Source: an optimization exercise on an open RTL-to-GDS flow (aim: small area). Production flows keep margins and buffers that such runs may drop. At most, simulation tests tie the RTL to the original design; equivalence was not proved. The series may have gaps, and a smaller design here may also do less where the tests do not look. The RTL of runs 7 and 10 was laid out without a check of its function. Power figures rest on the tool's default switching activity, not on a simulated workload.

==> run_1/met4.png <==
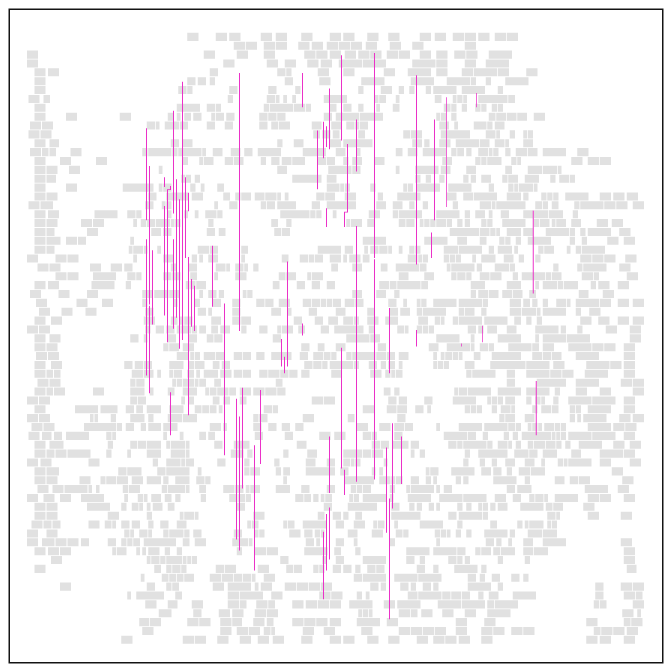
==> run_1/cell_classes.png <==
Scale bar: 50 µm.
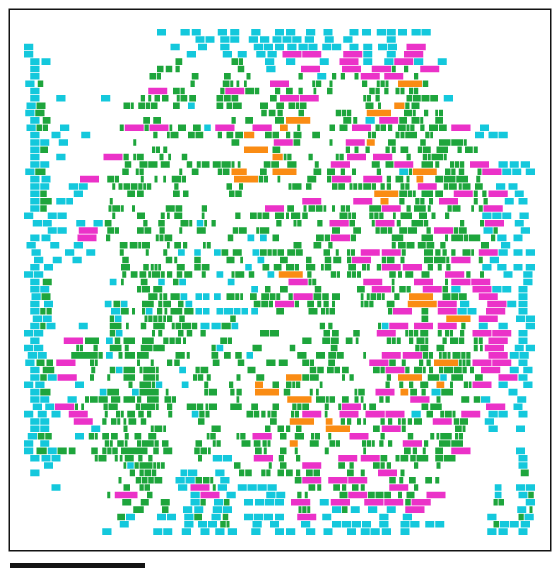
==> run_1/pins.png <==
Pins as bars across the die edge, other pins in gray.
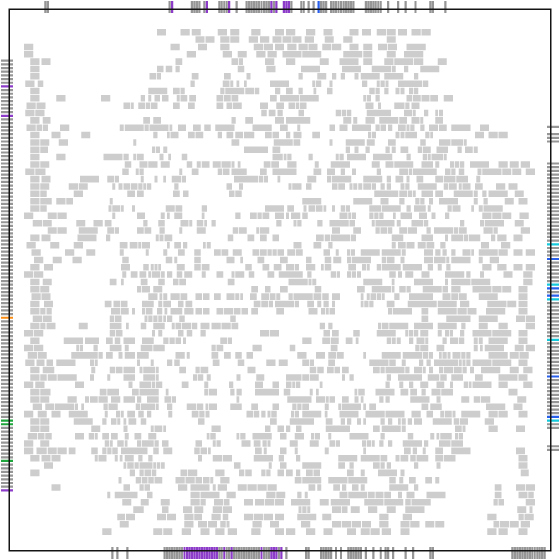
==> run_1/wire_density.png <==
Scale bar: 50 µm. 40 x 40 tiles, from black (low) to pale yellow (high), scaled to the fullest tile. Values are wire area over tile area, all layers added.
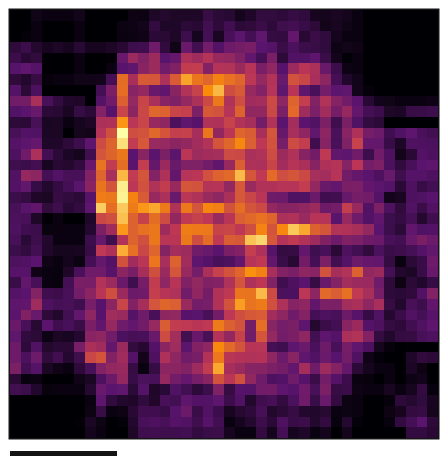
==> flow/design.v <==
module VectorDiv(
  input          clock,
  input          reset,
  input  [191:0] io_instr,
  input  [17:0]  io_vlmul,
  output [131:0] io_bundles,
  output [5:0]   io_valid,
  output [2:0]   io_strIndex
);
  reg         stateReg;    
  reg [131:0] bundleReg;
  reg [5:0]   validReg;
  wire [5:0] isV;
  genvar g;
  generate
    for (g = 0; g < 6; g = g + 1) begin : dec
      wire [31:0] in = io_instr[32*g +: 32];
      assign isV[g] = in[6:0] == 7'h57 && in[14:12] == 3'h0 && in[31:26] == 6'h0;
    end
  endgenerate
  wire [21:0] simp [0:4];
  generate
    for (g = 0; g < 5; g = g + 1) begin : sdec
      wire [31:0] in = io_instr[32*(g+1) +: 32];
      assign simp[g] = isV[g+1] ? {1'b1, in[19:15], in[24:20], in[11:7], in[25], in[11:7]} : 22'h0;
    end
  endgenerate
  wire [31:0] in0 = io_instr[31:0];
  wire [21:0] uop [0:7];
  generate
    for (g = 0; g < 8; g = g + 1) begin : cdec
      wire [4:0] a = in0[19:15] + g;
      wire [4:0] b = in0[24:20] + g;
      wire [4:0] d = in0[11:7] + g;
      assign uop[g] = isV[0] ? {1'b1, a, b, d, in0[25], in0[11:7]} : 22'h0;
    end
  endgenerate
  wire [2:0] vl0 = io_vlmul[2:0];
  wire is2 = vl0 == 3'h1;
  wire is4 = vl0 == 3'h2;
  wire is8 = vl0 == 3'h3;
  wire is1 = ~(is2 | is4 | is8);
  wire [5:1] ic;
  generate
    for (g = 1; g < 6; g = g + 1) begin : cx
      assign ic[g] = io_vlmul[3*g+2] == 1'b0 && io_vlmul[3*g +: 2] != 2'b00;
    end
  endgenerate
  wire [5:0] none_;
  assign none_[0] = 1'b1;
  generate
    for (g = 1; g < 6; g = g + 1) begin : nn
      assign none_[g] = none_[g-1] & ~ic[g];
    end
  endgenerate
  wire zeroOff = stateReg & ~is8 & none_[5];
  reg [2:0] nUop;
  reg       ok;
  always @(*) begin
    if (~stateReg) begin
      nUop = is8 ? 3'd6 : is4 ? 3'd4 : is2 ? 3'd2 : 3'd1;
      ok   = 1'b1;
    end else if (zeroOff) begin
      nUop = 3'd1;
      ok   = 1'b1;
    end else begin
      nUop = is8 ? 3'd2 : is4 ? 3'd6 : is2 ? 3'd4 : 3'd3;
      ok   = is8 | (is4 & ic[1]) | (is2 & ~none_[3]) | (is1 & ~none_[4]);
    end
  end
  reg [131:0] nextBundle;
  reg [5:0]   nextValid;
  integer i;
  always @(*) begin
    for (i = 0; i < 6; i = i + 1) begin
      if (~stateReg)
        nextBundle[22*i +: 22] = uop[i];
      else if (i == 0)
        nextBundle[22*i +: 22] = uop[6];
      else if (i == 1)
        nextBundle[22*i +: 22] = uop[7];
      else
        nextBundle[22*i +: 22] = bundleReg[22*i +: 22];
      nextValid[i] = 1'b0;
      if (ok) begin
        if (i < nUop) begin
          nextValid[i] = 1'b1;
        end else if (none_[i - nUop + 1]) begin
          nextValid[i] = 1'b1;
          nextBundle[22*i +: 22] = simp[i - nUop];
        end
      end
    end
  end
  always @(posedge clock) begin
    if (reset)
      stateReg <= 1'b0;
    else
      stateReg <= ~stateReg & is8;
    bundleReg <= nextBundle;
    validReg  <= nextValid;
  end
  assign io_bundles = bundleReg;
  assign io_valid = validReg;
  assign io_strIndex = ~stateReg ? (is8 ? 3'd0 :
                                    is4 ? (ic[1] ? 3'd1 : ic[2] ? 3'd2 : 3'd3) :
                                    is2 ? (ic[1] ? 3'd1 : ic[2] ? 3'd2 : ic[3] ? 3'd3 : ic[4] ? 3'd4 : 3'd5) :
                                          (ic[1] ? 3'd1 : ic[2] ? 3'd2 : ic[3] ? 3'd3 : ic[4] ? 3'd4 : ic[5] ? 3'd5 : 3'd6))
                                 : (ic[1] ? 3'd1 : ic[2] ? 3'd2 : ic[3] ? 3'd3 : ic[4] ? 3'd4 :
                                    (ic[5] | is8) ? 3'd5 : 3'd6);
endmodule
module VectorDivTop(
  input         clock,
  input         reset,
  input  [31:0] io_instr_0,
  input  [31:0] io_instr_1,
  input  [31:0] io_instr_2,
  input  [31:0] io_instr_3,
  input  [31:0] io_instr_4,
  input  [31:0] io_instr_5,
  input  [2:0]  io_vlmul_0,
  input  [2:0]  io_vlmul_1,
  input  [2:0]  io_vlmul_2,
  input  [2:0]  io_vlmul_3,
  input  [2:0]  io_vlmul_4,
  input  [2:0]  io_vlmul_5,
  output        io_outCtrlSignals_0_vecWen,
  output [4:0]  io_outCtrlSignals_0_lsrc_0,
  output [4:0]  io_outCtrlSignals_0_lsrc_1,
  output [4:0]  io_outCtrlSignals_0_ldest,
  output [5:0]  io_outCtrlSignals_0_imm,
  output        io_valid_0,
  output        io_outCtrlSignals_1_vecWen,
  output [4:0]  io_outCtrlSignals_1_lsrc_0,
  output [4:0]  io_outCtrlSignals_1_lsrc_1,
  output [4:0]  io_outCtrlSignals_1_ldest,
  output [5:0]  io_outCtrlSignals_1_imm,
  output        io_valid_1,
  output        io_outCtrlSignals_2_vecWen,
  output [4:0]  io_outCtrlSignals_2_lsrc_0,
  output [4:0]  io_outCtrlSignals_2_lsrc_1,
  output [4:0]  io_outCtrlSignals_2_ldest,
  output [5:0]  io_outCtrlSignals_2_imm,
  output        io_valid_2,
  output        io_outCtrlSignals_3_vecWen,
  output [4:0]  io_outCtrlSignals_3_lsrc_0,
  output [4:0]  io_outCtrlSignals_3_lsrc_1,
  output [4:0]  io_outCtrlSignals_3_ldest,
  output [5:0]  io_outCtrlSignals_3_imm,
  output        io_valid_3,
  output        io_outCtrlSignals_4_vecWen,
  output [4:0]  io_outCtrlSignals_4_lsrc_0,
  output [4:0]  io_outCtrlSignals_4_lsrc_1,
  output [4:0]  io_outCtrlSignals_4_ldest,
  output [5:0]  io_outCtrlSignals_4_imm,
  output        io_valid_4,
  output        io_outCtrlSignals_5_vecWen,
  output [4:0]  io_outCtrlSignals_5_lsrc_0,
  output [4:0]  io_outCtrlSignals_5_lsrc_1,
  output [4:0]  io_outCtrlSignals_5_ldest,
  output [5:0]  io_outCtrlSignals_5_imm,
  output        io_valid_5,
  output [2:0]  io_strIndex
);
  wire [131:0] bundles;
  wire [5:0]   valids;
  VectorDiv core (
    .clock(clock),
    .reset(reset),
    .io_instr({io_instr_5, io_instr_4, io_instr_3, io_instr_2, io_instr_1, io_instr_0}),
    .io_vlmul({io_vlmul_5, io_vlmul_4, io_vlmul_3, io_vlmul_2, io_vlmul_1, io_vlmul_0}),
    .io_bundles(bundles),
    .io_valid(valids),
    .io_strIndex(io_strIndex)
  );
  assign {io_outCtrlSignals_0_vecWen, io_outCtrlSignals_0_lsrc_0, io_outCtrlSignals_0_lsrc_1,
          io_outCtrlSignals_0_ldest, io_outCtrlSignals_0_imm} = bundles[21:0];
  assign {io_outCtrlSignals_1_vecWen, io_outCtrlSignals_1_lsrc_0, io_outCtrlSignals_1_lsrc_1,
          io_outCtrlSignals_1_ldest, io_outCtrlSignals_1_imm} = bundles[43:22];
  assign {io_outCtrlSignals_2_vecWen, io_outCtrlSignals_2_lsrc_0, io_outCtrlSignals_2_lsrc_1,
          io_outCtrlSignals_2_ldest, io_outCtrlSignals_2_imm} = bundles[65:44];
  assign {io_outCtrlSignals_3_vecWen, io_outCtrlSignals_3_lsrc_0, io_outCtrlSignals_3_lsrc_1,
          io_outCtrlSignals_3_ldest, io_outCtrlSignals_3_imm} = bundles[87:66];
  assign {io_outCtrlSignals_4_vecWen, io_outCtrlSignals_4_lsrc_0, io_outCtrlSignals_4_lsrc_1,
          io_outCtrlSignals_4_ldest, io_outCtrlSignals_4_imm} = bundles[109:88];
  assign {io_outCtrlSignals_5_vecWen, io_outCtrlSignals_5_lsrc_0, io_outCtrlSignals_5_lsrc_1,
          io_outCtrlSignals_5_ldest, io_outCtrlSignals_5_imm} = bundles[131:110];
  assign {io_valid_5, io_valid_4, io_valid_3, io_valid_2, io_valid_1, io_valid_0} = valids;
endmodule
==> flow/run.sh <==
#!/bin/bash
# synth_recipe.tcl (not shown) runs the flow's synth.tcl, then flattens the netlist and writes it again
# the make line also repeats each setting of config.mk as NAME=value (left out here)
make -C /OpenROAD-flow-scripts/flow DESIGN_CONFIG=/design/flow/config.mk WORK_HOME=/design/flow/orfs CLKGATE_MAP_FILE= SYNTH_SCRIPT=/design/flow/synth_recipe.tcl finish
==> flow/config.mk <==
export PLATFORM = sky130hd
export DESIGN_NAME = VectorDivTop
export DESIGN_NICKNAME = VectorDivTop
export VERILOG_FILES = /design/flow/design.v
export SDC_FILE = /design/flow/constraint.sdc
export NUM_CORES = 4
export LEC_CHECK = 0
export CAP_MARGIN = 20
export CORE_AREA = 5 5 195 195
export DIE_AREA = 0 0 200 200
export SLEW_MARGIN = 20
==> flow/constraint.sdc <==
create_clock -name core_clock -period 6.0 [get_ports {clock}]
set_input_delay 1.2000 -clock core_clock [delete_from_list [all_inputs] [get_ports {clock}]]
set_output_delay 1.2000 -clock core_clock [all_outputs]
set_load 0.01 [all_outputs]
==> qor.yml, run 1 <==
cts_resized: 0
reg2regPathDepth: 13
synth-seq-cells: 138
regArea_mm2: 0.002766
die-height_um: 200
ys_seq_area_share_pct: 26.73
highest_layer: "met5"
cts_buffers: 17
largestClassByArea: "multi-input gates"
cp_top_family: "compound AO/OA/AOI/OAI gates"
r2r-start: "core.stateReg"
drc_errors: 0
layout_commonest_cell: "clkdlybuf4s50_1"
wl_met1_um: 24650
synthAdderAreaFrac_pct: 5.521
multi_input_area_mm2: 0.006963
synth_area_leaders: "dfxtp_1, a21oi_1, a22oi_1, ha_1, nand2_1"
cp-endpoint: "core.bundleReg[1]"
firstDrtPassIters: 8
use_met2_pct: 43.00
power_per_cell_area_mw_per_mm2: 211.2
synth_edf_count: 0
path_buf_inv: 4
end_kind: "flop"
cts_root_buf: "clkbuf_16"
synthXorXnorAreaFrac_pct: 4.237
synth.most_common_cell: "a21oi_1"
postCtsHoldBufs: 0
p_switching_mw: 1.113
dr_wl_met3_um: 7577
dieArea_mm2: 0.04000
grt_overflow: 0
io_pins: 353
grt_use_met1_pct: 38.71
startpoint: "io_vlmul_0[1]"
clock_cell_area_share_pct: 4.005
syn_inst: 1350
use_met3_pct: 9.684
n_clock_buffer: 17
comb_cell_power_mw: 0.979
well_tap_count: 461
mostFrequentLayoutCells: "clkdlybuf4s50_1, a21oi_1, dfxtp_1"
drv_cap: 0
yosys-mux-area-fraction_pct: 0.7748
antenna_found_initial: 5
nets: 1900
slowest_delay_ns: 0.77
cts_setup_buffers: 0
ys_warn_count: 1
ys_types: 76
setup_violations: 0
multi_input_area_share_pct: 46.63
combinationalPowerShare_pct: 31.0
gp_congestion: 0.9540
pwr.group.clock_mw: 1.10
yosysTopAreaCell: "dfxtp_1"
die_x_um: 200
ir_drop_v: 0.0002047
place_area_mm2: 0.01433
largest_register: "core.bundleReg"
internal_power_mw: 2.041
holdPathEnd: "core.bundleReg[89]"
regToRegEndpoint: "core.bundleReg[1]"
grt_first_pass_wirelength_um: 85300
grt_max_degree: 87
syn_avg_cell_area_um2: 7.655
antenna_cells_inserted: 2
clk_pin_slew_ns: 0.07
cp.depth: 14
finalNonFillerCells: 2119
design.seq.count: 138
worstPathArrival_ns: 5.55
tightest_slew_ns: 0.9552
buffers: 405
setup-tns-final_ns: 0
setup_ws_ns: 0.8338
hp-class: "flop to flop"
finalPower_mw: 3.154
async_flop_share_pct: 0
ant_nets: 0
cts_sinks: 138
hold_depth: 2
powerSeq_mw: 1.08
fin_hold_ws_ns: 0.4685
timing.reg2reg.setup_slack_ns: 1.86
power_leader: "the clock network"
status: "finished clean"
synth_top_area_share_pct: 26.73
max-slew-margin-rel_pct: 35.97
grt_pass1_vias: 12645
cp_max_fo: 14
syn_area_mm2: 0.01033
io_buffers: 352
place_inst: 2085
htreeDepth: 4
-- met4.png (at the start) --
The layer carries 1720 µm of wire. The layer holds 2.9% of the routed length. 50 nets have wire on it. The longest straight run is 78.9 µm.
Vias: 12972
WL final: 59560 µm

-- cell_classes.png (at the start) --
clock drivers and dummy loads: shown in orange, cells 32, share of their area 4.2%. flip-flops: shown in magenta, cells 138, share of their area 19%. other buffers and delay cells: shown in cyan, cells 405, share of their area 27%. all other logic: shown in green, cells 1081, share of their area 49%.
# rows: 69
core area: 0.03557 mm²
cell area after layout: 0.01493 mm²
final core occ: 41.98%
Seq area share: 18.53%

-- pins.png (at the start) --
io_valid_4: shown in orange, pins 1, direction output, edge west. io_outCtrlSignals_0_ldest: shown in cyan, pins 5, direction output, edge east. io_vlmul_3: shown in green, pins 3, direction input, edge west. io_outCtrlSignals_0_imm: shown in blue, pins 6, direction output, edge 5 east, 1 north. io_instr_1: shown in purple, pins 32, direction input, edge 21 south, 8 north, 3 west.

-- wire_density.png (at the start) --
15% of the tiles are over half the peak. The emptiest ninth of the die: north-east. The fullest tile reaches 0.94. The mean over all tiles is 0.26. 11% of the tiles are nearly empty.
drt wl/cell: 28.11 µm
gr usage total: 28.40%

==> run_1/final_clocks.png <==
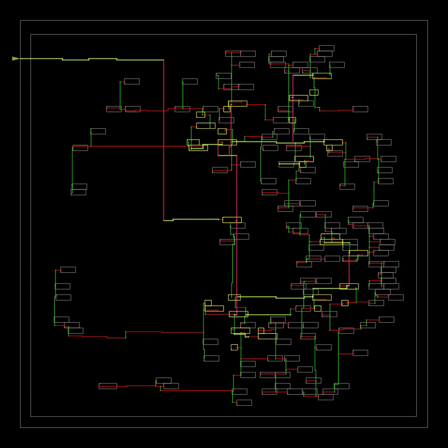

==> run 2: changes to the inputs <==
--- a/flow/design.v
+++ b/flow/design.v
@@ -9,7 +9,12 @@
 );
   reg         stateReg;    
-  reg [131:0] bundleReg;
+  reg [16:0]  slotReg [0:5];
   reg [5:0]   validReg;
+  reg         add6Reg;     
+  reg         add1Reg;     
+  reg         add7Reg;     
+  reg [5:2]   addIReg;     
   wire [5:0] isV;
+  wire [16:0] rawF [0:5];
   genvar g;
   generate
@@ -17,21 +22,5 @@
       wire [31:0] in = io_instr[32*g +: 32];
       assign isV[g] = in[6:0] == 7'h57 && in[14:12] == 3'h0 && in[31:26] == 6'h0;
-    end
-  endgenerate
-  wire [21:0] simp [0:4];
-  generate
-    for (g = 0; g < 5; g = g + 1) begin : sdec
-      wire [31:0] in = io_instr[32*(g+1) +: 32];
-      assign simp[g] = isV[g+1] ? {1'b1, in[19:15], in[24:20], in[11:7], in[25], in[11:7]} : 22'h0;
-    end
-  endgenerate
-  wire [31:0] in0 = io_instr[31:0];
-  wire [21:0] uop [0:7];
-  generate
-    for (g = 0; g < 8; g = g + 1) begin : cdec
-      wire [4:0] a = in0[19:15] + g;
-      wire [4:0] b = in0[24:20] + g;
-      wire [4:0] d = in0[11:7] + g;
-      assign uop[g] = isV[0] ? {1'b1, a, b, d, in0[25], in0[11:7]} : 22'h0;
+      assign rawF[g] = {1'b1, in[19:15], in[24:20], in[11:7], in[25]};
     end
   endgenerate
@@ -69,26 +58,29 @@
     end
   end
-  reg [131:0] nextBundle;
-  reg [5:0]   nextValid;
-  integer i;
+  wire [4:1] useN;
+  assign useN[1] = ok & (nUop == 3'd1);
+  assign useN[2] = ok & (nUop == 3'd2);
+  assign useN[3] = ok & (nUop == 3'd3);
+  assign useN[4] = ok & (nUop == 3'd4);
+  reg [5:0]  takeS;
+  reg [5:0]  nextValid;
+  reg [16:0] nextSlot [0:5];
+  reg        sel;
+  integer i, m;
   always @(*) begin
     for (i = 0; i < 6; i = i + 1) begin
-      if (~stateReg)
-        nextBundle[22*i +: 22] = uop[i];
-      else if (i == 0)
-        nextBundle[22*i +: 22] = uop[6];
-      else if (i == 1)
-        nextBundle[22*i +: 22] = uop[7];
+      takeS[i] = 1'b0;
+      nextSlot[i] = 17'h0;
+      for (m = 0; m < 5; m = m + 1)
+        if (i - m >= 1 && i - m <= 4) begin
+          sel = useN[i - m] & none_[m + 1];
+          takeS[i] = takeS[i] | sel;
+          nextSlot[i] = nextSlot[i] | ({17{sel & isV[m + 1]}} & rawF[m + 1]);
+        end
+      if (~stateReg || i < 2)
+        nextSlot[i] = nextSlot[i] | ({17{~takeS[i] & isV[0]}} & rawF[0]);
       else
-        nextBundle[22*i +: 22] = bundleReg[22*i +: 22];
-      nextValid[i] = 1'b0;
-      if (ok) begin
-        if (i < nUop) begin
-          nextValid[i] = 1'b1;
-        end else if (none_[i - nUop + 1]) begin
-          nextValid[i] = 1'b1;
-          nextBundle[22*i +: 22] = simp[i - nUop];
-        end
-      end
+        nextSlot[i] = nextSlot[i] | ({17{~takeS[i]}} & slotReg[i]);
+      nextValid[i] = ok & ((i < nUop) | takeS[i]);
     end
   end
@@ -98,8 +90,31 @@
     else
       stateReg <= ~stateReg & is8;
-    bundleReg <= nextBundle;
-    validReg  <= nextValid;
+    for (i = 0; i < 6; i = i + 1)
+      slotReg[i] <= nextSlot[i];
+    validReg <= nextValid;
+    add6Reg <= stateReg & isV[0];
+    add1Reg <= ~takeS[1] & isV[0];
+    add7Reg <= stateReg & ~takeS[1] & isV[0];
+    for (i = 2; i < 6; i = i + 1)
+      if (takeS[i])
+        addIReg[i] <= 1'b0;
+      else if (~stateReg)
+        addIReg[i] <= isV[0];
   end
-  assign io_bundles = bundleReg;
+  wire [2:0] addv [0:5];
+  assign addv[0] = {add6Reg, add6Reg, 1'b0};
+  assign addv[1] = {add7Reg, add7Reg, add1Reg};
+  generate
+    for (g = 2; g < 6; g = g + 1) begin : av
+      assign addv[g] = addIReg[g] ? g : 3'd0;
+    end
+    for (g = 0; g < 6; g = g + 1) begin : ob
+      wire [16:0] s = slotReg[g];
+      wire [4:0] a = s[15:11] + addv[g];
+      wire [4:0] b = s[10:6] + addv[g];
+      wire [4:0] d = s[5:1] + addv[g];
+      assign io_bundles[22*g +: 22] = {s[16], a, b, d, s[0], s[5:1]};
+    end
+  endgenerate
   assign io_valid = validReg;
   assign io_strIndex = ~stateReg ? (is8 ? 3'd0 :
==> flow/flow/run.sh (new file) <==
#!/bin/bash
# Standard layout, with plain buf_1 cells as the port buffers.
set -euo pipefail
export BUFFER_PORTS_ARGS="-buffer_cell sky130_fd_sc_hd__buf_1"
bash standard.sh > make_finish.log 2>&1
==> flow/standard.sh (new file) <==
#!/bin/bash
# synth_recipe.tcl (not shown) runs the flow's synth.tcl, then flattens the netlist and writes it again
# the make line also repeats each setting of config.mk as NAME=value (left out here)
make -C /OpenROAD-flow-scripts/flow DESIGN_CONFIG=/design/flow/config.mk WORK_HOME=/design/flow/orfs CLKGATE_MAP_FILE= SYNTH_SCRIPT=/design/flow/synth_recipe.tcl "${@:-finish}"
--- a/flow/config.mk
+++ b/flow/config.mk
@@ -7,5 +7,6 @@
 export LEC_CHECK = 0
 export CAP_MARGIN = 20
-export CORE_AREA = 5 5 195 195
-export DIE_AREA = 0 0 200 200
+export CORE_AREA = 5 5 135 135
+export CTS_BUF_LIST = sky130_fd_sc_hd__clkbuf_4 sky130_fd_sc_hd__clkbuf_8
+export DIE_AREA = 0 0 140 140
 export SLEW_MARGIN = 20
removed: flow/run.sh
==> run_2/final_clocks.png <==
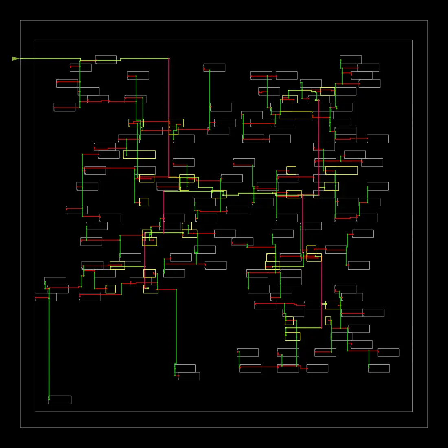
CLK BUF: 17
CTS Sinks: 116
Final Skew: 0.01247 ns

==> qor.yml, run 2 <==
syn_area_mm2: 0.007498  # -27%
synth_edf_count: 0  # unchanged
multi_input_area_mm2: 0.004484  # -36%
power_per_cell_area_mw_per_mm2: 193.3  # -8.5%
synth_area_leaders: "dfxtp_1, ha_1, a222oi_1, a22oi_1, a22o_1"
internal_power_mw: 1.256  # -38%
cts_resized: 0  # unchanged
synthXorXnorAreaFrac_pct: 4.906  # +0.67 points
setup_ws_ns: 1.968  # +1.135 ns
hp-class: "flop to flop"
largest_register: "core.slotReg"
dr_wl_met3_um: 3139  # -59%
multi_input_area_share_pct: 49.35  # +2.7 points
antenna_cells_inserted: 0  # -2
ant_nets: 0  # unchanged
slowest_delay_ns: 0.67  # -0.10 ns
htreeDepth: 4  # unchanged
drv_cap: 0  # unchanged
use_met3_pct: 8.930  # -0.75 points
nets: 1385  # -27%
ys_types: 69  # -9.2%
startpoint: "io_vlmul_0[1]"
clk_pin_slew_ns: 0.08  # about the same
synth_top_area_share_pct: 30.97  # +4.2 points
regToRegEndpoint: "core.slotReg[5][13]"
grt_pass1_vias: 7666  # -39%
well_tap_count: 220  # -52%
cts_setup_buffers: 0  # unchanged
postCtsHoldBufs: 0  # unchanged
totalWireLength_um: 29710  # -50%
grt_usage_pct: 28.82  # +0.42 points
antenna_found_initial: 0  # -5
grt_use_met1_pct: 41.09  # +2.4 points
timing.reg2reg.setup_slack_ns: 2.74  # +0.88 ns
grt_overflow: 0  # unchanged
buffers: 369  # -8.9%
r2r-start: "core.stateReg"
setup_violations: 0  # unchanged
cp-endpoint: "io_strIndex[1]"
mostFrequentLayoutCells: "buf_1, dfxtp_1, nand2_1"
core_mm2: 0.01658  # -53%
regArea_mm2: 0.002323  # -16%
gp_congestion: 0.9614  # +0.78%
drc_errors: 0  # unchanged
largestClassByArea: "multi-input gates"
p_switching_mw: 0.5001  # -55%
grt_max_degree: 71  # -18%
design.seq.count: 116  # -16%
syn_inst: 829  # -39%
finalPower_mw: 1.756  # -44%
cp_max_fo: 10  # -4
worstPathArrival_ns: 2.83  # -2.72 ns
vias: 7876  # -39%
combinationalPowerShare_pct: 10.5  # -21 points
ys_seq_area_share_pct: 30.97  # +4.2 points
synth-seq-cells: 116  # -16%
cts_root_buf: "clkbuf_8"
max-slew-margin-rel_pct: 27.68  # -8.3 points
status: "finished clean"
layout_commonest_cell: "buf_1"
ir_drop_v: 0.0001301  # -36%
rows: 47  # -32%
highest_layer: "met4"
wl_met1_um: 13200  # -46%
fin_hold_ws_ns: 0.5545  # +0.08606 ns
==> run_2/pins.png <==
Pins as bars across the die edge, other pins in gray.
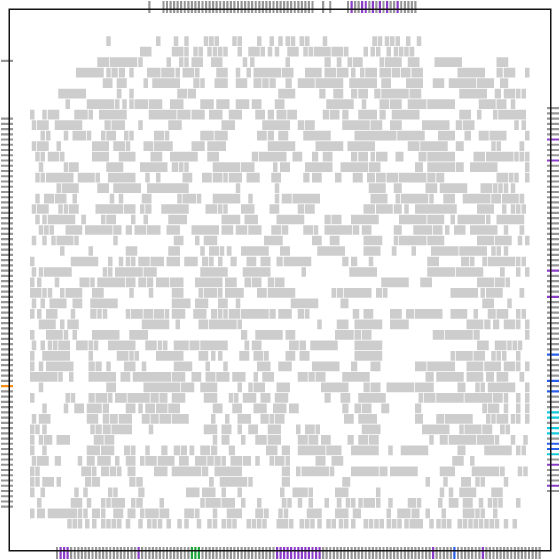
Die Span Y: 140 µm
Die Span X: 140 µm
IO buf count: 352

==> run_2/cell_classes.png <==
Scale bar: 50 µm.
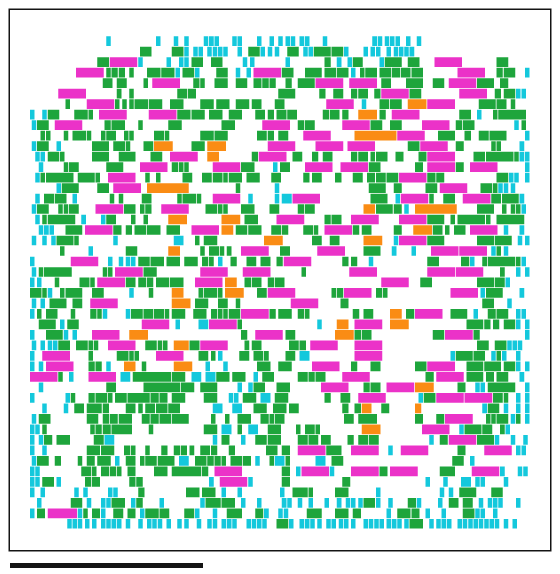

==> run 3: changes to the inputs <==
==> flow/run.sh (new file) <==
#!/bin/bash
# synth_recipe.tcl (not shown) runs the flow's synth.tcl, then flattens the netlist and writes it again
# the make line also repeats each setting of config.mk as NAME=value (left out here)
make -C /OpenROAD-flow-scripts/flow DESIGN_CONFIG=/design/flow/config.mk WORK_HOME=/design/flow/orfs CLKGATE_MAP_FILE= SYNTH_SCRIPT=/design/flow/synth_recipe.tcl finish
--- a/flow/config.mk
+++ b/flow/config.mk
@@ -7,6 +7,5 @@
 export LEC_CHECK = 0
 export CAP_MARGIN = 20
-export CORE_AREA = 5 5 135 135
-export CTS_BUF_LIST = sky130_fd_sc_hd__clkbuf_4 sky130_fd_sc_hd__clkbuf_8
-export DIE_AREA = 0 0 140 140
+export CORE_AREA = 5 5 195 195
+export DIE_AREA = 0 0 200 200
 export SLEW_MARGIN = 20
removed: flow/flow/run.sh
removed: flow/standard.sh
==> run_3/cell_classes.png <==
Scale bar: 50 µm.
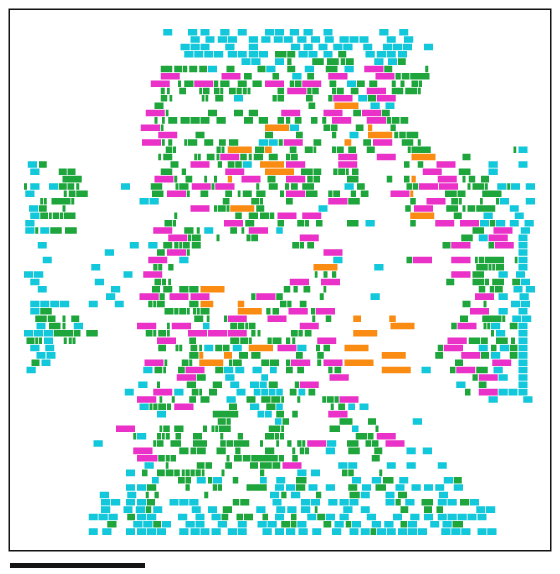
clock drivers and dummy loads: shown in orange, cells 32, share of their area 5.4%. other buffers and delay cells: shown in cyan, cells 370, share of their area 33%. flip-flops: shown in magenta, cells 116, share of their area 21%. all other logic: shown in green, cells 618, share of their area 41%.

==> qor.yml, run 3 <==
status: "finished clean"
regArea_mm2: 0.002323  # unchanged
syn_inst: 829  # unchanged
startpoint: "io_vlmul_0[1]"
synthXorXnorAreaFrac_pct: 4.906  # unchanged
grt_max_degree: 65  # -8.5%
drtIter0Drc: 793
regToRegEndpoint: "core.slotReg[3][16]"
p_switching_mw: 0.5235  # +4.7%
use_met3_pct: 4.213  # -4.7 points
highest_layer: "met5"
ys_warn_count: 3
clk_pin_slew_ns: 0.05  # -0.03 ns
path_buf_inv: 2
synth_common_cells: "dfxtp_1, nand2_1, a22oi_1"
fmax_ghz: 0.2087
power_leader: "the clock network"
postCtsHoldBufs: 0  # unchanged
rows: 69  # +47%
setup_violations: 0  # unchanged
nonClkBufAreaFrac_pct: 31.03
slowest_delay_ns: 0.66  # about the same
largest_reg_flops: 102
combinationalPowerShare_pct: 13.9  # +3.4 points
yosys-mux-area-fraction_pct: 0.1335
finalPower_mw: 2.119  # +21%
well_tap_count: 461  # +110%
ir_drop_v: 0.0001471  # +13%
synth_compound_area_share_pct: 29.60
grt_overflow: 0  # unchanged
totalWireLength_um: 37990  # +28%
grt_usage_pct: 18.26  # -11 points
crit_top_cell: "clkdlybuf4s50_1"
p_clk_share_pct: 49.4
ys_types: 69  # unchanged
drc_errors: 0  # unchanged
die_x_um: 200  # +43%
final_util_pct: 33.15
mostFrequentLayoutCells: "clkdlybuf4s50_1, dfxtp_1, nand2_1"
synthAdderAreaFrac_pct: 9.411
firstDrtPassIters: 9
synth_edf_count: 0  # unchanged
vias: 7925  # +0.62%
ys_seq_area_share_pct: 30.97  # unchanged
wl_met1_um: 16940  # +28%
synth_top_area_share_pct: 30.97  # unchanged
cp_max_fo: 10  # unchanged
multi_input_area_mm2: 0.004484  # unchanged
ant_nets: 0  # unchanged
gp_congestion: 0.9332  # -2.9%
cp-endpoint: "io_strIndex[1]"
internal_power_mw: 1.595  # +27%
synth_area_leaders: "dfxtp_1, ha_1, a222oi_1, a22oi_1, a22o_1"
grt_use_met1_pct: 25.32  # -16 points
synth.most_common_cell: "dfxtp_1"
wl_per_cell_um: 23.67
synth-seq-cells: 116  # unchanged
worstPathArrival_ns: 3.59  # +0.76 ns
setup_ws_ns: 1.210  # -0.7590 ns
area_growth_pct: 57.25
io_pins: 353
layout_commonest_cell: "clkdlybuf4s50_1"
drv_cap: 0  # unchanged
nets: 1386  # +0.072%
fin_hold_ws_ns: 0.5592  # +0.004691 ns
cts_setup_buffers: 0  # unchanged
cts_resized: 0  # unchanged
htreeDepth: 4  # unchanged
dieArea_mm2: 0.04000
largestClassByArea: "multi-input gates"
core_mm2: 0.03557  # +110%
syn_area_mm2: 0.007498  # unchanged
grt_pass1_vias: 7971  # +4.0%
powerSeq_mw: 0.778
io_buffers: 352  # unchanged
largest_register: "core.slotReg"
final-hold-violation-count: 0
finalCritPeriodShare_pct: 79.84
cts_sinks: 116  # unchanged
end_kind: "output port"
slowest_stage: "or4b_1"
layout-drive-gt1-share_pct: 8.011
max-slew-margin-rel_pct: 31.55  # +3.9 points
power_per_cell_area_mw_per_mm2: 179.7  # -7.0%
timing.reg2reg.setup_slack_ns: 2.81  # +0.07 ns
hp-class: "flop to flop"
cts_root_buf: "clkbuf_16"
buffers: 370  # +0.27%
dr_wl_met3_um: 2810  # -10%
die-height_um: 200  # +43%
multi_input_area_share_pct: 38.03  # -11 points
r2r-start: "core.stateReg"
antenna_cells_inserted: 8  # +8
antenna_found_initial: 9  # +9
==> run_3/final_clocks.png <==
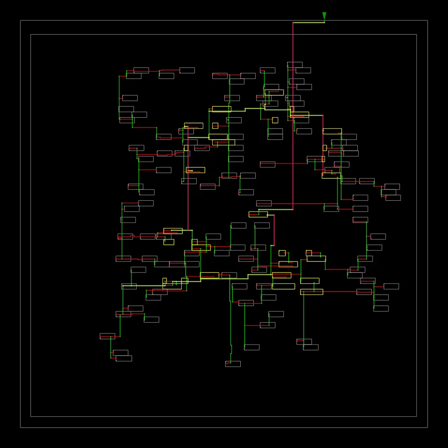
CLK BUF: 19
final sequential cell count: 116
CTS buffer count: 17
Final Skew: 0.01139 ns
P_clk: 1.05 mW

==> run_3/pins.png <==
Pins as bars across the die edge, other pins in gray.
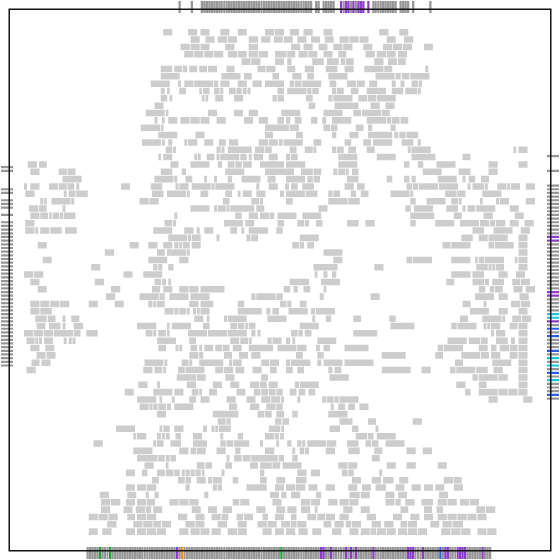

==> run 4: changes to the inputs <==
==> flow/flow/run.sh (new file) <==
#!/bin/bash
set -euo pipefail
W=$(pwd)
R=$W/orfs/results/$FLOW_PLATFORM/VectorDivTop/base
YOSYS=$FLOW_HOME/../tools/install/yosys/bin/yosys
LIB=$FLOW_HOME/platforms/sky130hd/lib/sky130_fd_sc_hd__tt_025C_1v80.lib
export BUFFER_PORTS_ARGS="-buffer_cell sky130_fd_sc_hd__buf_1"

bash standard.sh synth > make_synth.log 2>&1
cp "$R/1_2_yosys.v" "$W/synth_standard.v"

sub() { sed -e "s#@LIB@#$LIB#g; s#@TOP@#$FLOW_TOP#g; s#@IN@#$W/synth_standard.v#g; s#@OUT@#$W/synth_reopt.v#g; s#@ABC@#$W/flow/reopt.abc#g; s#@GOLD@#$W/synth_standard.v#g; s#@GATE@#$W/synth_reopt.v#g" "$1" > "$2"; }
sub flow/reopt.ys reopt.ys
sub flow/equiv.ys equiv.ys
if "$YOSYS" -s reopt.ys > yosys_reopt.log 2>&1 && "$YOSYS" -s equiv.ys > yosys_equiv.log 2>&1; then
  echo "re-mapped netlist used" > reopt_status.txt
  cp "$W/synth_reopt.v" "$R/1_2_yosys.v"
else
  echo "re-mapped netlist dropped" > reopt_status.txt
fi

bash standard.sh > make_finish.log 2>&1
==> flow/flow/equiv.ys (new file) <==
# Check that the re-mapped netlist does what the standard synthesis's netlist does.
read_liberty -ignore_miss_func @LIB@
read_verilog @GOLD@
rename @TOP@ gold
read_verilog @GATE@
rename @TOP@ gate
rename -hide gold/w:_* gold/c:_* gate/w:_* gate/c:_*
flatten gold gate
opt_clean
equiv_make gold gate equiv
hierarchy -top equiv
equiv_simple -seq 2
equiv_induct -seq 2
equiv_status -assert
==> flow/flow/reopt.abc (new file) <==
strash
ifraig
dc2
strash
&get -n
&dch -f
&nf -R 1000
&put
==> flow/flow/reopt.ys (new file) <==
# Re-map the combinational logic of the standard synthesis for area.
# The flip-flops are kept as they are (same instances, names and cells).
read_liberty -ignore_miss_func @LIB@
read_verilog @IN@
hierarchy -top @TOP@
setattr -mod -set keep_hierarchy 1 sky130_fd_sc_hd__dfxtp_1
setattr -mod -set keep_hierarchy 1 sky130_fd_sc_hd__edfxtp_1
setattr -mod -set keep_hierarchy 1 sky130_fd_sc_hd__dfrtp_1
setattr -mod -set keep_hierarchy 1 sky130_fd_sc_hd__dfstp_1
setattr -mod -set keep_hierarchy 1 sky130_fd_sc_hd__conb_1
flatten
opt_clean
abc -liberty @LIB@ -dont_use sky130_fd_sc_hd__lpflow_bleeder_1 -dont_use sky130_fd_sc_hd__lpflow_clkbufkapwr_1 -dont_use sky130_fd_sc_hd__lpflow_clkbufkapwr_16 -dont_use sky130_fd_sc_hd__lpflow_clkbufkapwr_2 -dont_use sky130_fd_sc_hd__lpflow_clkbufkapwr_4 -dont_use sky130_fd_sc_hd__lpflow_clkbufkapwr_8 -dont_use sky130_fd_sc_hd__lpflow_clkinvkapwr_1 -dont_use sky130_fd_sc_hd__lpflow_clkinvkapwr_16 -dont_use sky130_fd_sc_hd__lpflow_clkinvkapwr_2 -dont_use sky130_fd_sc_hd__lpflow_clkinvkapwr_4 -dont_use sky130_fd_sc_hd__lpflow_clkinvkapwr_8 -dont_use sky130_fd_sc_hd__lpflow_decapkapwr_12 -dont_use sky130_fd_sc_hd__lpflow_decapkapwr_3 -dont_use sky130_fd_sc_hd__lpflow_decapkapwr_4 -dont_use sky130_fd_sc_hd__lpflow_decapkapwr_6 -dont_use sky130_fd_sc_hd__lpflow_decapkapwr_8 -dont_use sky130_fd_sc_hd__lpflow_inputiso0n_1 -dont_use sky130_fd_sc_hd__lpflow_inputiso0p_1 -dont_use sky130_fd_sc_hd__lpflow_inputiso1n_1 -dont_use sky130_fd_sc_hd__lpflow_inputiso1p_1 -dont_use sky130_fd_sc_hd__lpflow_inputisolatch_1 -dont_use sky130_fd_sc_hd__lpflow_isobufsrc_1 -dont_use sky130_fd_sc_hd__lpflow_isobufsrc_16 -dont_use sky130_fd_sc_hd__lpflow_isobufsrc_2 -dont_use sky130_fd_sc_hd__lpflow_isobufsrc_4 -dont_use sky130_fd_sc_hd__lpflow_isobufsrc_8 -dont_use sky130_fd_sc_hd__lpflow_isobufsrckapwr_16 -dont_use sky130_fd_sc_hd__lpflow_lsbuf_lh_hl_isowell_tap_1 -dont_use sky130_fd_sc_hd__lpflow_lsbuf_lh_hl_isowell_tap_2 -dont_use sky130_fd_sc_hd__lpflow_lsbuf_lh_hl_isowell_tap_4 -dont_use sky130_fd_sc_hd__lpflow_lsbuf_lh_isowell_4 -dont_use sky130_fd_sc_hd__lpflow_lsbuf_lh_isowell_tap_1 -dont_use sky130_fd_sc_hd__lpflow_lsbuf_lh_isowell_tap_2 -dont_use sky130_fd_sc_hd__lpflow_lsbuf_lh_isowell_tap_4 -dont_use sky130_fd_sc_hd__probe_p_8 -dont_use sky130_fd_sc_hd__probec_p_8  -script @ABC@
opt_clean -purge
hilomap -singleton -hicell sky130_fd_sc_hd__conb_1 HI -locell sky130_fd_sc_hd__conb_1 LO
insbuf -buf sky130_fd_sc_hd__buf_4 A X
opt_clean -purge
stat -liberty @LIB@
select @TOP@
write_verilog -noattr -nohex -nodec -selected @OUT@
==> flow/standard.sh (new file) <==
#!/bin/bash
# synth_recipe.tcl (not shown) runs the flow's synth.tcl, then flattens the netlist and writes it again
# the make line also repeats each setting of config.mk as NAME=value (left out here)
make -C /OpenROAD-flow-scripts/flow DESIGN_CONFIG=/design/flow/config.mk WORK_HOME=/design/flow/orfs CLKGATE_MAP_FILE= SYNTH_SCRIPT=/design/flow/synth_recipe.tcl "${@:-finish}"
--- a/flow/config.mk
+++ b/flow/config.mk
@@ -8,4 +8,5 @@
 export CAP_MARGIN = 20
 export CORE_AREA = 5 5 195 195
+export CTS_BUF_LIST = sky130_fd_sc_hd__clkbuf_4 sky130_fd_sc_hd__clkbuf_8
 export DIE_AREA = 0 0 200 200
 export SLEW_MARGIN = 20
removed: flow/run.sh
==> run_4/pins.png <==
Pins as bars across the die edge, other pins in gray.
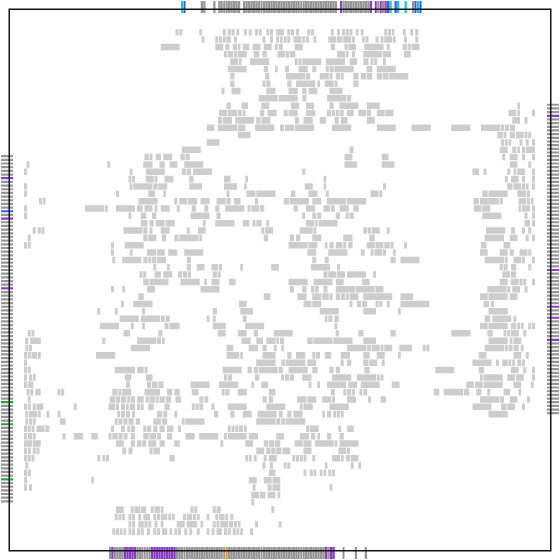
io_valid_4: shown in orange, pins 1, direction output, edge south. io_vlmul_3: shown in green, pins 3, direction input, edge west. io_instr_1: shown in purple, pins 32, direction input, edge 19 south, 5 north, 5 east, 3 west. io_outCtrlSignals_0_imm: shown in blue, pins 6, direction output, edge 5 north, 1 west. io_outCtrlSignals_0_ldest: shown in cyan, pins 5, direction output, edge north.
Die Span Y: 200 µm
Die Span X: 200 µm

==> run_4/wire_density.png <==
Scale bar: 50 µm. 40 x 40 tiles, from black (low) to pale yellow (high), scaled to the fullest tile. Values are wire area over tile area, all layers added.
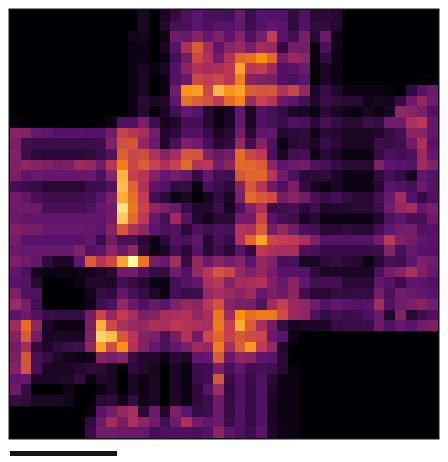
23% of the tiles are nearly empty. The mean over all tiles is 0.15. 7.7% of the tiles are over half the peak. The fullest tile reaches 0.74.

==> qor.yml, run 4 <==
status: "finished clean"
well_tap_count: 461  # unchanged
wl_met1_um: 14200  # -16%
nets: 1305  # -5.8%
antenna_cells_inserted: 8  # unchanged
slowest_delay_ns: 0.54  # -0.12 ns
regArea_mm2: 0.002323  # unchanged
multi_input_area_share_pct: 44.77  # +6.7 points
use_met3_pct: 6.109  # +1.9 points
hp-class: "flop to flop"
cts_sinks: 116  # unchanged
firstDrtPassIters: 8  # -1
cts_setup_buffers: 0  # unchanged
max-slew-margin-rel_pct: 20.92  # -11 points
startpoint: "io_vlmul_1[0]"
final_util_pct: 24.06  # -9.1 points
fin_skew_ns: 0.01781  # +0.006421 ns
htreeDepth: 4  # unchanged
syn_inst: 761  # -8.2%
power_leader: "registers"
slowest_stage: "clkinv_1"
timing.reg2reg.setup_slack_ns: 2.25  # -0.56 ns
setup_ws_ns: 1.717  # +0.5079 ns
largest_reg_flops: 102  # unchanged
cp-endpoint: "core.slotReg[5][4]"
nonClkBufAreaFrac_pct: 16.27  # -15 points
setup_violations: 0  # unchanged
end_kind: "flop"
p_switching_mw: 0.4971  # -5.0%
totalWireLength_um: 35130  # -7.5%
grt_use_met1_pct: 20.87  # -4.5 points
buffers: 361  # -2.4%
clk_pin_slew_ns: 0.08  # +0.03 ns
drc_errors: 0  # unchanged
area_growth_pct: 31.91
grt_pass1_vias: 7267  # -8.8%
gp_congestion: 0.8849  # -5.2%
grt_overflow: 0  # unchanged
finalCritPeriodShare_pct: 71.38  # -8.5 points
ant_nets: 0  # unchanged
fin_hold_ws_ns: 0.5178  # -0.04139 ns
fmax_ghz: 0.2335  # +12%
final-hold-violation-count: 0  # unchanged
highest_layer: "met5"
syn_area_mm2: 0.006489  # -13%
dr_wl_met3_um: 4072  # +45%
p_clk_share_pct: 42.6  # -6.8 points
==> run_4/met4.png <==
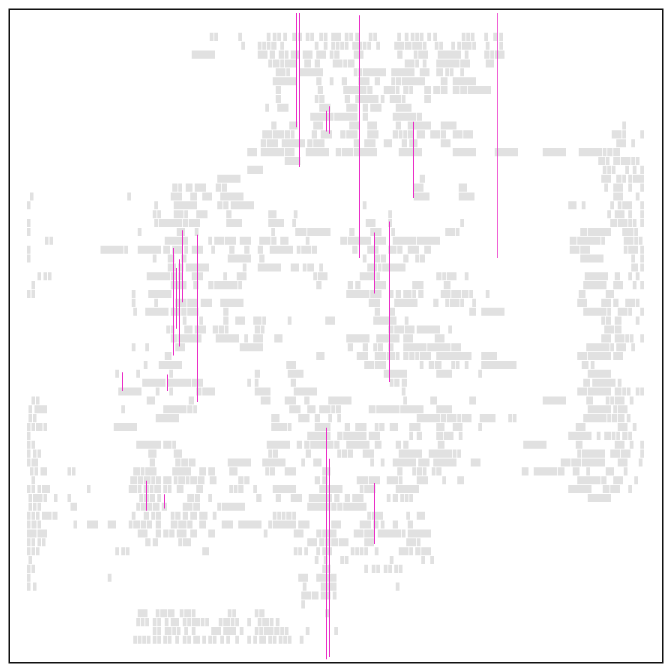

==> run 5: changes to the inputs <==
--- a/flow/config.mk
+++ b/flow/config.mk
@@ -8,5 +8,7 @@
 export CAP_MARGIN = 20
 export CORE_AREA = 5 5 195 195
-export CTS_BUF_LIST = sky130_fd_sc_hd__clkbuf_4 sky130_fd_sc_hd__clkbuf_8
+export CTS_BUF_LIST = sky130_fd_sc_hd__clkbuf_8
+export CTS_CLUSTER_DIAMETER = 100
+export CTS_CLUSTER_SIZE = 30
 export DIE_AREA = 0 0 200 200
 export SLEW_MARGIN = 20
==> run_5/met4.png <==
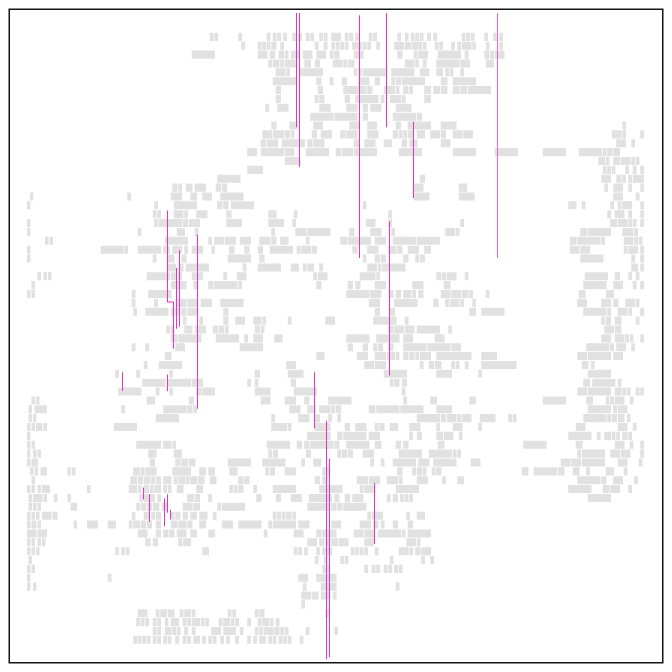
The wires run mostly vertical. The layer holds 1.9% of the routed length. The layer carries 681 µm of wire. 20 nets have wire on it.

==> run_5/pins.png <==
Pins as bars across the die edge, other pins in gray.
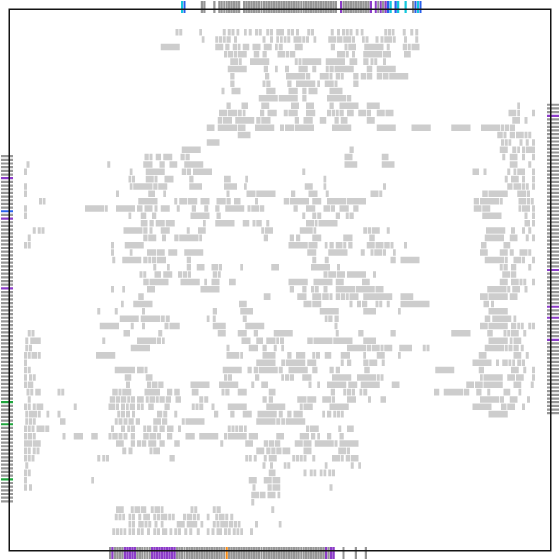
io_valid_4: shown in orange, pins 1, direction output, edge south. io_vlmul_3: shown in green, pins 3, direction input, edge west. io_outCtrlSignals_0_ldest: shown in cyan, pins 5, direction output, edge north. io_instr_1: shown in purple, pins 32, direction input, edge 19 south, 5 north, 5 east, 3 west. io_outCtrlSignals_0_imm: shown in blue, pins 6, direction output, edge 5 north, 1 west.

==> qor.yml, run 5 <==
grt_pass1_vias: 7267  # unchanged
multi_input_area_share_pct: 44.81  # about the same
holdPathEnd: "core.slotReg[4][7]"
finalCritPeriodShare_pct: 71.67  # +0.30 points
cp-endpoint: "io_strIndex[0]"
final_util_pct: 24.04  # about the same
path_cells: "buf_1 -> clkinv_1 -> or4b_1 -> a21oi_1 -> o21ai_0 -> a21oi_1 -> buf_1"
hp-class: "flop to flop"
area_growth_pct: 31.80  # about the same
r2r-start: "core.stateReg"
cts_sinks: 116  # unchanged
status: "finished clean"
gp_congestion: 0.8849  # unchanged
syn_inst: 761  # unchanged
drc_errors: 0  # unchanged
slowest_delay_ns: 0.80  # +0.26 ns
cts_setup_buffers: 0  # unchanged
ant_nets: 0  # unchanged
fin_hold_ws_ns: 0.5179  # +0.00007900 ns
use_met3_pct: 6.109  # unchanged
p_clk_share_pct: 42.1  # -0.5 points
die_x_um: 200  # unchanged
buffers: 361  # unchanged
end_kind: "output port"
power_leader: "registers"
timing.reg2reg.setup_slack_ns: 2.23  # -0.02 ns
syn_area_mm2: 0.006489  # unchanged
grt_overflow: 0  # unchanged
setup_violations: 0  # unchanged
fmax_ghz: 0.2325  # -0.41%
clk_pin_slew_ns: 0.08  # about the same
fin_skew_ns: 0.01711  # -0.0007029 ns
htreeDepth: 4  # unchanged
slowest_stage: "or4b_1"
totalWireLength_um: 35070  # -0.17%
p_switching_mw: 0.4956  # -0.29%
firstDrtPassIters: 8  # unchanged
max-slew-margin-rel_pct: 21.43  # +0.51 points
largest_reg_flops: 102  # unchanged
well_tap_count: 461  # unchanged
highest_layer: "met5"
pre_cts_ws_ns: 1.334
regArea_mm2: 0.002323  # unchanged
nets: 1305  # unchanged
==> run_5/cell_classes.png <==
Scale bar: 50 µm.
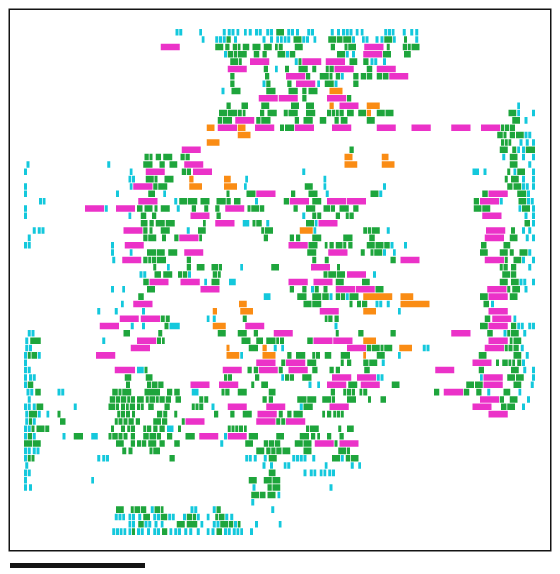

==> run 6: changes to the inputs <==
--- a/flow/flow/run.sh
+++ b/flow/flow/run.sh
@@ -6,4 +6,5 @@
 LIB=$FLOW_HOME/platforms/sky130hd/lib/sky130_fd_sc_hd__tt_025C_1v80.lib
 export BUFFER_PORTS_ARGS="-buffer_cell sky130_fd_sc_hd__buf_1"
+export CTS_ARGS="-sink_clustering_enable -repair_clock_nets -sink_clustering_size 30 -sink_clustering_max_diameter 100 -buf_list sky130_fd_sc_hd__clkbuf_8 -dont_use_dummy_load"
 
 bash standard.sh synth > make_synth.log 2>&1
==> run_6/cell_classes.png <==
Scale bar: 50 µm.
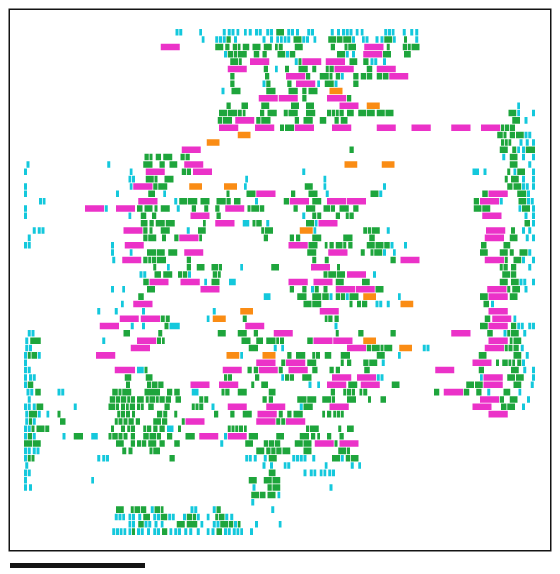
other buffers and delay cells: shown in cyan, cells 361, share of their area 18%. flip-flops: shown in magenta, cells 116, share of their area 30%. all other logic: shown in green, cells 597, share of their area 49%. cells driving clock nets: shown in orange, cells 17, share of their area 3.0%.
Seq area share: 27.64%
cell area after layout: 0.008407 mm²
final core occ: 23.64%

==> run_6/final_clocks.png <==
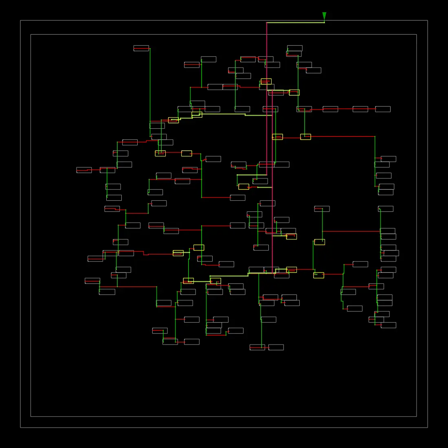
CLK BUF: 17
Final Skew: 0.02856 ns
clock latency (worst-skew pair): 0.44 ns
P_clk: 0.538 mW

==> qor.yml, run 6 <==
status: "finished clean"
multi_input_area_share_pct: 45.59  # +0.77 points
fin_hold_ws_ns: 0.5144  # -0.003496 ns
comb_cell_power_mw: 0.196
min_period_ns: 4.372
max-slew-margin-rel_pct: 21.33  # -0.10 points
drc_errors: 0  # unchanged
crit_path_start_kind: "input port"
totalWireLength_um: 34930  # -0.40%
p_switching_mw: 0.4317  # -13%
grt_overflow: 0  # unchanged
area_growth_pct: 29.56
largestClassByArea: "multi-input gates"
syn_inst: 761  # unchanged
dr_wl_met3_um: 4157
place_area_mm2: 0.008144
firstDrtPassIters: 11  # +3
grt_pass1_vias: 7253  # -0.19%
dieArea_mm2: 0.04000
regToRegEndpoint: "core.slotReg[4][5]"
postCtsHoldBufs: 0
slowest_delay_ns: 0.54  # -0.26 ns
hold_depth: 2
powerSeq_mw: 0.793
htreeDepth: 4  # unchanged
end_kind: "flop"
use_met3_pct: 6.227  # +0.12 points
well_tap_count: 461  # unchanged
drtIter0Drc: 846
grt_first_pass_wirelength_um: 48220
cts_setup_buffers: 0  # unchanged
clk_pin_slew_ns: 0.06  # -0.02 ns
fmax_ghz: 0.2287  # -1.6%
startpoint: "io_vlmul_1[0]"
path_cells: "buf_1 -> nor2_1 -> or2_0 -> and2_0 -> o21ai_0 -> nor2_2 -> buf_4 -> a31oi_1 -> o21ai_0 -> nor2_1 -> nand2_1 -> nor2_1 -> a21oi_1 -> clkinv_1 -> o21ai_0"
cts_buffer_depth: 2
highest_layer: "met5"
pre_cts_ws_ns: 1.334  # unchanged
largest_reg_flops: 102  # unchanged
antenna_found_initial: 8
buffers: 361  # unchanged
busiest_layer: "met2"
antenna_cells_inserted: 7
syn_avg_cell_area_um2: 8.527
largestRegisters: "core.slotReg x102, core.validReg x6, core.addIReg x4"
dp_hpwl_um: 26990
cp-endpoint: "core.slotReg[5][4]"
clock_cell_area_share_pct: 2.783
timing.reg2reg.setup_slack_ns: 2.30  # +0.07 ns
setup_violations: 0  # unchanged
nets: 1305  # unchanged
r2r-start: "core.stateReg"
p_clk_share_pct: 35.3  # -6.8 points
drv_cap: 0
grt_max_degree: 47
finalCritPeriodShare_pct: 72.86  # +1.2 points
cp_top_family: "compound AO/OA/AOI/OAI gates"
ant_nets: 0  # unchanged
vias: 7565
path_class: "input port to flop"
mostFrequentLayoutCells: "buf_1, dfxtp_1, o21ai_0"
die_x_um: 200  # unchanged
final-hold-violation-count: 0
gp_congestion: 0.8849  # unchanged
regArea_mm2: 0.002323  # unchanged
cts_tree: "done"
vias_per_cell: 4.852
slowest_stage: "clkinv_1"
largest_register: "core.slotReg"
cts_resized: 0
layout-drive-gt1-share_pct: 4.033
power_leader: "registers"
hp-class: "flop to flop"
holdPathEnd: "core.slotReg[4][12]"
cts_sinks: 116  # unchanged
syn_area_mm2: 0.006489  # unchanged
==> run_6/wire_density.png <==
Scale bar: 50 µm. 40 x 40 tiles, from black (low) to pale yellow (high), scaled to the fullest tile. Values are wire area over tile area, all layers added.
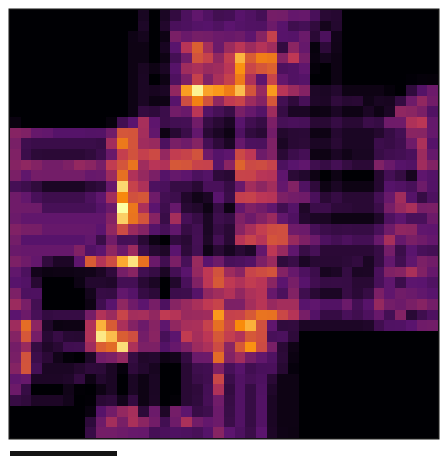

==> run 7: changes to the inputs <==
--- a/flow/design.v
+++ b/flow/design.v
@@ -63,26 +63,35 @@
   assign useN[3] = ok & (nUop == 3'd3);
   assign useN[4] = ok & (nUop == 3'd4);
-  reg [5:0]  takeS;
+  reg [4:0]  selS [0:5];
+  reg [5:0]  takeS, selC, selH;
   reg [5:0]  nextValid;
-  reg [16:0] nextSlot [0:5];
-  reg        sel;
   integer i, m;
   always @(*) begin
     for (i = 0; i < 6; i = i + 1) begin
       takeS[i] = 1'b0;
-      nextSlot[i] = 17'h0;
-      for (m = 0; m < 5; m = m + 1)
+      for (m = 0; m < 5; m = m + 1) begin
+        selS[i][m] = 1'b0;
         if (i - m >= 1 && i - m <= 4) begin
-          sel = useN[i - m] & none_[m + 1];
-          takeS[i] = takeS[i] | sel;
-          nextSlot[i] = nextSlot[i] | ({17{sel & isV[m + 1]}} & rawF[m + 1]);
+          takeS[i] = takeS[i] | (useN[i - m] & none_[m + 1]);
+          selS[i][m] = useN[i - m] & none_[m + 1] & isV[m + 1];
         end
-      if (~stateReg || i < 2)
-        nextSlot[i] = nextSlot[i] | ({17{~takeS[i] & isV[0]}} & rawF[0]);
-      else
-        nextSlot[i] = nextSlot[i] | ({17{~takeS[i]}} & slotReg[i]);
+      end
+      selC[i] = ~takeS[i] & isV[0] & (~stateReg | (i < 2));
+      selH[i] = ~takeS[i] & stateReg & (i >= 2);
       nextValid[i] = ok & ((i < nUop) | takeS[i]);
     end
   end
+  wire [16:0] nextSlot [0:5];
+  genvar gi;
+  generate
+    for (gi = 0; gi < 6; gi = gi + 1) begin : sm
+      SlotMux #(.IDX(gi)) mux (
+        .selC(selC[gi]), .selH(selH[gi]), .selS(selS[gi]),
+        .cur(rawF[0]), .hold(slotReg[gi]),
+        .s0(rawF[1]), .s1(rawF[2]), .s2(rawF[3]), .s3(rawF[4]), .s4(rawF[5]),
+        .y(nextSlot[gi])
+      );
+    end
+  endgenerate
   always @(posedge clock) begin
     if (reset)
@@ -102,17 +111,12 @@
         addIReg[i] <= isV[0];
   end
-  wire [2:0] addv [0:5];
-  assign addv[0] = {add6Reg, add6Reg, 1'b0};
-  assign addv[1] = {add7Reg, add7Reg, add1Reg};
-  generate
-    for (g = 2; g < 6; g = g + 1) begin : av
-      assign addv[g] = addIReg[g] ? g : 3'd0;
-    end
-    for (g = 0; g < 6; g = g + 1) begin : ob
-      wire [16:0] s = slotReg[g];
-      wire [4:0] a = s[15:11] + addv[g];
-      wire [4:0] b = s[10:6] + addv[g];
-      wire [4:0] d = s[5:1] + addv[g];
-      assign io_bundles[22*g +: 22] = {s[16], a, b, d, s[0], s[5:1]};
+  generate
+    for (gi = 0; gi < 6; gi = gi + 1) begin : so
+      SlotOut #(.IDX(gi)) out (
+        .s(slotReg[gi]),
+        .addA(gi == 0 ? add6Reg : gi == 1 ? add1Reg : addIReg[gi < 2 ? 2 : gi]),
+        .addB(gi == 1 ? add7Reg : 1'b0),
+        .bundle(io_bundles[22*gi +: 22])
+      );
     end
   endgenerate
@@ -124,4 +128,41 @@
                                  : (ic[1] ? 3'd1 : ic[2] ? 3'd2 : ic[3] ? 3'd3 : ic[4] ? 3'd4 :
                                     (ic[5] | is8) ? 3'd5 : 3'd6);
+endmodule
+module SlotMux #(parameter IDX = 0) (
+  input         selC,
+  input         selH,
+  input  [4:0]  selS,
+  input  [16:0] cur,
+  input  [16:0] hold,
+  input  [16:0] s0, s1, s2, s3, s4,
+  output [16:0] y
+);
+  wire [16:0] s [0:4];
+  assign s[0] = s0; assign s[1] = s1; assign s[2] = s2; assign s[3] = s3; assign s[4] = s4;
+  reg [16:0] acc;
+  integer m;
+  always @(*) begin
+    acc = {17{selC}} & cur;
+    if (IDX >= 2)
+      acc = acc | ({17{selH}} & hold);
+    for (m = 0; m < 5; m = m + 1)
+      if (IDX - m >= 1 && IDX - m <= 4)
+        acc = acc | ({17{selS[m]}} & s[m]);
+  end
+  assign y = acc;
+endmodule
+module SlotOut #(parameter IDX = 0) (
+  input  [16:0] s,
+  input         addA,
+  input         addB,
+  output [21:0] bundle
+);
+  wire [2:0] addv = IDX == 0 ? {addA, addA, 1'b0} :
+                    IDX == 1 ? {addB, addB, addA} :
+                    (addA ? IDX[2:0] : 3'd0);
+  wire [4:0] a = s[15:11] + addv;
+  wire [4:0] b = s[10:6] + addv;
+  wire [4:0] d = s[5:1] + addv;
+  assign bundle = {s[16], a, b, d, s[0], s[5:1]};
 endmodule
 module VectorDivTop(
==> flow/flow/run.sh (replaced) <==
#!/bin/bash
# Standard layout with these changes:
#  - the combinational logic is mapped for area, module by module (hsynth.ys); the result
#    is used only if it has the standard synthesis's flip-flops (same names and cells) and
#    equiv.ys proves it does what the standard netlist does; otherwise the standard netlist's
#    logic is re-mapped as a whole (reopt.ys) under the same checks, or kept as it is;
#  - the port buffers are plain buf_1 cells;
#  - clock tree synthesis adds no dummy loads.
set -euo pipefail
W=$(pwd)
R=$W/orfs/results/$FLOW_PLATFORM/VectorDivTop/base
YOSYS=$FLOW_HOME/../tools/install/yosys/bin/yosys
LIB=$FLOW_HOME/platforms/sky130hd/lib/sky130_fd_sc_hd__tt_025C_1v80.lib
export BUFFER_PORTS_ARGS="-buffer_cell sky130_fd_sc_hd__buf_1"
export CTS_ARGS="-sink_clustering_enable -repair_clock_nets -sink_clustering_size 30 -sink_clustering_max_diameter 100 -buf_list sky130_fd_sc_hd__clkbuf_8 -dont_use_dummy_load"

bash standard.sh synth > make_synth.log 2>&1
cp "$R/1_2_yosys.v" "$W/synth_standard.v"

sub() { sed -e "s#@LIB@#$LIB#g; s#@TOP@#$FLOW_TOP#g; s#@DESIGN@#$FLOW_DESIGN#g; s#@ABC@#$W/flow/area.abc#g; s#@IN@#$W/synth_standard.v#g; s#@GOLD@#$W/synth_standard.v#g; s#@OUT@#$3#g; s#@GATE@#$3#g" "$1" > "$2"; }
flops() { grep -E '^\s*sky130_fd_sc_hd__(dfxtp|dfxbp|edfxtp|dfrtp|dfrbp|dfstp|dfsbp|dfbbp|sdf|sedf|dl)\S* ' "$1" | awk '{print $1, $2}' | sort; }
try() {  # try NAME SCRIPT: make synth_NAME.v and check it against the standard netlist
  sub "flow/$2" "$1.ys" "$W/synth_$1.v"
  sub flow/equiv.ys "equiv_$1.ys" "$W/synth_$1.v"
  "$YOSYS" -s "$1.ys" > "yosys_$1.log" 2>&1 || return 1
  flops synth_standard.v > flops_standard.txt
  flops "synth_$1.v" > "flops_$1.txt"
  cmp -s flops_standard.txt "flops_$1.txt" || return 1
  "$YOSYS" -s "equiv_$1.ys" > "yosys_equiv_$1.log" 2>&1 || return 1
}
if try hier hsynth.ys; then
  echo "module-by-module netlist used" > netlist_status.txt
  cp "$W/synth_hier.v" "$R/1_2_yosys.v"
elif try reopt reopt.ys; then
  echo "re-mapped netlist used" > netlist_status.txt
  cp "$W/synth_reopt.v" "$R/1_2_yosys.v"
else
  echo "standard netlist used" > netlist_status.txt
fi

bash standard.sh > make_finish.log 2>&1
==> flow/flow/area.abc (new file) <==
strash
ifraig
dc2
strash
&get -n
&dch -f
&nf -R 1000
&put
==> flow/flow/hsynth.ys (new file) <==
# Synthesis that keeps the design's module hierarchy through technology mapping, so that
# ABC maps each module on its own for area; flattened at the end like the standard synthesis.
read_verilog -sv @DESIGN@
hierarchy -check -top @TOP@
synth -top @TOP@ -nofsm -noshare -run :fine
synth -top @TOP@ -nofsm -noshare -run fine:check
chformal -remove
delete t:$print
rename -wire
opt -purge
dfflibmap -liberty @LIB@ -dont_use sky130_fd_sc_hd__lpflow_bleeder_1 -dont_use sky130_fd_sc_hd__lpflow_clkbufkapwr_1 -dont_use sky130_fd_sc_hd__lpflow_clkbufkapwr_16 -dont_use sky130_fd_sc_hd__lpflow_clkbufkapwr_2 -dont_use sky130_fd_sc_hd__lpflow_clkbufkapwr_4 -dont_use sky130_fd_sc_hd__lpflow_clkbufkapwr_8 -dont_use sky130_fd_sc_hd__lpflow_clkinvkapwr_1 -dont_use sky130_fd_sc_hd__lpflow_clkinvkapwr_16 -dont_use sky130_fd_sc_hd__lpflow_clkinvkapwr_2 -dont_use sky130_fd_sc_hd__lpflow_clkinvkapwr_4 -dont_use sky130_fd_sc_hd__lpflow_clkinvkapwr_8 -dont_use sky130_fd_sc_hd__lpflow_decapkapwr_12 -dont_use sky130_fd_sc_hd__lpflow_decapkapwr_3 -dont_use sky130_fd_sc_hd__lpflow_decapkapwr_4 -dont_use sky130_fd_sc_hd__lpflow_decapkapwr_6 -dont_use sky130_fd_sc_hd__lpflow_decapkapwr_8 -dont_use sky130_fd_sc_hd__lpflow_inputiso0n_1 -dont_use sky130_fd_sc_hd__lpflow_inputiso0p_1 -dont_use sky130_fd_sc_hd__lpflow_inputiso1n_1 -dont_use sky130_fd_sc_hd__lpflow_inputiso1p_1 -dont_use sky130_fd_sc_hd__lpflow_inputisolatch_1 -dont_use sky130_fd_sc_hd__lpflow_isobufsrc_1 -dont_use sky130_fd_sc_hd__lpflow_isobufsrc_16 -dont_use sky130_fd_sc_hd__lpflow_isobufsrc_2 -dont_use sky130_fd_sc_hd__lpflow_isobufsrc_4 -dont_use sky130_fd_sc_hd__lpflow_isobufsrc_8 -dont_use sky130_fd_sc_hd__lpflow_isobufsrckapwr_16 -dont_use sky130_fd_sc_hd__lpflow_lsbuf_lh_hl_isowell_tap_1 -dont_use sky130_fd_sc_hd__lpflow_lsbuf_lh_hl_isowell_tap_2 -dont_use sky130_fd_sc_hd__lpflow_lsbuf_lh_hl_isowell_tap_4 -dont_use sky130_fd_sc_hd__lpflow_lsbuf_lh_isowell_4 -dont_use sky130_fd_sc_hd__lpflow_lsbuf_lh_isowell_tap_1 -dont_use sky130_fd_sc_hd__lpflow_lsbuf_lh_isowell_tap_2 -dont_use sky130_fd_sc_hd__lpflow_lsbuf_lh_isowell_tap_4 -dont_use sky130_fd_sc_hd__probe_p_8 -dont_use sky130_fd_sc_hd__probec_p_8 
opt
setundef -zero
abc -liberty @LIB@ -dont_use sky130_fd_sc_hd__lpflow_bleeder_1 -dont_use sky130_fd_sc_hd__lpflow_clkbufkapwr_1 -dont_use sky130_fd_sc_hd__lpflow_clkbufkapwr_16 -dont_use sky130_fd_sc_hd__lpflow_clkbufkapwr_2 -dont_use sky130_fd_sc_hd__lpflow_clkbufkapwr_4 -dont_use sky130_fd_sc_hd__lpflow_clkbufkapwr_8 -dont_use sky130_fd_sc_hd__lpflow_clkinvkapwr_1 -dont_use sky130_fd_sc_hd__lpflow_clkinvkapwr_16 -dont_use sky130_fd_sc_hd__lpflow_clkinvkapwr_2 -dont_use sky130_fd_sc_hd__lpflow_clkinvkapwr_4 -dont_use sky130_fd_sc_hd__lpflow_clkinvkapwr_8 -dont_use sky130_fd_sc_hd__lpflow_decapkapwr_12 -dont_use sky130_fd_sc_hd__lpflow_decapkapwr_3 -dont_use sky130_fd_sc_hd__lpflow_decapkapwr_4 -dont_use sky130_fd_sc_hd__lpflow_decapkapwr_6 -dont_use sky130_fd_sc_hd__lpflow_decapkapwr_8 -dont_use sky130_fd_sc_hd__lpflow_inputiso0n_1 -dont_use sky130_fd_sc_hd__lpflow_inputiso0p_1 -dont_use sky130_fd_sc_hd__lpflow_inputiso1n_1 -dont_use sky130_fd_sc_hd__lpflow_inputiso1p_1 -dont_use sky130_fd_sc_hd__lpflow_inputisolatch_1 -dont_use sky130_fd_sc_hd__lpflow_isobufsrc_1 -dont_use sky130_fd_sc_hd__lpflow_isobufsrc_16 -dont_use sky130_fd_sc_hd__lpflow_isobufsrc_2 -dont_use sky130_fd_sc_hd__lpflow_isobufsrc_4 -dont_use sky130_fd_sc_hd__lpflow_isobufsrc_8 -dont_use sky130_fd_sc_hd__lpflow_isobufsrckapwr_16 -dont_use sky130_fd_sc_hd__lpflow_lsbuf_lh_hl_isowell_tap_1 -dont_use sky130_fd_sc_hd__lpflow_lsbuf_lh_hl_isowell_tap_2 -dont_use sky130_fd_sc_hd__lpflow_lsbuf_lh_hl_isowell_tap_4 -dont_use sky130_fd_sc_hd__lpflow_lsbuf_lh_isowell_4 -dont_use sky130_fd_sc_hd__lpflow_lsbuf_lh_isowell_tap_1 -dont_use sky130_fd_sc_hd__lpflow_lsbuf_lh_isowell_tap_2 -dont_use sky130_fd_sc_hd__lpflow_lsbuf_lh_isowell_tap_4 -dont_use sky130_fd_sc_hd__probe_p_8 -dont_use sky130_fd_sc_hd__probec_p_8  -script @ABC@
splitnets
opt_clean -purge
flatten
opt_clean -purge
hilomap -singleton -hicell sky130_fd_sc_hd__conb_1 HI -locell sky130_fd_sc_hd__conb_1 LO
insbuf -buf sky130_fd_sc_hd__buf_4 A X
opt_clean -purge
rename -hide w:*$func$*
stat -liberty @LIB@
write_verilog -noattr -nohex -nodec @OUT@
removed: flow/flow/reopt.abc
==> run_7/wire_density.png <==
Scale bar: 50 µm. 40 x 40 tiles, from black (low) to pale yellow (high), scaled to the fullest tile. Values are wire area over tile area, all layers added.
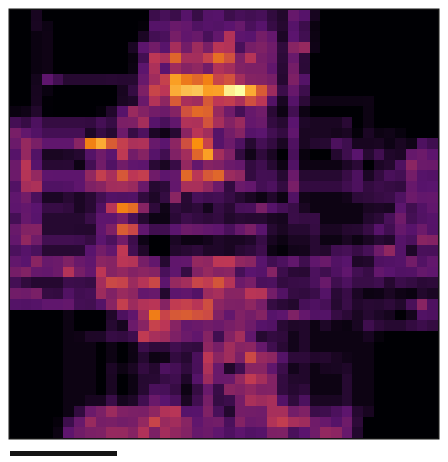
The emptiest ninth of the die: north-east. 22% of the tiles are nearly empty. The mean over all tiles is 0.14. The densest ninth of the die: north. The fullest tile reaches 0.79.

==> qor.yml, run 7 <==
status: "finished clean"
cp.depth: 14
report.final.slew_viol_count: 0
clk_pin_slew_ns: 0.07  # about the same
syn_area_mm2: 0.005959  # -8.2%
power_leader: "registers"
slowest_stage: "and3b_1"
grt_pass1_vias: 6990  # -3.6%
htreeDepth: 4  # unchanged
vias_per_cell: 4.813  # -0.82%
largestClassByArea: "multi-input gates"
syn_inst: 659  # -13%
p_clk_share_pct: 36.6  # +1.3 points
final-hold-violation-count: 0  # unchanged
power_per_cell_area_mw_per_mm2: 176.0
largestRegisters: "core.slotReg x102, core.validReg x6, core.addIReg x4"
place_area_mm2: 0.008112  # -0.40%
die_x_um: 200  # unchanged
vias: 7373  # -2.5%
dr_wl_met3_um: 3170  # -24%
path_buf_inv: 1
gp_congestion: 0.8559  # -3.3%
max-slew-margin-rel_pct: 41.47  # +20 points
clock_cell_area_share_pct: 2.799  # +0.016 points
drv_cap: 0  # unchanged
fin_skew_ns: 0.01524  # -0.01332 ns
final_area_mm2: 0.008358  # -0.58%
comb_cell_power_mw: 0.155  # -21%
use_met3_pct: 4.582  # -1.6 points
antenna_cells_inserted: 5  # -2
highest_layer: "met5"
nets: 1280  # -1.9%
seq_area_share_pct: 27.78  # +0.15 points
pre_cts_ws_ns: 0.8425  # -0.4911 ns
holdPathEnd: "core.slotReg[2][6]"
largest_register: "core.slotReg"
clock_latency_ns: 0.44  # about the same
drtIter0Drc: 1094  # +29%
n_clock_buffer: 17  # unchanged
ant_nets: 0  # unchanged
slowest_delay_ns: 0.49  # -0.05 ns
internal_power_mw: 1.075
inverters: 2
area_growth_pct: 40.25
dieArea_mm2: 0.04000  # unchanged
well_tap_count: 461  # unchanged
cts_resized: 0  # unchanged
pwr.group.clock_mw: 0.538  # about the same
dp_hpwl_um: 27630  # +2.4%
cp-endpoint: "core.slotReg[5][3]"
syn_avg_cell_area_um2: 9.043  # +6.1%
p_switching_mw: 0.3956  # -8.4%
path_class: "input port to flop"
grt_max_degree: 22  # -53%
path_cells: "buf_1 -> nor2_1 -> nor2_1 -> or3_1 -> nor3_1 -> o22ai_1 -> or2_0 -> nor2_1 -> o21ai_0 -> or2_0 -> o2111a_1 -> and3b_1 -> a222oi_1 -> nand2_1"
multi_input_area_share_pct: 44.40  # -1.2 points
required_ns: 6.31
antenna_found_initial: 7  # -1
mostFrequentLayoutCells: "buf_1, nand2_1, dfxtp_1"
timing.reg2reg.setup_slack_ns: 1.90  # -0.40 ns
buffers: 375  # +3.9%
busiest_layer: "met2"
regToRegEndpoint: "core.slotReg[5][3]"
startpoint: "io_vlmul_3[1]"
totalWireLength_um: 34670  # -0.75%
grt_overflow: 0  # unchanged
firstDrtPassIters: 12  # +1
finalCritPeriodShare_pct: 78.40  # +5.5 points
postCtsHoldBufs: 0  # unchanged
hold_depth: 2  # unchanged
cp_top_family: "simple AND/OR/NAND/NOR gates"
use_met2_pct: 25.81
drc_errors: 0  # unchanged
cts_setup_buffers: 0  # unchanged
powerSeq_mw: 0.778  # -2%
grt_first_pass_wirelength_um: 48150  # -0.14%
regArea_mm2: 0.002322  # about the same
fmax_ghz: 0.2126  # -7.1%
initial_core_util_pct: 16.75
fin_hold_ws_ns: 0.4546  # -0.05980 ns
layout-drive-gt1-share_pct: 4.409  # +0.38 points
crit_path_start_kind: "input port"
final_util_pct: 23.50  # -0.14 points
r2r-start: "core.stateReg"
cts_sinks: 116  # unchanged
largest_reg_flops: 102  # unchanged
setup_violations: 0  # unchanged
cts_buffer_depth: 2  # unchanged
min_period_ns: 4.704  # +0.3320 ns
hp-class: "flop to flop"
cts_tree: "done"
end_kind: "flop"
==> run_7/pins.png <==
Pins as bars across the die edge, other pins in gray.
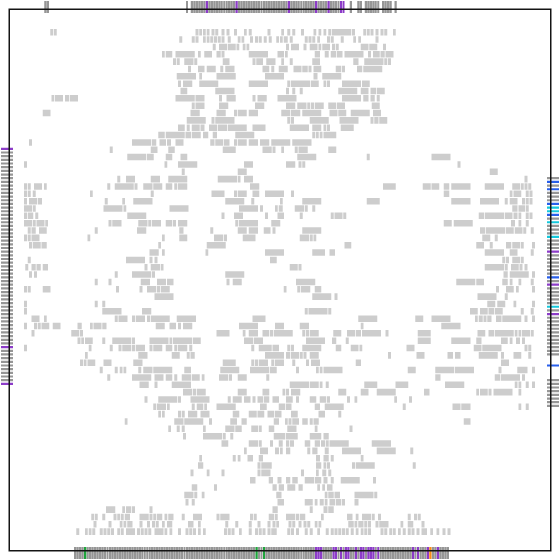
io_vlmul_3: shown in green, pins 3, direction input, edge south. io_outCtrlSignals_0_ldest: shown in cyan, pins 5, direction output, edge east. io_instr_1: shown in purple, pins 32, direction input, edge 19 south, 7 north, 3 east, 3 west. io_valid_4: shown in orange, pins 1, direction output, edge south. io_outCtrlSignals_0_imm: shown in blue, pins 6, direction output, edge east.
All pins by edge: 151 south, 79 north, 65 west, 58 east.

==> run_7/final_clocks.png <==
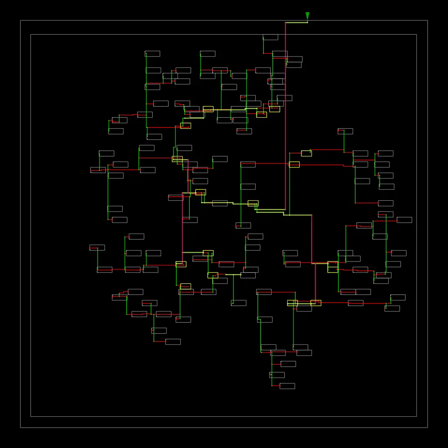

==> run 8: changes to the inputs <==
--- a/flow/design.v
+++ b/flow/design.v
@@ -86,9 +86,10 @@
   generate
     for (gi = 0; gi < 6; gi = gi + 1) begin : sm
+      assign nextSlot[gi][16] = selC[gi] | (selH[gi] & slotReg[gi][16]) | (|selS[gi]);
       SlotMux #(.IDX(gi)) mux (
         .selC(selC[gi]), .selH(selH[gi]), .selS(selS[gi]),
-        .cur(rawF[0]), .hold(slotReg[gi]),
-        .s0(rawF[1]), .s1(rawF[2]), .s2(rawF[3]), .s3(rawF[4]), .s4(rawF[5]),
-        .y(nextSlot[gi])
+        .cur(rawF[0][15:0]), .hold(slotReg[gi][15:0]),
+        .s0(rawF[1][15:0]), .s1(rawF[2][15:0]), .s2(rawF[3][15:0]), .s3(rawF[4][15:0]), .s4(rawF[5][15:0]),
+        .y(nextSlot[gi][15:0])
       );
     end
@@ -133,20 +134,20 @@
   input         selH,
   input  [4:0]  selS,
-  input  [16:0] cur,
-  input  [16:0] hold,
-  input  [16:0] s0, s1, s2, s3, s4,
-  output [16:0] y
-);
-  wire [16:0] s [0:4];
+  input  [15:0] cur,
+  input  [15:0] hold,
+  input  [15:0] s0, s1, s2, s3, s4,
+  output [15:0] y
+);
+  wire [15:0] s [0:4];
   assign s[0] = s0; assign s[1] = s1; assign s[2] = s2; assign s[3] = s3; assign s[4] = s4;
-  reg [16:0] acc;
+  reg [15:0] acc;
   integer m;
   always @(*) begin
-    acc = {17{selC}} & cur;
+    acc = {16{selC}} & cur;
     if (IDX >= 2)
-      acc = acc | ({17{selH}} & hold);
+      acc = acc | ({16{selH}} & hold);
     for (m = 0; m < 5; m = m + 1)
       if (IDX - m >= 1 && IDX - m <= 4)
-        acc = acc | ({17{selS[m]}} & s[m]);
+        acc = acc | ({16{selS[m]}} & s[m]);
   end
   assign y = acc;
--- a/flow/config.mk
+++ b/flow/config.mk
@@ -6,5 +6,5 @@
 export NUM_CORES = 4
 export LEC_CHECK = 0
-export CAP_MARGIN = 20
+export CAP_MARGIN = 5
 export CORE_AREA = 5 5 195 195
 export CTS_BUF_LIST = sky130_fd_sc_hd__clkbuf_8
@@ -12,3 +12,3 @@
 export CTS_CLUSTER_SIZE = 30
 export DIE_AREA = 0 0 200 200
-export SLEW_MARGIN = 20
+export SLEW_MARGIN = 5
==> run_8/final_clocks.png <==
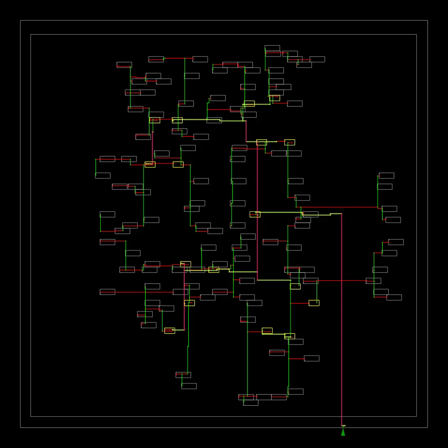
Final Skew: 0.02542 ns
clock latency (worst-skew pair): 0.45 ns

==> run_8/wire_density.png <==
Scale bar: 50 µm. 40 x 40 tiles, from black (low) to pale yellow (high), scaled to the fullest tile. Values are wire area over tile area, all layers added.
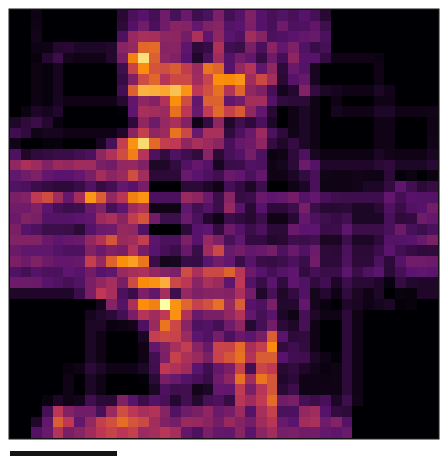
8.1% of the tiles are over half the peak. The mean over all tiles is 0.13. The fullest tile reaches 0.69. 23% of the tiles are nearly empty. The emptiest ninth of the die: north-east.
gr usage total: 15.49%
Vias: 7152

==> qor.yml, run 8 <==
min_period_ns: 4.786  # +0.08223 ns
largest_register: "core.slotReg"
p_clk_share_pct: 36.4  # -0.2 points
cts_resized: 0  # unchanged
max-slew-margin-rel_pct: 21.98  # -19 points
ys_warn_count: 11
swShare_pct: 26.51
report.final.slew_viol_count: 0  # unchanged
postCtsHoldBufs: 0  # unchanged
fmax_ghz: 0.2089  # -1.7%
power_per_cell_area_mw_per_mm2: 178.5  # +1.4%
syn_area_mm2: 0.005919  # -0.67%
use_met3_pct: 4.884  # +0.30 points
finalNonFillerCells: 1517
firstDrtPassIters: 7  # -5
r2r-start: "core.stateReg"
syn_avg_cell_area_um2: 8.875  # -1.9%
area_growth_pct: 38.22
setup_ws_ns: 1.214
cts_sinks: 116  # unchanged
vias_per_cell: 4.715  # -2.0%
setup_violations: 0  # unchanged
seq_area_share_pct: 28.38  # +0.60 points
rows: 69
antenna_cells_inserted: 7  # +2
final-hold-violation-count: 0  # unchanged
dieArea_mm2: 0.04000  # unchanged
combinationalPowerShare_pct: 10.4
grt_overflow: 0  # unchanged
pwr.group.clock_mw: 0.532  # -1%
cp_top_family: "simple AND/OR/NAND/NOR gates"
totalWireLength_um: 32300  # -6.8%
dp_hpwl_um: 27110  # -1.9%
clock_cell_area_share_pct: 2.860  # +0.060 points
antenna_found_initial: 7  # unchanged
cp.depth: 17  # +3
regToRegEndpoint: "core.slotReg[5][11]"
n_clock_buffer: 17  # unchanged
grt_first_pass_wirelength_um: 46280  # -3.9%
required_ns: 6.31  # about the same
multi_input_cells: 540
multi_input_area_share_pct: 43.46  # -0.94 points
timing.reg2reg.setup_slack_ns: 2.06  # +0.16 ns
grt_pass1_vias: 6967  # -0.33%
internal_power_mw: 1.073  # -0.18%
drtIter0Drc: 848  # -22%
drc_errors: 0  # unchanged
power_leader: "registers"
met2_length_um: 14970
hold_depth: 2  # unchanged
p_switching_mw: 0.3872  # -2.1%
regArea_mm2: 0.002322  # unchanged
well_tap_count: 461  # unchanged
gp_congestion: 0.9279  # +8.4%
syn_inst: 667  # +1.2%
io_buffers: 352
layout-drive-gt1-share_pct: 3.527  # -0.88 points
use_met2_pct: 24.34  # -1.5 points
pre_cts_ws_ns: 0.8815  # +0.03901 ns
place_area_mm2: 0.007930  # -2.2%
path_class: "input port to flop"
path_cells: "buf_1 -> o21bai_1 -> nor2b_1 -> nand2_1 -> or2_0 -> nand2_1 -> nor2_1 -> nor2_1 -> nand2_1 -> nor2_1 -> nand3_1 -> nor2_1 -> nor2_1 -> nand2_1 -> clkinv_1 -> a222oi_1 -> nand2_1"
final_area_mm2: 0.008182  # -2.1%
path_buf_inv: 2  # +1
crit_path_start_kind: "input port"
final_util_pct: 23.00  # -0.50 points
cts_buffer_depth: 2  # unchanged
largestClassByArea: "multi-input gates"
slowest_stage: "a222oi_1"
clk_pin_slew_ns: 0.07  # about the same
ant_nets: 0  # unchanged
powerSeq_mw: 0.777  # about the same
hp-class: "flop to flop"
status: "finished clean"
fin_hold_ws_ns: 0.4726  # +0.01803 ns
comb_cell_power_mw: 0.151  # -3%
finalCritPeriodShare_pct: 79.77  # +1.4 points
initial_core_util_pct: 16.64  # -0.11 points
cp_max_fo: 17
grt_max_degree: 19  # -14%
htreeDepth: 4  # unchanged
cts_setup_buffers: 0  # unchanged
die_x_um: 200  # unchanged
drv_cap: 0  # unchanged
wl_per_cell_um: 21.29
mostFrequentLayoutCells: "buf_1, nand2_1, dfxtp_1"
highest_layer: "met5"
finalPower_mw: 1.461
end_kind: "flop"
buffers: 369  # -1.6%
cp-endpoint: "core.slotReg[5][11]"
cts_tree: "done"
nets: 1263  # -1.3%
startpoint: "io_vlmul_2[1]"
largestRegisters: "core.slotReg x102, core.validReg x6, core.addIReg x4"
slowest_delay_ns: 0.55  # +0.06 ns
largest_reg_flops: 102  # unchanged
dr_wl_met3_um: 3027  # -4.5%
inverters: 7  # +5
holdPathEnd: "core.slotReg[2][1]"
busiest_layer: "met2"
==> run 9: changes to the inputs <==
--- a/flow/config.mk
+++ b/flow/config.mk
@@ -6,5 +6,5 @@
 export NUM_CORES = 4
 export LEC_CHECK = 0
-export CAP_MARGIN = 5
+export CAP_MARGIN = 20
 export CORE_AREA = 5 5 195 195
 export CTS_BUF_LIST = sky130_fd_sc_hd__clkbuf_8
@@ -12,3 +12,3 @@
 export CTS_CLUSTER_SIZE = 30
 export DIE_AREA = 0 0 200 200
-export SLEW_MARGIN = 5
+export SLEW_MARGIN = 20
==> run_9/cell_classes.png <==
Scale bar: 50 µm.
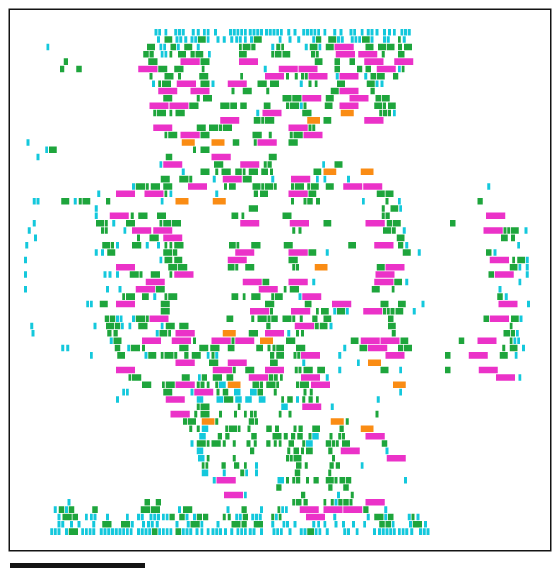
flip-flops: shown in magenta, cells 116, share of their area 31%. cells driving clock nets: shown in orange, cells 17, share of their area 3.1%. all other logic: shown in green, cells 547, share of their area 47%. other buffers and delay cells: shown in cyan, cells 369, share of their area 19%.

==> qor.yml, run 9 <==
status: "finished clean"
multi_input_area_share_pct: 43.46  # unchanged
power_leader: "registers"
die_x_um: 200  # unchanged
final_util_pct: 23.00  # unchanged
antenna_found_initial: 7  # unchanged
r2r-start: "core.stateReg"
cp_top_family: "simple AND/OR/NAND/NOR gates"
largest_reg_flops: 102  # unchanged
grt_usage_pct: 15.49  # unchanged
cts_resized: 0  # unchanged
mostFrequentLayoutCells: "buf_1, nand2_1, dfxtp_1"
drv_cap: 0  # unchanged
fin_skew_ns: 0.02542  # unchanged
holdPathEnd: "core.slotReg[2][1]"
ys_warn_count: 11  # unchanged
swShare_pct: 26.51  # unchanged
setup_ws_ns: 1.214  # unchanged
met2_length_um: 14970  # unchanged
grt_overflow: 0  # unchanged
ant_nets: 0  # unchanged
use_met3_pct: 4.884  # unchanged
area_growth_pct: 38.22  # unchanged
hp-class: "flop to flop"
highest_layer: "met5"
inverters: 7  # unchanged
largest_register: "core.slotReg"
multi_input_cells: 540  # unchanged
combinationalPowerShare_pct: 10.4  # about the same
io_buffers: 352  # unchanged
startpoint: "io_vlmul_2[1]"
comb_cell_power_mw: 0.151  # about the same
postCtsHoldBufs: 0  # unchanged
min_period_ns: 4.786  # unchanged
pre_cts_ws_ns: 0.8815  # unchanged
syn_avg_cell_area_um2: 8.875  # unchanged
cp.depth: 17  # unchanged
layout-drive-gt1-share_pct: 3.527  # unchanged
dp_hpwl_um: 27110  # unchanged
final_area_mm2: 0.008182  # unchanged
busiest_layer: "met2"
nets: 1263  # unchanged
slowest_delay_ns: 0.55  # about the same
drc_errors: 0  # unchanged
finalCritPeriodShare_pct: 79.77  # unchanged
largestRegisters: "core.slotReg x102, core.validReg x6, core.addIReg x4"
fmax_ghz: 0.2089  # unchanged
p_switching_mw: 0.3872  # unchanged
dr_wl_met3_um: 3027  # unchanged
n_clock_buffer: 17  # unchanged
p_clk_share_pct: 36.4  # about the same
initial_core_util_pct: 16.64  # unchanged
syn_area_mm2: 0.005919  # unchanged
wl_per_cell_um: 21.29  # unchanged
drtIter0Drc: 848  # unchanged
max-slew-margin-rel_pct: 21.98  # unchanged
pwr.group.clock_mw: 0.532  # about the same
place_area_mm2: 0.007930  # unchanged
fin_hold_ws_ns: 0.4726  # unchanged
regArea_mm2: 0.002322  # unchanged
totalWireLength_um: 32300  # unchanged
timing.reg2reg.setup_slack_ns: 2.06  # about the same
report.final.slew_viol_count: 0  # unchanged
required_ns: 6.31  # about the same
buffers: 369  # unchanged
grt_pass1_vias: 6967  # unchanged
grt_first_pass_wirelength_um: 46280  # unchanged
firstDrtPassIters: 7  # unchanged
finalPower_mw: 1.461  # unchanged
regToRegEndpoint: "core.slotReg[5][11]"
powerSeq_mw: 0.777  # about the same
finalNonFillerCells: 1517  # unchanged
dieArea_mm2: 0.04000  # unchanged
cp-endpoint: "core.slotReg[5][11]"
==> run_9/pins.png <==
Pins as bars across the die edge, other pins in gray.
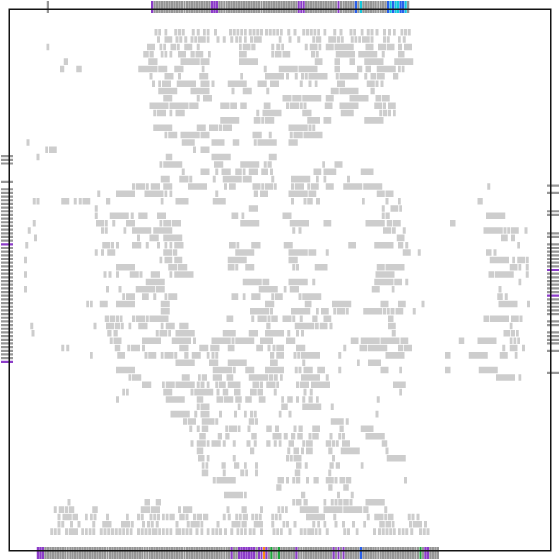
io_outCtrlSignals_0_ldest: shown in cyan, pins 5, direction output, edge north. io_vlmul_3: shown in green, pins 3, direction input, edge south. io_outCtrlSignals_0_imm: shown in blue, pins 6, direction output, edge 5 north, 1 south. io_instr_1: shown in purple, pins 32, direction input, edge 20 south, 8 north, 2 east, 2 west. io_valid_4: shown in orange, pins 1, direction output, edge south.
All pins by edge: 162 south, 105 north, 52 west, 34 east.

==> run_9/met4.png <==
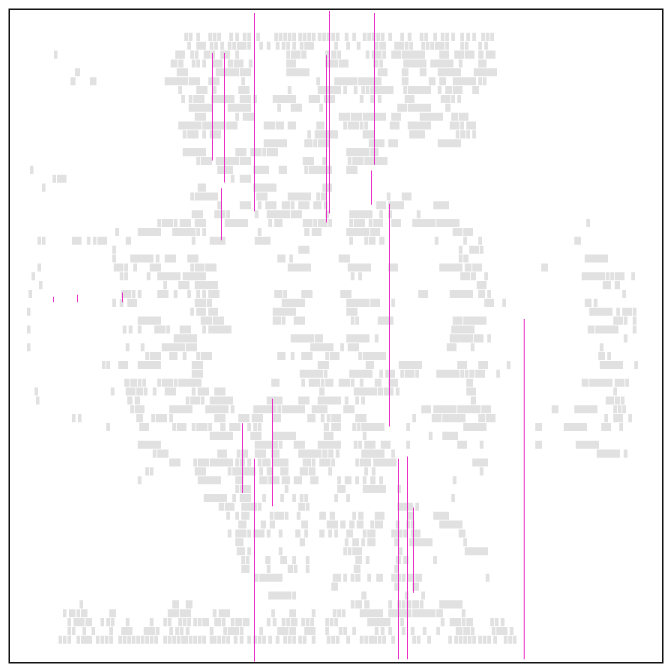

==> run 10: changes to the inputs <==
--- a/flow/design.v
+++ b/flow/design.v
@@ -162,7 +162,7 @@
                     IDX == 1 ? {addB, addB, addA} :
                     (addA ? IDX[2:0] : 3'd0);
-  wire [4:0] a = s[15:11] + addv;
-  wire [4:0] b = s[10:6] + addv;
-  wire [4:0] d = s[5:1] + addv;
+  wire [4:0] a = s[15:11] + {2'b00, addv};
+  wire [4:0] b = s[10:6] + {2'b00, addv};
+  wire [4:0] d = s[5:1] + {2'b00, addv};
   assign bundle = {s[16], a, b, d, s[0], s[5:1]};
 endmodule
--- a/flow/config.mk
+++ b/flow/config.mk
@@ -8,7 +8,6 @@
 export CAP_MARGIN = 20
 export CORE_AREA = 5 5 195 195
-export CTS_BUF_LIST = sky130_fd_sc_hd__clkbuf_8
-export CTS_CLUSTER_DIAMETER = 100
-export CTS_CLUSTER_SIZE = 30
 export DIE_AREA = 0 0 200 200
+export GPL_TIMING_DRIVEN = 0
+export PLACE_DENSITY = 0.75
 export SLEW_MARGIN = 20
==> run_10/met4.png <==
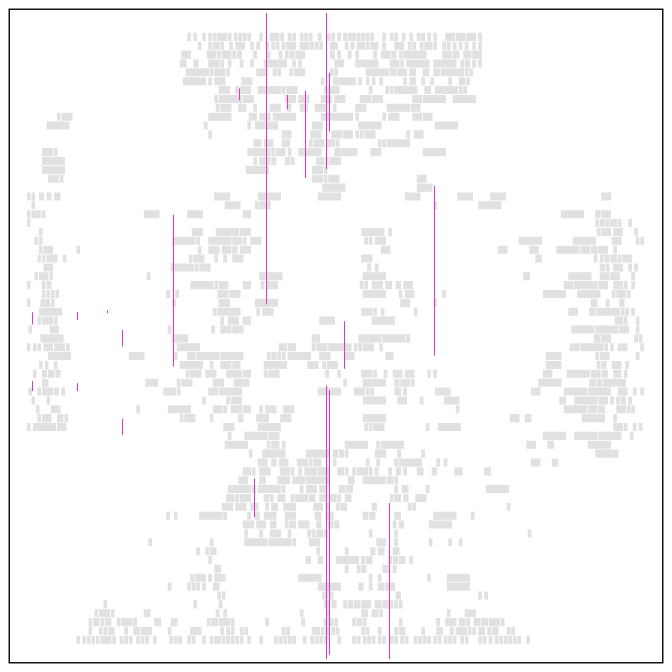
The layer holds 1.6% of the routed length. The longest straight run is 89.1 µm. The wires run mostly vertical. 16 nets have wire on it. The layer carries 545 µm of wire.

==> run_10/final_clocks.png <==
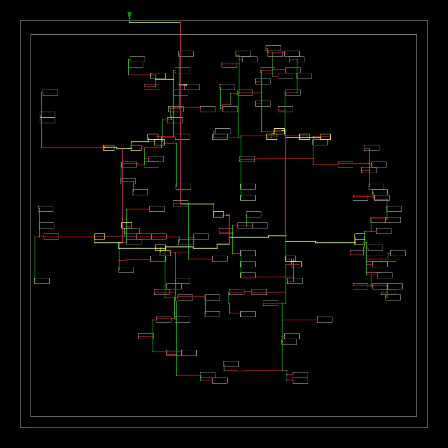
clock latency (worst-skew pair): 0.44 ns
P_clk: 0.554 mW
Final Skew: 0.03338 ns

==> qor.yml, run 10 <==
cp-endpoint: "core.slotReg[5][6]"
regToRegEndpoint: "core.slotReg[5][6]"
fmax_ghz: 0.1817  # -13%
place_area_mm2: 0.007984  # +0.68%
power_leader: "registers"
max-slew-margin-rel_pct: 21.74  # -0.24 points
nonClkBufAreaFrac_pct: 17.90
antenna_found_initial: 10  # +3
final_util_pct: 23.17  # +0.17 points
regArea_mm2: 0.002322  # unchanged
syn_area_mm2: 0.005919  # unchanged
design.seq.count: 116
firstDrtPassIters: 9  # +2
largest_register: "core.slotReg"
area_growth_pct: 39.23
setup_ws_ns: 0.4970  # -0.7170 ns
finalCritPeriodShare_pct: 91.72  # +12 points
wl_met1_um: 14410
totalWireLength_um: 33750  # +4.5%
grt_usage_pct: 15.88  # +0.39 points
initial_core_util_pct: 16.64  # unchanged
drc_errors: 0  # unchanged
highest_layer: "met5"
layout-drive-gt1-share_pct: 4.771  # +1.2 points
cts_root_buf: "clkbuf_8"
hp-class: "flop to flop"
p_clk_share_pct: 37.4  # +1.0 points
report.final.slew_viol_count: 0  # unchanged
buffers: 368  # -0.27%
ys_warn_count: 11  # unchanged
cp_top_family: "simple AND/OR/NAND/NOR gates"
grt_first_pass_wirelength_um: 46740  # +1.0%
timing.reg2reg.setup_slack_ns: 1.71  # -0.35 ns
r2r-start: "core.stateReg"
grt_overflow: 0  # unchanged
finalPower_mw: 1.483  # +1.5%
drv_cap: 0  # unchanged
drtIter0Drc: 1069  # +26%
grt_pass1_vias: 7054  # +1.2%
io_buffers: 352  # unchanged
holdPathEnd: "core.slotReg[2][1]"
mostFrequentLayoutCells: "buf_1, nand2_1, dfxtp_1"
comb_cell_power_mw: 0.152  # about the same
combinationalPowerShare_pct: 10.2  # -0.2 points
final_area_mm2: 0.008242  # +0.73%
ant_nets: 0  # unchanged
cp.depth: 17  # unchanged
inverters: 7  # unchanged
dieArea_mm2: 0.04000  # unchanged
multi_input_cells: 540  # unchanged
fin_hold_ws_ns: 0.4746  # +0.002006 ns
largestRegisters: "core.slotReg x102, core.validReg x6, core.addIReg x4"
rsz0062_at_grt: "false"
multi_input_area_share_pct: 43.54  # +0.078 points
largest_reg_flops: 102  # unchanged
dr_wl_met3_um: 2631  # -13%
busiest_layer: "met2"
wl_per_cell_um: 22.28  # +4.6%
status: "finished clean"
p_switching_mw: 0.4093  # +5.7%
ir_drop_v: 0.0001144
syn_avg_cell_area_um2: 8.875  # unchanged
finalNonFillerCells: 1515  # -0.13%
die_x_um: 200  # unchanged
met2_length_um: 16080  # +7.4%
startpoint: "io_vlmul_2[1]"
min_period_ns: 5.503  # +0.7170 ns
required_ns: 6.27  # -0.04 ns
pre_cts_ws_ns: 0.01308  # -0.8684 ns
slowest_delay_ns: 0.75  # +0.20 ns
nets: 1262  # -0.079%
postCtsHoldBufs: 0  # unchanged
==> run_10/cell_classes.png <==
Scale bar: 50 µm.
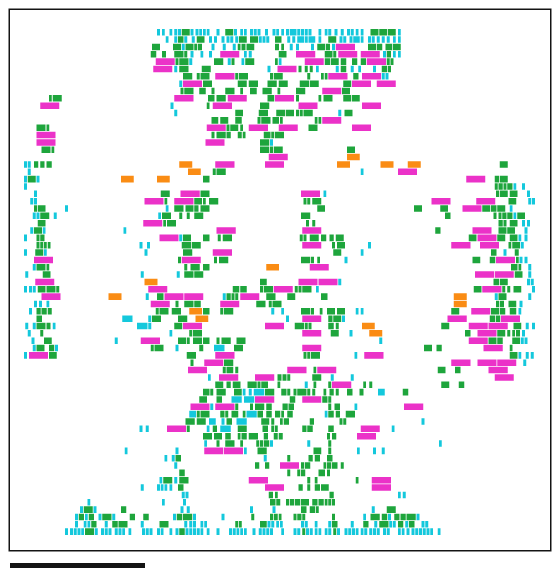

==> run 11: changes to the inputs <==
--- a/flow/design.v
+++ b/flow/design.v
@@ -10,8 +10,7 @@
   reg         stateReg;    
   reg [16:0]  slotReg [0:5];
-  reg [5:0]   validReg;
-  reg         add6Reg;     
+  reg [2:0]   validCnt;    
+  reg         wasSReg;     
   reg         add1Reg;     
-  reg         add7Reg;     
   reg [5:2]   addIReg;     
   wire [5:0] isV;
@@ -102,8 +101,9 @@
     for (i = 0; i < 6; i = i + 1)
       slotReg[i] <= nextSlot[i];
-    validReg <= nextValid;
-    add6Reg <= stateReg & isV[0];
+    validCnt <= {nextValid[3],
+                 (nextValid[1] & ~nextValid[3]) | nextValid[5],
+                 (nextValid[0] & ~nextValid[1]) | (nextValid[2] & ~nextValid[3]) | (nextValid[4] & ~nextValid[5])};
+    wasSReg <= stateReg;
     add1Reg <= ~takeS[1] & isV[0];
-    add7Reg <= stateReg & ~takeS[1] & isV[0];
     for (i = 2; i < 6; i = i + 1)
       if (takeS[i])
@@ -116,11 +116,12 @@
       SlotOut #(.IDX(gi)) out (
         .s(slotReg[gi]),
-        .addA(gi == 0 ? add6Reg : gi == 1 ? add1Reg : addIReg[gi < 2 ? 2 : gi]),
-        .addB(gi == 1 ? add7Reg : 1'b0),
+        .addA(gi == 0 ? wasSReg & slotReg[0][16] : gi == 1 ? add1Reg : addIReg[gi < 2 ? 2 : gi]),
+        .addB(gi == 1 ? wasSReg & add1Reg : 1'b0),
         .bundle(io_bundles[22*gi +: 22])
       );
     end
   endgenerate
-  assign io_valid = validReg;
+  assign io_valid = {validCnt > 3'd5, validCnt > 3'd4, validCnt > 3'd3,
+                     validCnt > 3'd2, validCnt > 3'd1, validCnt > 3'd0};
   assign io_strIndex = ~stateReg ? (is8 ? 3'd0 :
                                     is4 ? (ic[1] ? 3'd1 : ic[2] ? 3'd2 : 3'd3) :
--- a/flow/config.mk
+++ b/flow/config.mk
@@ -7,7 +7,5 @@
 export LEC_CHECK = 0
 export CAP_MARGIN = 20
-export CORE_AREA = 5 5 195 195
-export DIE_AREA = 0 0 200 200
-export GPL_TIMING_DRIVEN = 0
-export PLACE_DENSITY = 0.75
+export CORE_AREA = 5 5 155 155
+export DIE_AREA = 0 0 160 160
 export SLEW_MARGIN = 20
==> run_11/cell_classes.png <==
Scale bar: 50 µm.
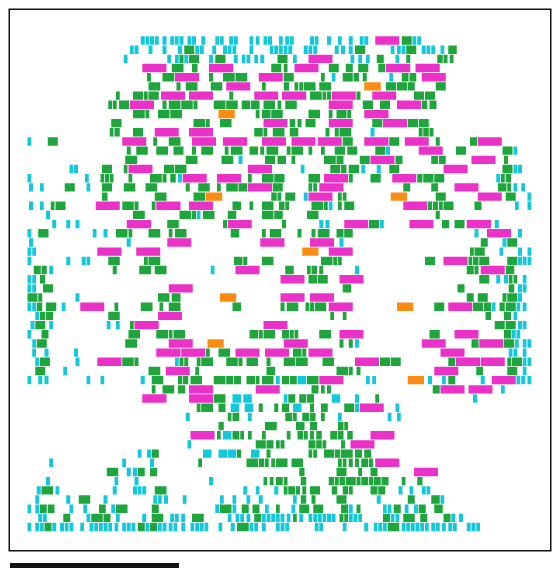
cell area after layout: 0.007757 mm²
core area: 0.02196 mm²

==> run_11/met4.png <==
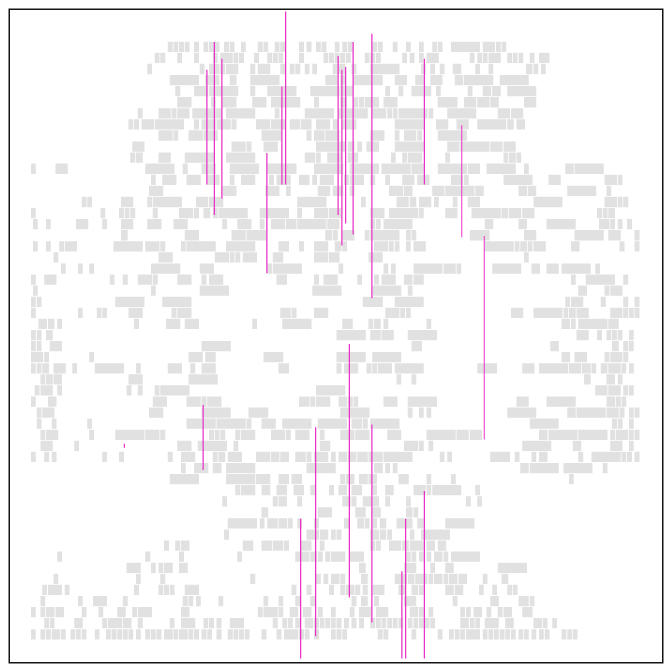
The layer carries 845 µm of wire. The layer holds 2.9% of the routed length. The longest straight run is 64.6 µm.
WL final: 28690 µm
Vias: 7158

==> qor.yml, run 11 <==
ys_warn_count: 11  # unchanged
min_period_ns: 4.616  # -0.8870 ns
buffers: 364  # -1.1%
syn_avg_cell_area_um2: 8.845  # -0.33%
cts_resized: 0
well_tap_count: 280
met2_length_um: 12560  # -22%
cts_buffers: 9
comb_cell_power_mw: 0.158  # +4%
final_util_pct: 35.33  # +12 points
grt_usage_pct: 21.31  # +5.4 points
multi_input_area_share_pct: 46.60  # +3.1 points
use_met3_pct: 4.124
place_area_mm2: 0.007624  # -4.5%
antenna_found_initial: 1  # -9
end_kind: "flop"
report.final.slew_viol_count: 0  # unchanged
die-height_um: 160
swShare_pct: 27.32
grt_overflow: 0  # unchanged
largest_register: "core.slotReg"
drtIter0Drc: 1125  # +5.2%
finalCritPeriodShare_pct: 76.93  # -15 points
initial_core_util_pct: 26.75  # +10 points
drv_cap: 0  # unchanged
dr_wl_met3_um: 2821  # +7.2%
fin_skew_ns: 0.02266  # -0.01072 ns
fmax_ghz: 0.2166  # +19%
largest_reg_flops: 102  # unchanged
inverters: 4  # -3
wl_met1_um: 12450  # -14%
cp-endpoint: "core.slotReg[5][3]"
io_buffers: 352  # unchanged
path_buf_inv: 2
hp-class: "flop to flop"
mostFrequentLayoutCells: "buf_1, nand2_1, dfxtp_1"
regToRegEndpoint: "core.slotReg[5][3]"
firstDrtPassIters: 10  # +1
p_clk_share_pct: 29.4  # -8.0 points
n_clock_buffer: 9
design.seq.count: 112  # -3.4%
fin_hold_ws_ns: 0.4736  # -0.001014 ns
die_x_um: 160  # -20%
r2r-start: "core.stateReg"
highest_layer: "met5"
max-slew-margin-rel_pct: 27.73  # +6.0 points
area_growth_pct: 32.08
ir_drop_v: 0.00006768  # -41%
pwr.group.clock_mw: 0.379  # -32%
power_leader: "registers"
holdPathEnd: "core.slotReg[2][16]"
grt_pass1_vias: 7065  # +0.16%
setup_ws_ns: 1.384  # +0.8870 ns
gp_congestion: 0.9395
status: "finished clean"
drc_errors: 0  # unchanged
clock_latency_ns: 0.39  # -0.05 ns
grt_first_pass_wirelength_um: 43210  # -7.5%
cp_top_family: "simple AND/OR/NAND/NOR gates"
cts_setup_buffers: 0
largestRegisters: "core.slotReg x102, core.addIReg x4, core.validCnt x3"
seq_area_share_pct: 28.90
finalPower_mw: 1.290  # -13%
place_inst: 1303
timing.reg2reg.setup_slack_ns: 2.12  # +0.41 ns
path_cells: "buf_1 -> nor2_1 -> nor2_1 -> nor2_1 -> nand2_1 -> nor2_1 -> nand2_1 -> a31oi_1 -> nor4b_1 -> nand2_1 -> and4_1 -> nand2b_1 -> clkinv_1 -> a222oi_1 -> nand2_1"
nets: 1246  # -1.3%
cts_buffer_depth: 2
slowest_delay_ns: 0.58  # -0.17 ns
layout-drive-gt1-share_pct: 2.907  # -1.9 points
postCtsHoldBufs: 0  # unchanged
finalNonFillerCells: 1312  # -13%
dieArea_mm2: 0.02560  # -36%
syn_area_mm2: 0.005873  # -0.78%
startpoint: "io_vlmul_3[1]"
multi_input_cells: 543  # +0.56%
cellLeakagePower_nw: 2.958
regArea_mm2: 0.002242  # -3.4%
cp_max_fo: 16
internal_power_mw: 0.9372
rsz0062_at_grt: "false"
clk_pin_slew_ns: 0.11
required_ns: 6.23  # -0.04 ns
vias_per_cell: 5.456
min_from: "core.slotReg[2][16]"
power_per_cell_area_mw_per_mm2: 166.2
largestClassByArea: "multi-input gates"
wl_per_cell_um: 21.87  # -1.8%
p_switching_mw: 0.3523  # -14%
busiest_layer: "met2"
nonClkBufAreaFrac_pct: 18.19  # +0.29 points
cp.depth: 15  # -2
cts_root_buf: "clkbuf_8"
syn_inst: 664
setup_violations: 0
combinationalPowerShare_pct: 12.2  # +2.0 points
ant_nets: 0  # unchanged
pre_cts_ws_ns: 1.172  # +1.159 ns
layout_commonest_cell: "buf_1"
clock_cell_area_share_pct: 1.597
==> run_11/final_clocks.png <==
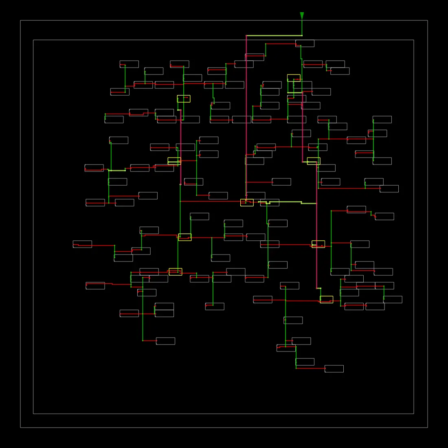

==> run 12: changes to the inputs <==
--- a/flow/flow/run.sh
+++ b/flow/flow/run.sh
@@ -13,5 +13,5 @@
 LIB=$FLOW_HOME/platforms/sky130hd/lib/sky130_fd_sc_hd__tt_025C_1v80.lib
 export BUFFER_PORTS_ARGS="-buffer_cell sky130_fd_sc_hd__buf_1"
-export CTS_ARGS="-sink_clustering_enable -repair_clock_nets -sink_clustering_size 30 -sink_clustering_max_diameter 100 -buf_list sky130_fd_sc_hd__clkbuf_8 -dont_use_dummy_load"
+export CTS_ARGS="-sink_clustering_enable -repair_clock_nets -sink_clustering_size 30 -sink_clustering_max_diameter 100 -buf_list sky130_fd_sc_hd__clkbuf_16 -dont_use_dummy_load"
 
 bash standard.sh synth > make_synth.log 2>&1
--- a/flow/config.mk
+++ b/flow/config.mk
@@ -7,5 +7,5 @@
 export LEC_CHECK = 0
 export CAP_MARGIN = 20
-export CORE_AREA = 5 5 155 155
-export DIE_AREA = 0 0 160 160
+export CORE_AREA = 5 5 195 195
+export DIE_AREA = 0 0 200 200
 export SLEW_MARGIN = 20
==> run_12/final_clocks.png <==
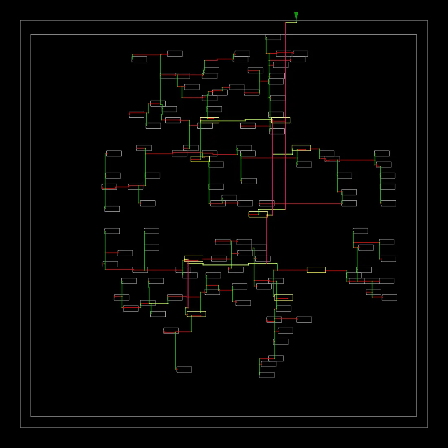
P_clk: 0.531 mW
final sequential cell count: 112
CTS Sinks: 112
CTS buffer count: 9

==> qor.yml, run 12 <==
status: "finished clean"
finalCritPeriodShare_pct: 77.12  # +0.19 points
power_per_cell_area_mw_per_mm2: 177.9  # +7.0%
largest_reg_flops: 102  # unchanged
path_buf_inv: 2  # unchanged
die_x_um: 200  # +25%
grt_overflow: 0  # unchanged
setup_ws_ns: 1.373  # -0.01135 ns
grt_pass1_vias: 6979  # -1.2%
path_cells: "buf_1 -> nor2_1 -> or2_0 -> nand2_1 -> nor2_1 -> nand2_1 -> a31oi_1 -> nor4b_1 -> nand2_1 -> and4_1 -> nand2b_1 -> clkinv_1 -> a222oi_1 -> nand2_1"
drtIter0Drc: 1025  # -8.9%
finalPower_mw: 1.443  # +12%
hp-class: "flop to flop"
drc_errors: 0  # unchanged
min_from: "core.slotReg[3][16]"
cts_setup_buffers: 0  # unchanged
syn_avg_cell_area_um2: 8.845  # unchanged
postCtsHoldBufs: 0  # unchanged
end_kind: "flop"
inverters: 4  # unchanged
largestRegisters: "core.slotReg x102, core.addIReg x4, core.validCnt x3"
swShare_pct: 26.04  # -1.3 points
multi_input_area_share_pct: 44.48  # -2.1 points
regToRegEndpoint: "core.slotReg[5][14]"
place_area_mm2: 0.007878  # +3.3%
wl_per_cell_um: 22.03  # +0.74%
cts_root_buf: "clkbuf_16"
layout-drive-gt1-share_pct: 3.089  # +0.18 points
firstDrtPassIters: 9  # -1
cp.depth: 14  # -1
ant_nets: 0  # unchanged
syn_inst: 664  # unchanged
clk_pin_slew_ns: 0.07  # -0.04 ns
multi_input_cells: 543  # unchanged
well_tap_count: 461  # +65%
ys_warn_count: 11  # unchanged
combinationalPowerShare_pct: 11.0  # -1.2 points
dieArea_mm2: 0.04000  # +56%
regArea_mm2: 0.002242  # unchanged
largestClassByArea: "multi-input gates"
fin_skew_ns: 0.01741  # -0.005255 ns
die-height_um: 200  # +25%
finalNonFillerCells: 1499  # +14%
area_growth_pct: 38.18
max-slew-margin-rel_pct: 32.32  # +4.6 points
fin_hold_ws_ns: 0.4475  # -0.02609 ns
fmax_ghz: 0.2161  # -0.25%
initial_core_util_pct: 16.51  # -10 points
slowest_delay_ns: 0.54  # -0.04 ns
syn_area_mm2: 0.005873  # unchanged
==> run_12/cell_classes.png <==
Scale bar: 50 µm.
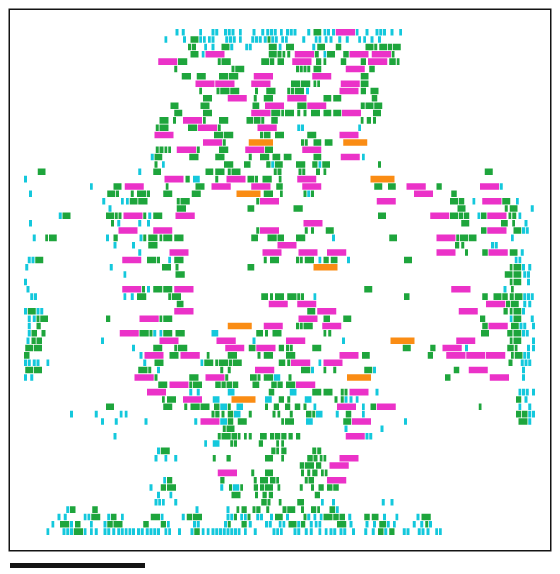
all other logic: shown in green, cells 547, share of their area 48%. cells driving clock nets: shown in orange, cells 9, share of their area 3.0%. other buffers and delay cells: shown in cyan, cells 368, share of their area 19%. flip-flops: shown in magenta, cells 112, share of their area 30%.
Seq area share: 27.63%
final core occ: 22.82%
cell area after layout: 0.008115 mm²

==> run_12/met4.png <==
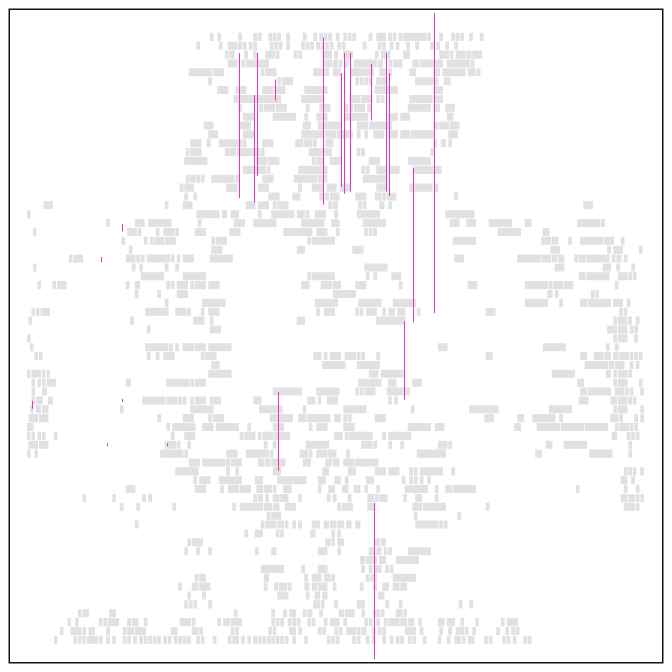

==> run 13: changes to the inputs <==
==> flow/flow/run.sh (replaced) <==
#!/bin/bash
# Standard layout with these changes:
#  - the combinational logic is mapped for area, module by module (hsynth.ys, with each ABC
#    script area*.abc; the smallest result is kept). A result is used only if it has the
#    standard synthesis's flip-flops (same names and cells) and equiv.ys proves it does what
#    the standard netlist does. Failing that, the standard netlist's logic is re-mapped as a
#    whole (reopt.ys) under the same checks, or kept as it is;
#  - the port buffers are plain buf_1 cells;
#  - clock tree synthesis adds no dummy loads.
set -euo pipefail
W=$(pwd)
R=$W/orfs/results/$FLOW_PLATFORM/VectorDivTop/base
YOSYS=$FLOW_HOME/../tools/install/yosys/bin/yosys
LIB=$FLOW_HOME/platforms/sky130hd/lib/sky130_fd_sc_hd__tt_025C_1v80.lib
export BUFFER_PORTS_ARGS="-buffer_cell sky130_fd_sc_hd__buf_1"
export CTS_ARGS="-sink_clustering_enable -repair_clock_nets -sink_clustering_size 30 -sink_clustering_max_diameter 100 -buf_list sky130_fd_sc_hd__clkbuf_16 -dont_use_dummy_load"

bash standard.sh synth > make_synth.log 2>&1
cp "$R/1_2_yosys.v" "$W/synth_standard.v"

sub() {  # sub TEMPLATE OUTSCRIPT NETLIST ABCSCRIPT
  sed -e "s#@LIB@#$LIB#g; s#@TOP@#$FLOW_TOP#g; s#@DESIGN@#$FLOW_DESIGN#g; s#@ABC@#$4#g; s#@IN@#$W/synth_standard.v#g; s#@GOLD@#$W/synth_standard.v#g; s#@OUT@#$3#g; s#@GATE@#$3#g" "$1" > "$2"
}
flops() { grep -E '^\s*sky130_fd_sc_hd__(dfxtp|dfxbp|edfxtp|dfrtp|dfrbp|dfstp|dfsbp|dfbbp|sdf|sedf|dl)\S* ' "$1" | awk '{print $1, $2}' | sort; }
flops synth_standard.v > flops_standard.txt
try() {  # try NAME TEMPLATE ABCSCRIPT: make synth_NAME.v and check it against the standard netlist
  sub "flow/$2" "$1.ys" "$W/synth_$1.v" "$3"
  sub flow/equiv.ys "equiv_$1.ys" "$W/synth_$1.v" "$3"
  "$YOSYS" -s "$1.ys" > "yosys_$1.log" 2>&1 || return 1
  flops "synth_$1.v" > "flops_$1.txt"
  cmp -s flops_standard.txt "flops_$1.txt" || return 1
  "$YOSYS" -s "equiv_$1.ys" > "yosys_equiv_$1.log" 2>&1 || return 1
}
area() { grep 'Chip area for' "yosys_$1.log" | tail -1 | awk '{print $NF}'; }

best=""
for s in area1 area2; do
  if try "hier_$s" hsynth.ys "$W/flow/$s.abc"; then
    a=$(area "hier_$s")
    echo "hier_$s: $a" >> netlist_status.txt
    if [[ -z "$best" ]] || awk -v x="$a" -v y="$(area "$best")" 'BEGIN { exit !(x < y) }'; then best="hier_$s"; fi
  else
    echo "hier_$s: refused" >> netlist_status.txt
  fi
done
if [[ -z "$best" ]] && try reopt reopt.ys "$W/flow/area1.abc"; then best=reopt; fi
if [[ -n "$best" ]]; then
  echo "used: $best" >> netlist_status.txt
  cp "$W/synth_$best.v" "$R/1_2_yosys.v"
else
  echo "used: standard netlist" >> netlist_status.txt
fi

bash standard.sh > make_finish.log 2>&1
==> flow/flow/area1.abc (new file) <==
strash
ifraig
dc2
strash
&get -n
&dch -f
&nf -R 1000
&put
==> flow/flow/area2.abc (new file) <==
strash
ifraig
dc2
strash
&get -n
&dch -f
&nf -R 1000
&put
mfs2
strash
&get -n
&dch -f
&nf -R 1000
&put
removed: flow/flow/area.abc
==> run_13/met4.png <==
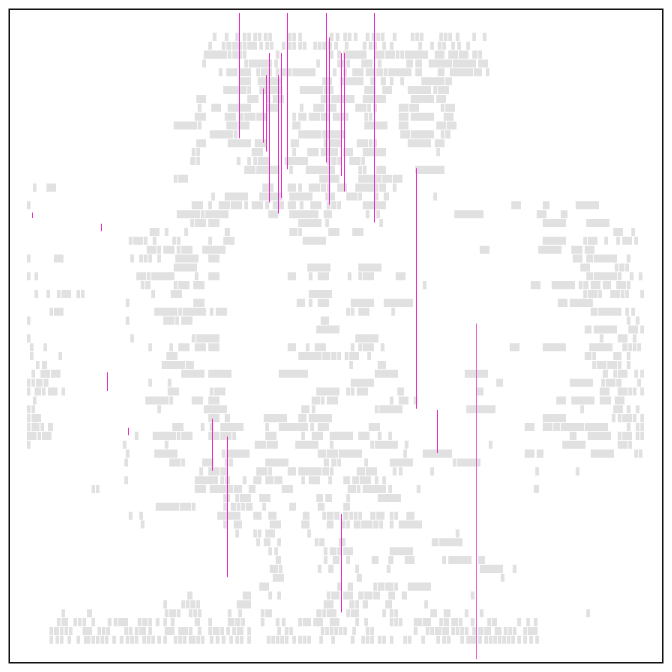
The layer holds 2.4% of the routed length. The longest straight run is 103 µm.
Vias: 7217
WL final: 32320 µm

==> qor.yml, run 13 <==
status: "finished clean"
path_cells: "buf_1 -> nor2_1 -> or2_0 -> o21ai_0 -> buf_4 -> nor2_1 -> nand3_1 -> a31oi_1 -> nand2_1 -> nor2_1 -> o21ai_0 -> a221oi_1 -> buf_1"
internal_power_mw: 1.067
drtIter0Drc: 1101  # +7.4%
ys_warn_count: 11  # unchanged
place_area_mm2: 0.007824  # -0.68%
final_util_pct: 22.69  # -0.13 points
cts_setup_buffers: 0  # unchanged
finalCritPeriodShare_pct: 90.15  # +13 points
worstPathArrival_ns: 4.21
largestClassByArea: "multi-input gates"
multi_input_cells: 545  # +0.37%
wl_per_cell_um: 21.50  # -2.4%
combinationalPowerShare_pct: 11.2  # +0.2 points
swShare_pct: 25.80  # -0.24 points
inverters: 5  # +1
cts_root_buf: "clkbuf_16"
die_x_um: 200  # unchanged
ant_nets: 0  # unchanged
pwr.group.clock_mw: 0.524  # -1%
regArea_mm2: 0.002242  # unchanged
end_kind: "output port"
p_clk_share_pct: 36.4
dieArea_mm2: 0.04000  # unchanged
syn_avg_cell_area_um2: 8.738  # -1.2%
design.seq.count: 112  # unchanged
cts_sinks: 112  # unchanged
r2r-start: "core.stateReg"
well_tap_count: 461  # unchanged
syn_inst: 667  # +0.45%
syn_area_mm2: 0.005828  # -0.77%
grt_use_met1_pct: 20.66
grt_pass1_vias: 7177  # +2.8%
cts_buffer_depth: 2
postCtsHoldBufs: 0  # unchanged
firstDrtPassIters: 7  # -2
power_per_cell_area_mw_per_mm2: 178.3  # +0.23%
nonClkBufAreaFrac_pct: 17.68
grt_overflow: 0  # unchanged
cts_buffers: 9  # unchanged
finalPower_mw: 1.438  # -0.34%
path_buf_inv: 3  # +1
finalNonFillerCells: 1503  # +0.27%
startpoint: "io_vlmul_2[0]"
layout-drive-gt1-share_pct: 2.989  # -0.099 points
area_growth_pct: 38.45
min_from: "core.slotReg[2][16]"
slowest_delay_ns: 0.47  # -0.07 ns
fin_hold_ws_ns: 0.4439  # -0.003634 ns
mostFrequentLayoutCells: "buf_1, nand2_1, dfxtp_1"
regToRegEndpoint: "core.slotReg[5][0]"
fin_skew_ns: 0.03336  # +0.01595 ns
largestRegisters: "core.slotReg x102, core.addIReg x4, core.validCnt x3"
largest_reg_flops: 102  # unchanged
max-slew-margin-rel_pct: 34.75  # +2.4 points
dp_hpwl_um: 27060
fmax_ghz: 0.1849  # -14%
io_pins: 353
path_class: "input port to output port"
slowest_stage: "a31oi_1"
clk_pin_slew_ns: 0.06  # about the same
setup_ws_ns: 0.5907  # -0.7819 ns
cp.depth: 13  # -1
buffers: 366
hp-class: "flop to flop"
multi_input_area_share_pct: 44.21  # -0.27 points
die-height_um: 200  # unchanged
initial_core_util_pct: 16.39  # -0.13 points
==> run_13/cell_classes.png <==
Scale bar: 50 µm.
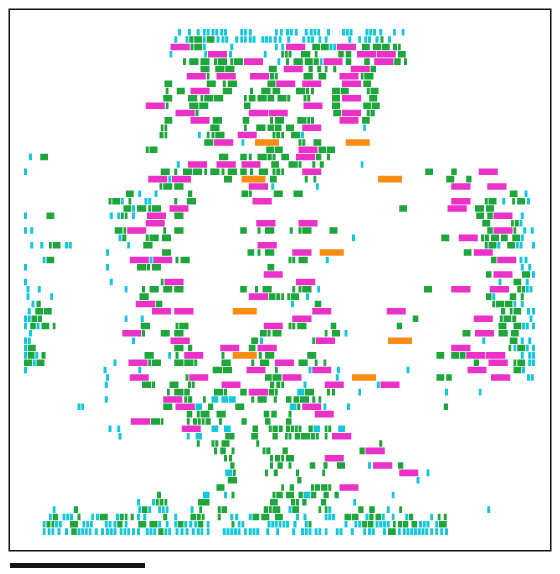
cells driving clock nets: shown in orange, cells 9, share of their area 3.0%. flip-flops: shown in magenta, cells 112, share of their area 30%. other buffers and delay cells: shown in cyan, cells 366, share of their area 19%. all other logic: shown in green, cells 550, share of their area 48%.
core area: 0.03557 mm²
cell area after layout: 0.008069 mm²
Seq area share: 27.79%

[afterwards: timing with drivers on the ports]
The flow's constraints put no driver on any port. The routed layouts listed below were extracted and timed again, unchanged, in two steps. Step 1 (the two cells are an assumption about what drives the block):
set clk [get_ports {clock}]
set_driving_cell -lib_cell sky130_fd_sc_hd__clkbuf_16 $clk
set_driving_cell -lib_cell sky130_fd_sc_hd__buf_2 [delete_from_list [all_inputs] $clk]
Step 2, shift: input delay + t, output delay - t, t = (earliest + latest rising clock arrival at the registers) / 2. This alone moves slack from input paths to output paths. Three values: ideal, step 1, step 2; two values: the first two.
run | t, ns | setup slack, ns | worst hold slack (ns) | cell pins on the clock port's net
run 1 | 0.491 | 0.834 / 0.859 / 0.368 | 0.468 / 0.468 / 0.468 | 1
run 2 | 0.476 | 1.968 / 1.936 / 1.936 | 0.555 / 0.555 / 0.555 | 1
run 3 | 0.460 | 1.210 / 1.179 / 1.179 | 0.559 / 0.559 / 0.559 | 1
run 4 | 0.479 | 1.717 / 1.670 / 1.252 | 0.518 / 0.518 / 0.518 | 1
run 5 | 0.475 | 1.700 / 1.652 / 1.254 | 0.518 / 0.518 / 0.518 | 1
run 6 | 0.469 | 1.628 / 1.645 / 1.176 | 0.514 / 0.514 / 0.514 | 1
run 7 | 0.466 | 1.296 / 1.313 / 0.847 | 0.455 / 0.455 / 0.455 | 1
run 8 | 0.473 | 1.214 / 1.230 / 0.758 | 0.473 / 0.473 / 0.473 | 1
run 9 | 0.473 | 1.214 / 1.230 / 0.758 | 0.473 / 0.473 / 0.473 | 1
run 10 | 0.472 | 0.497 / 0.517 / 0.045 | 0.475 / 0.475 / 0.475 | 1
run 11 | 0.404 | 1.384 / 1.396 / 0.992 | 0.474 / 0.474 / 0.474 | 1
run 12 | 0.394 | 1.373 / 1.389 / 0.995 | 0.448 / 0.448 / 0.448 | 1
run 13 | 0.396 | 0.591 / 0.560 / 0.560 | 0.444 / 0.444 / 0.444 | 1
After both steps setup and hold are still met in every run listed. For run 1, which loses most, drivers alone change the setup slack by +0.025 ns; drivers and shift together by -0.466 ns.
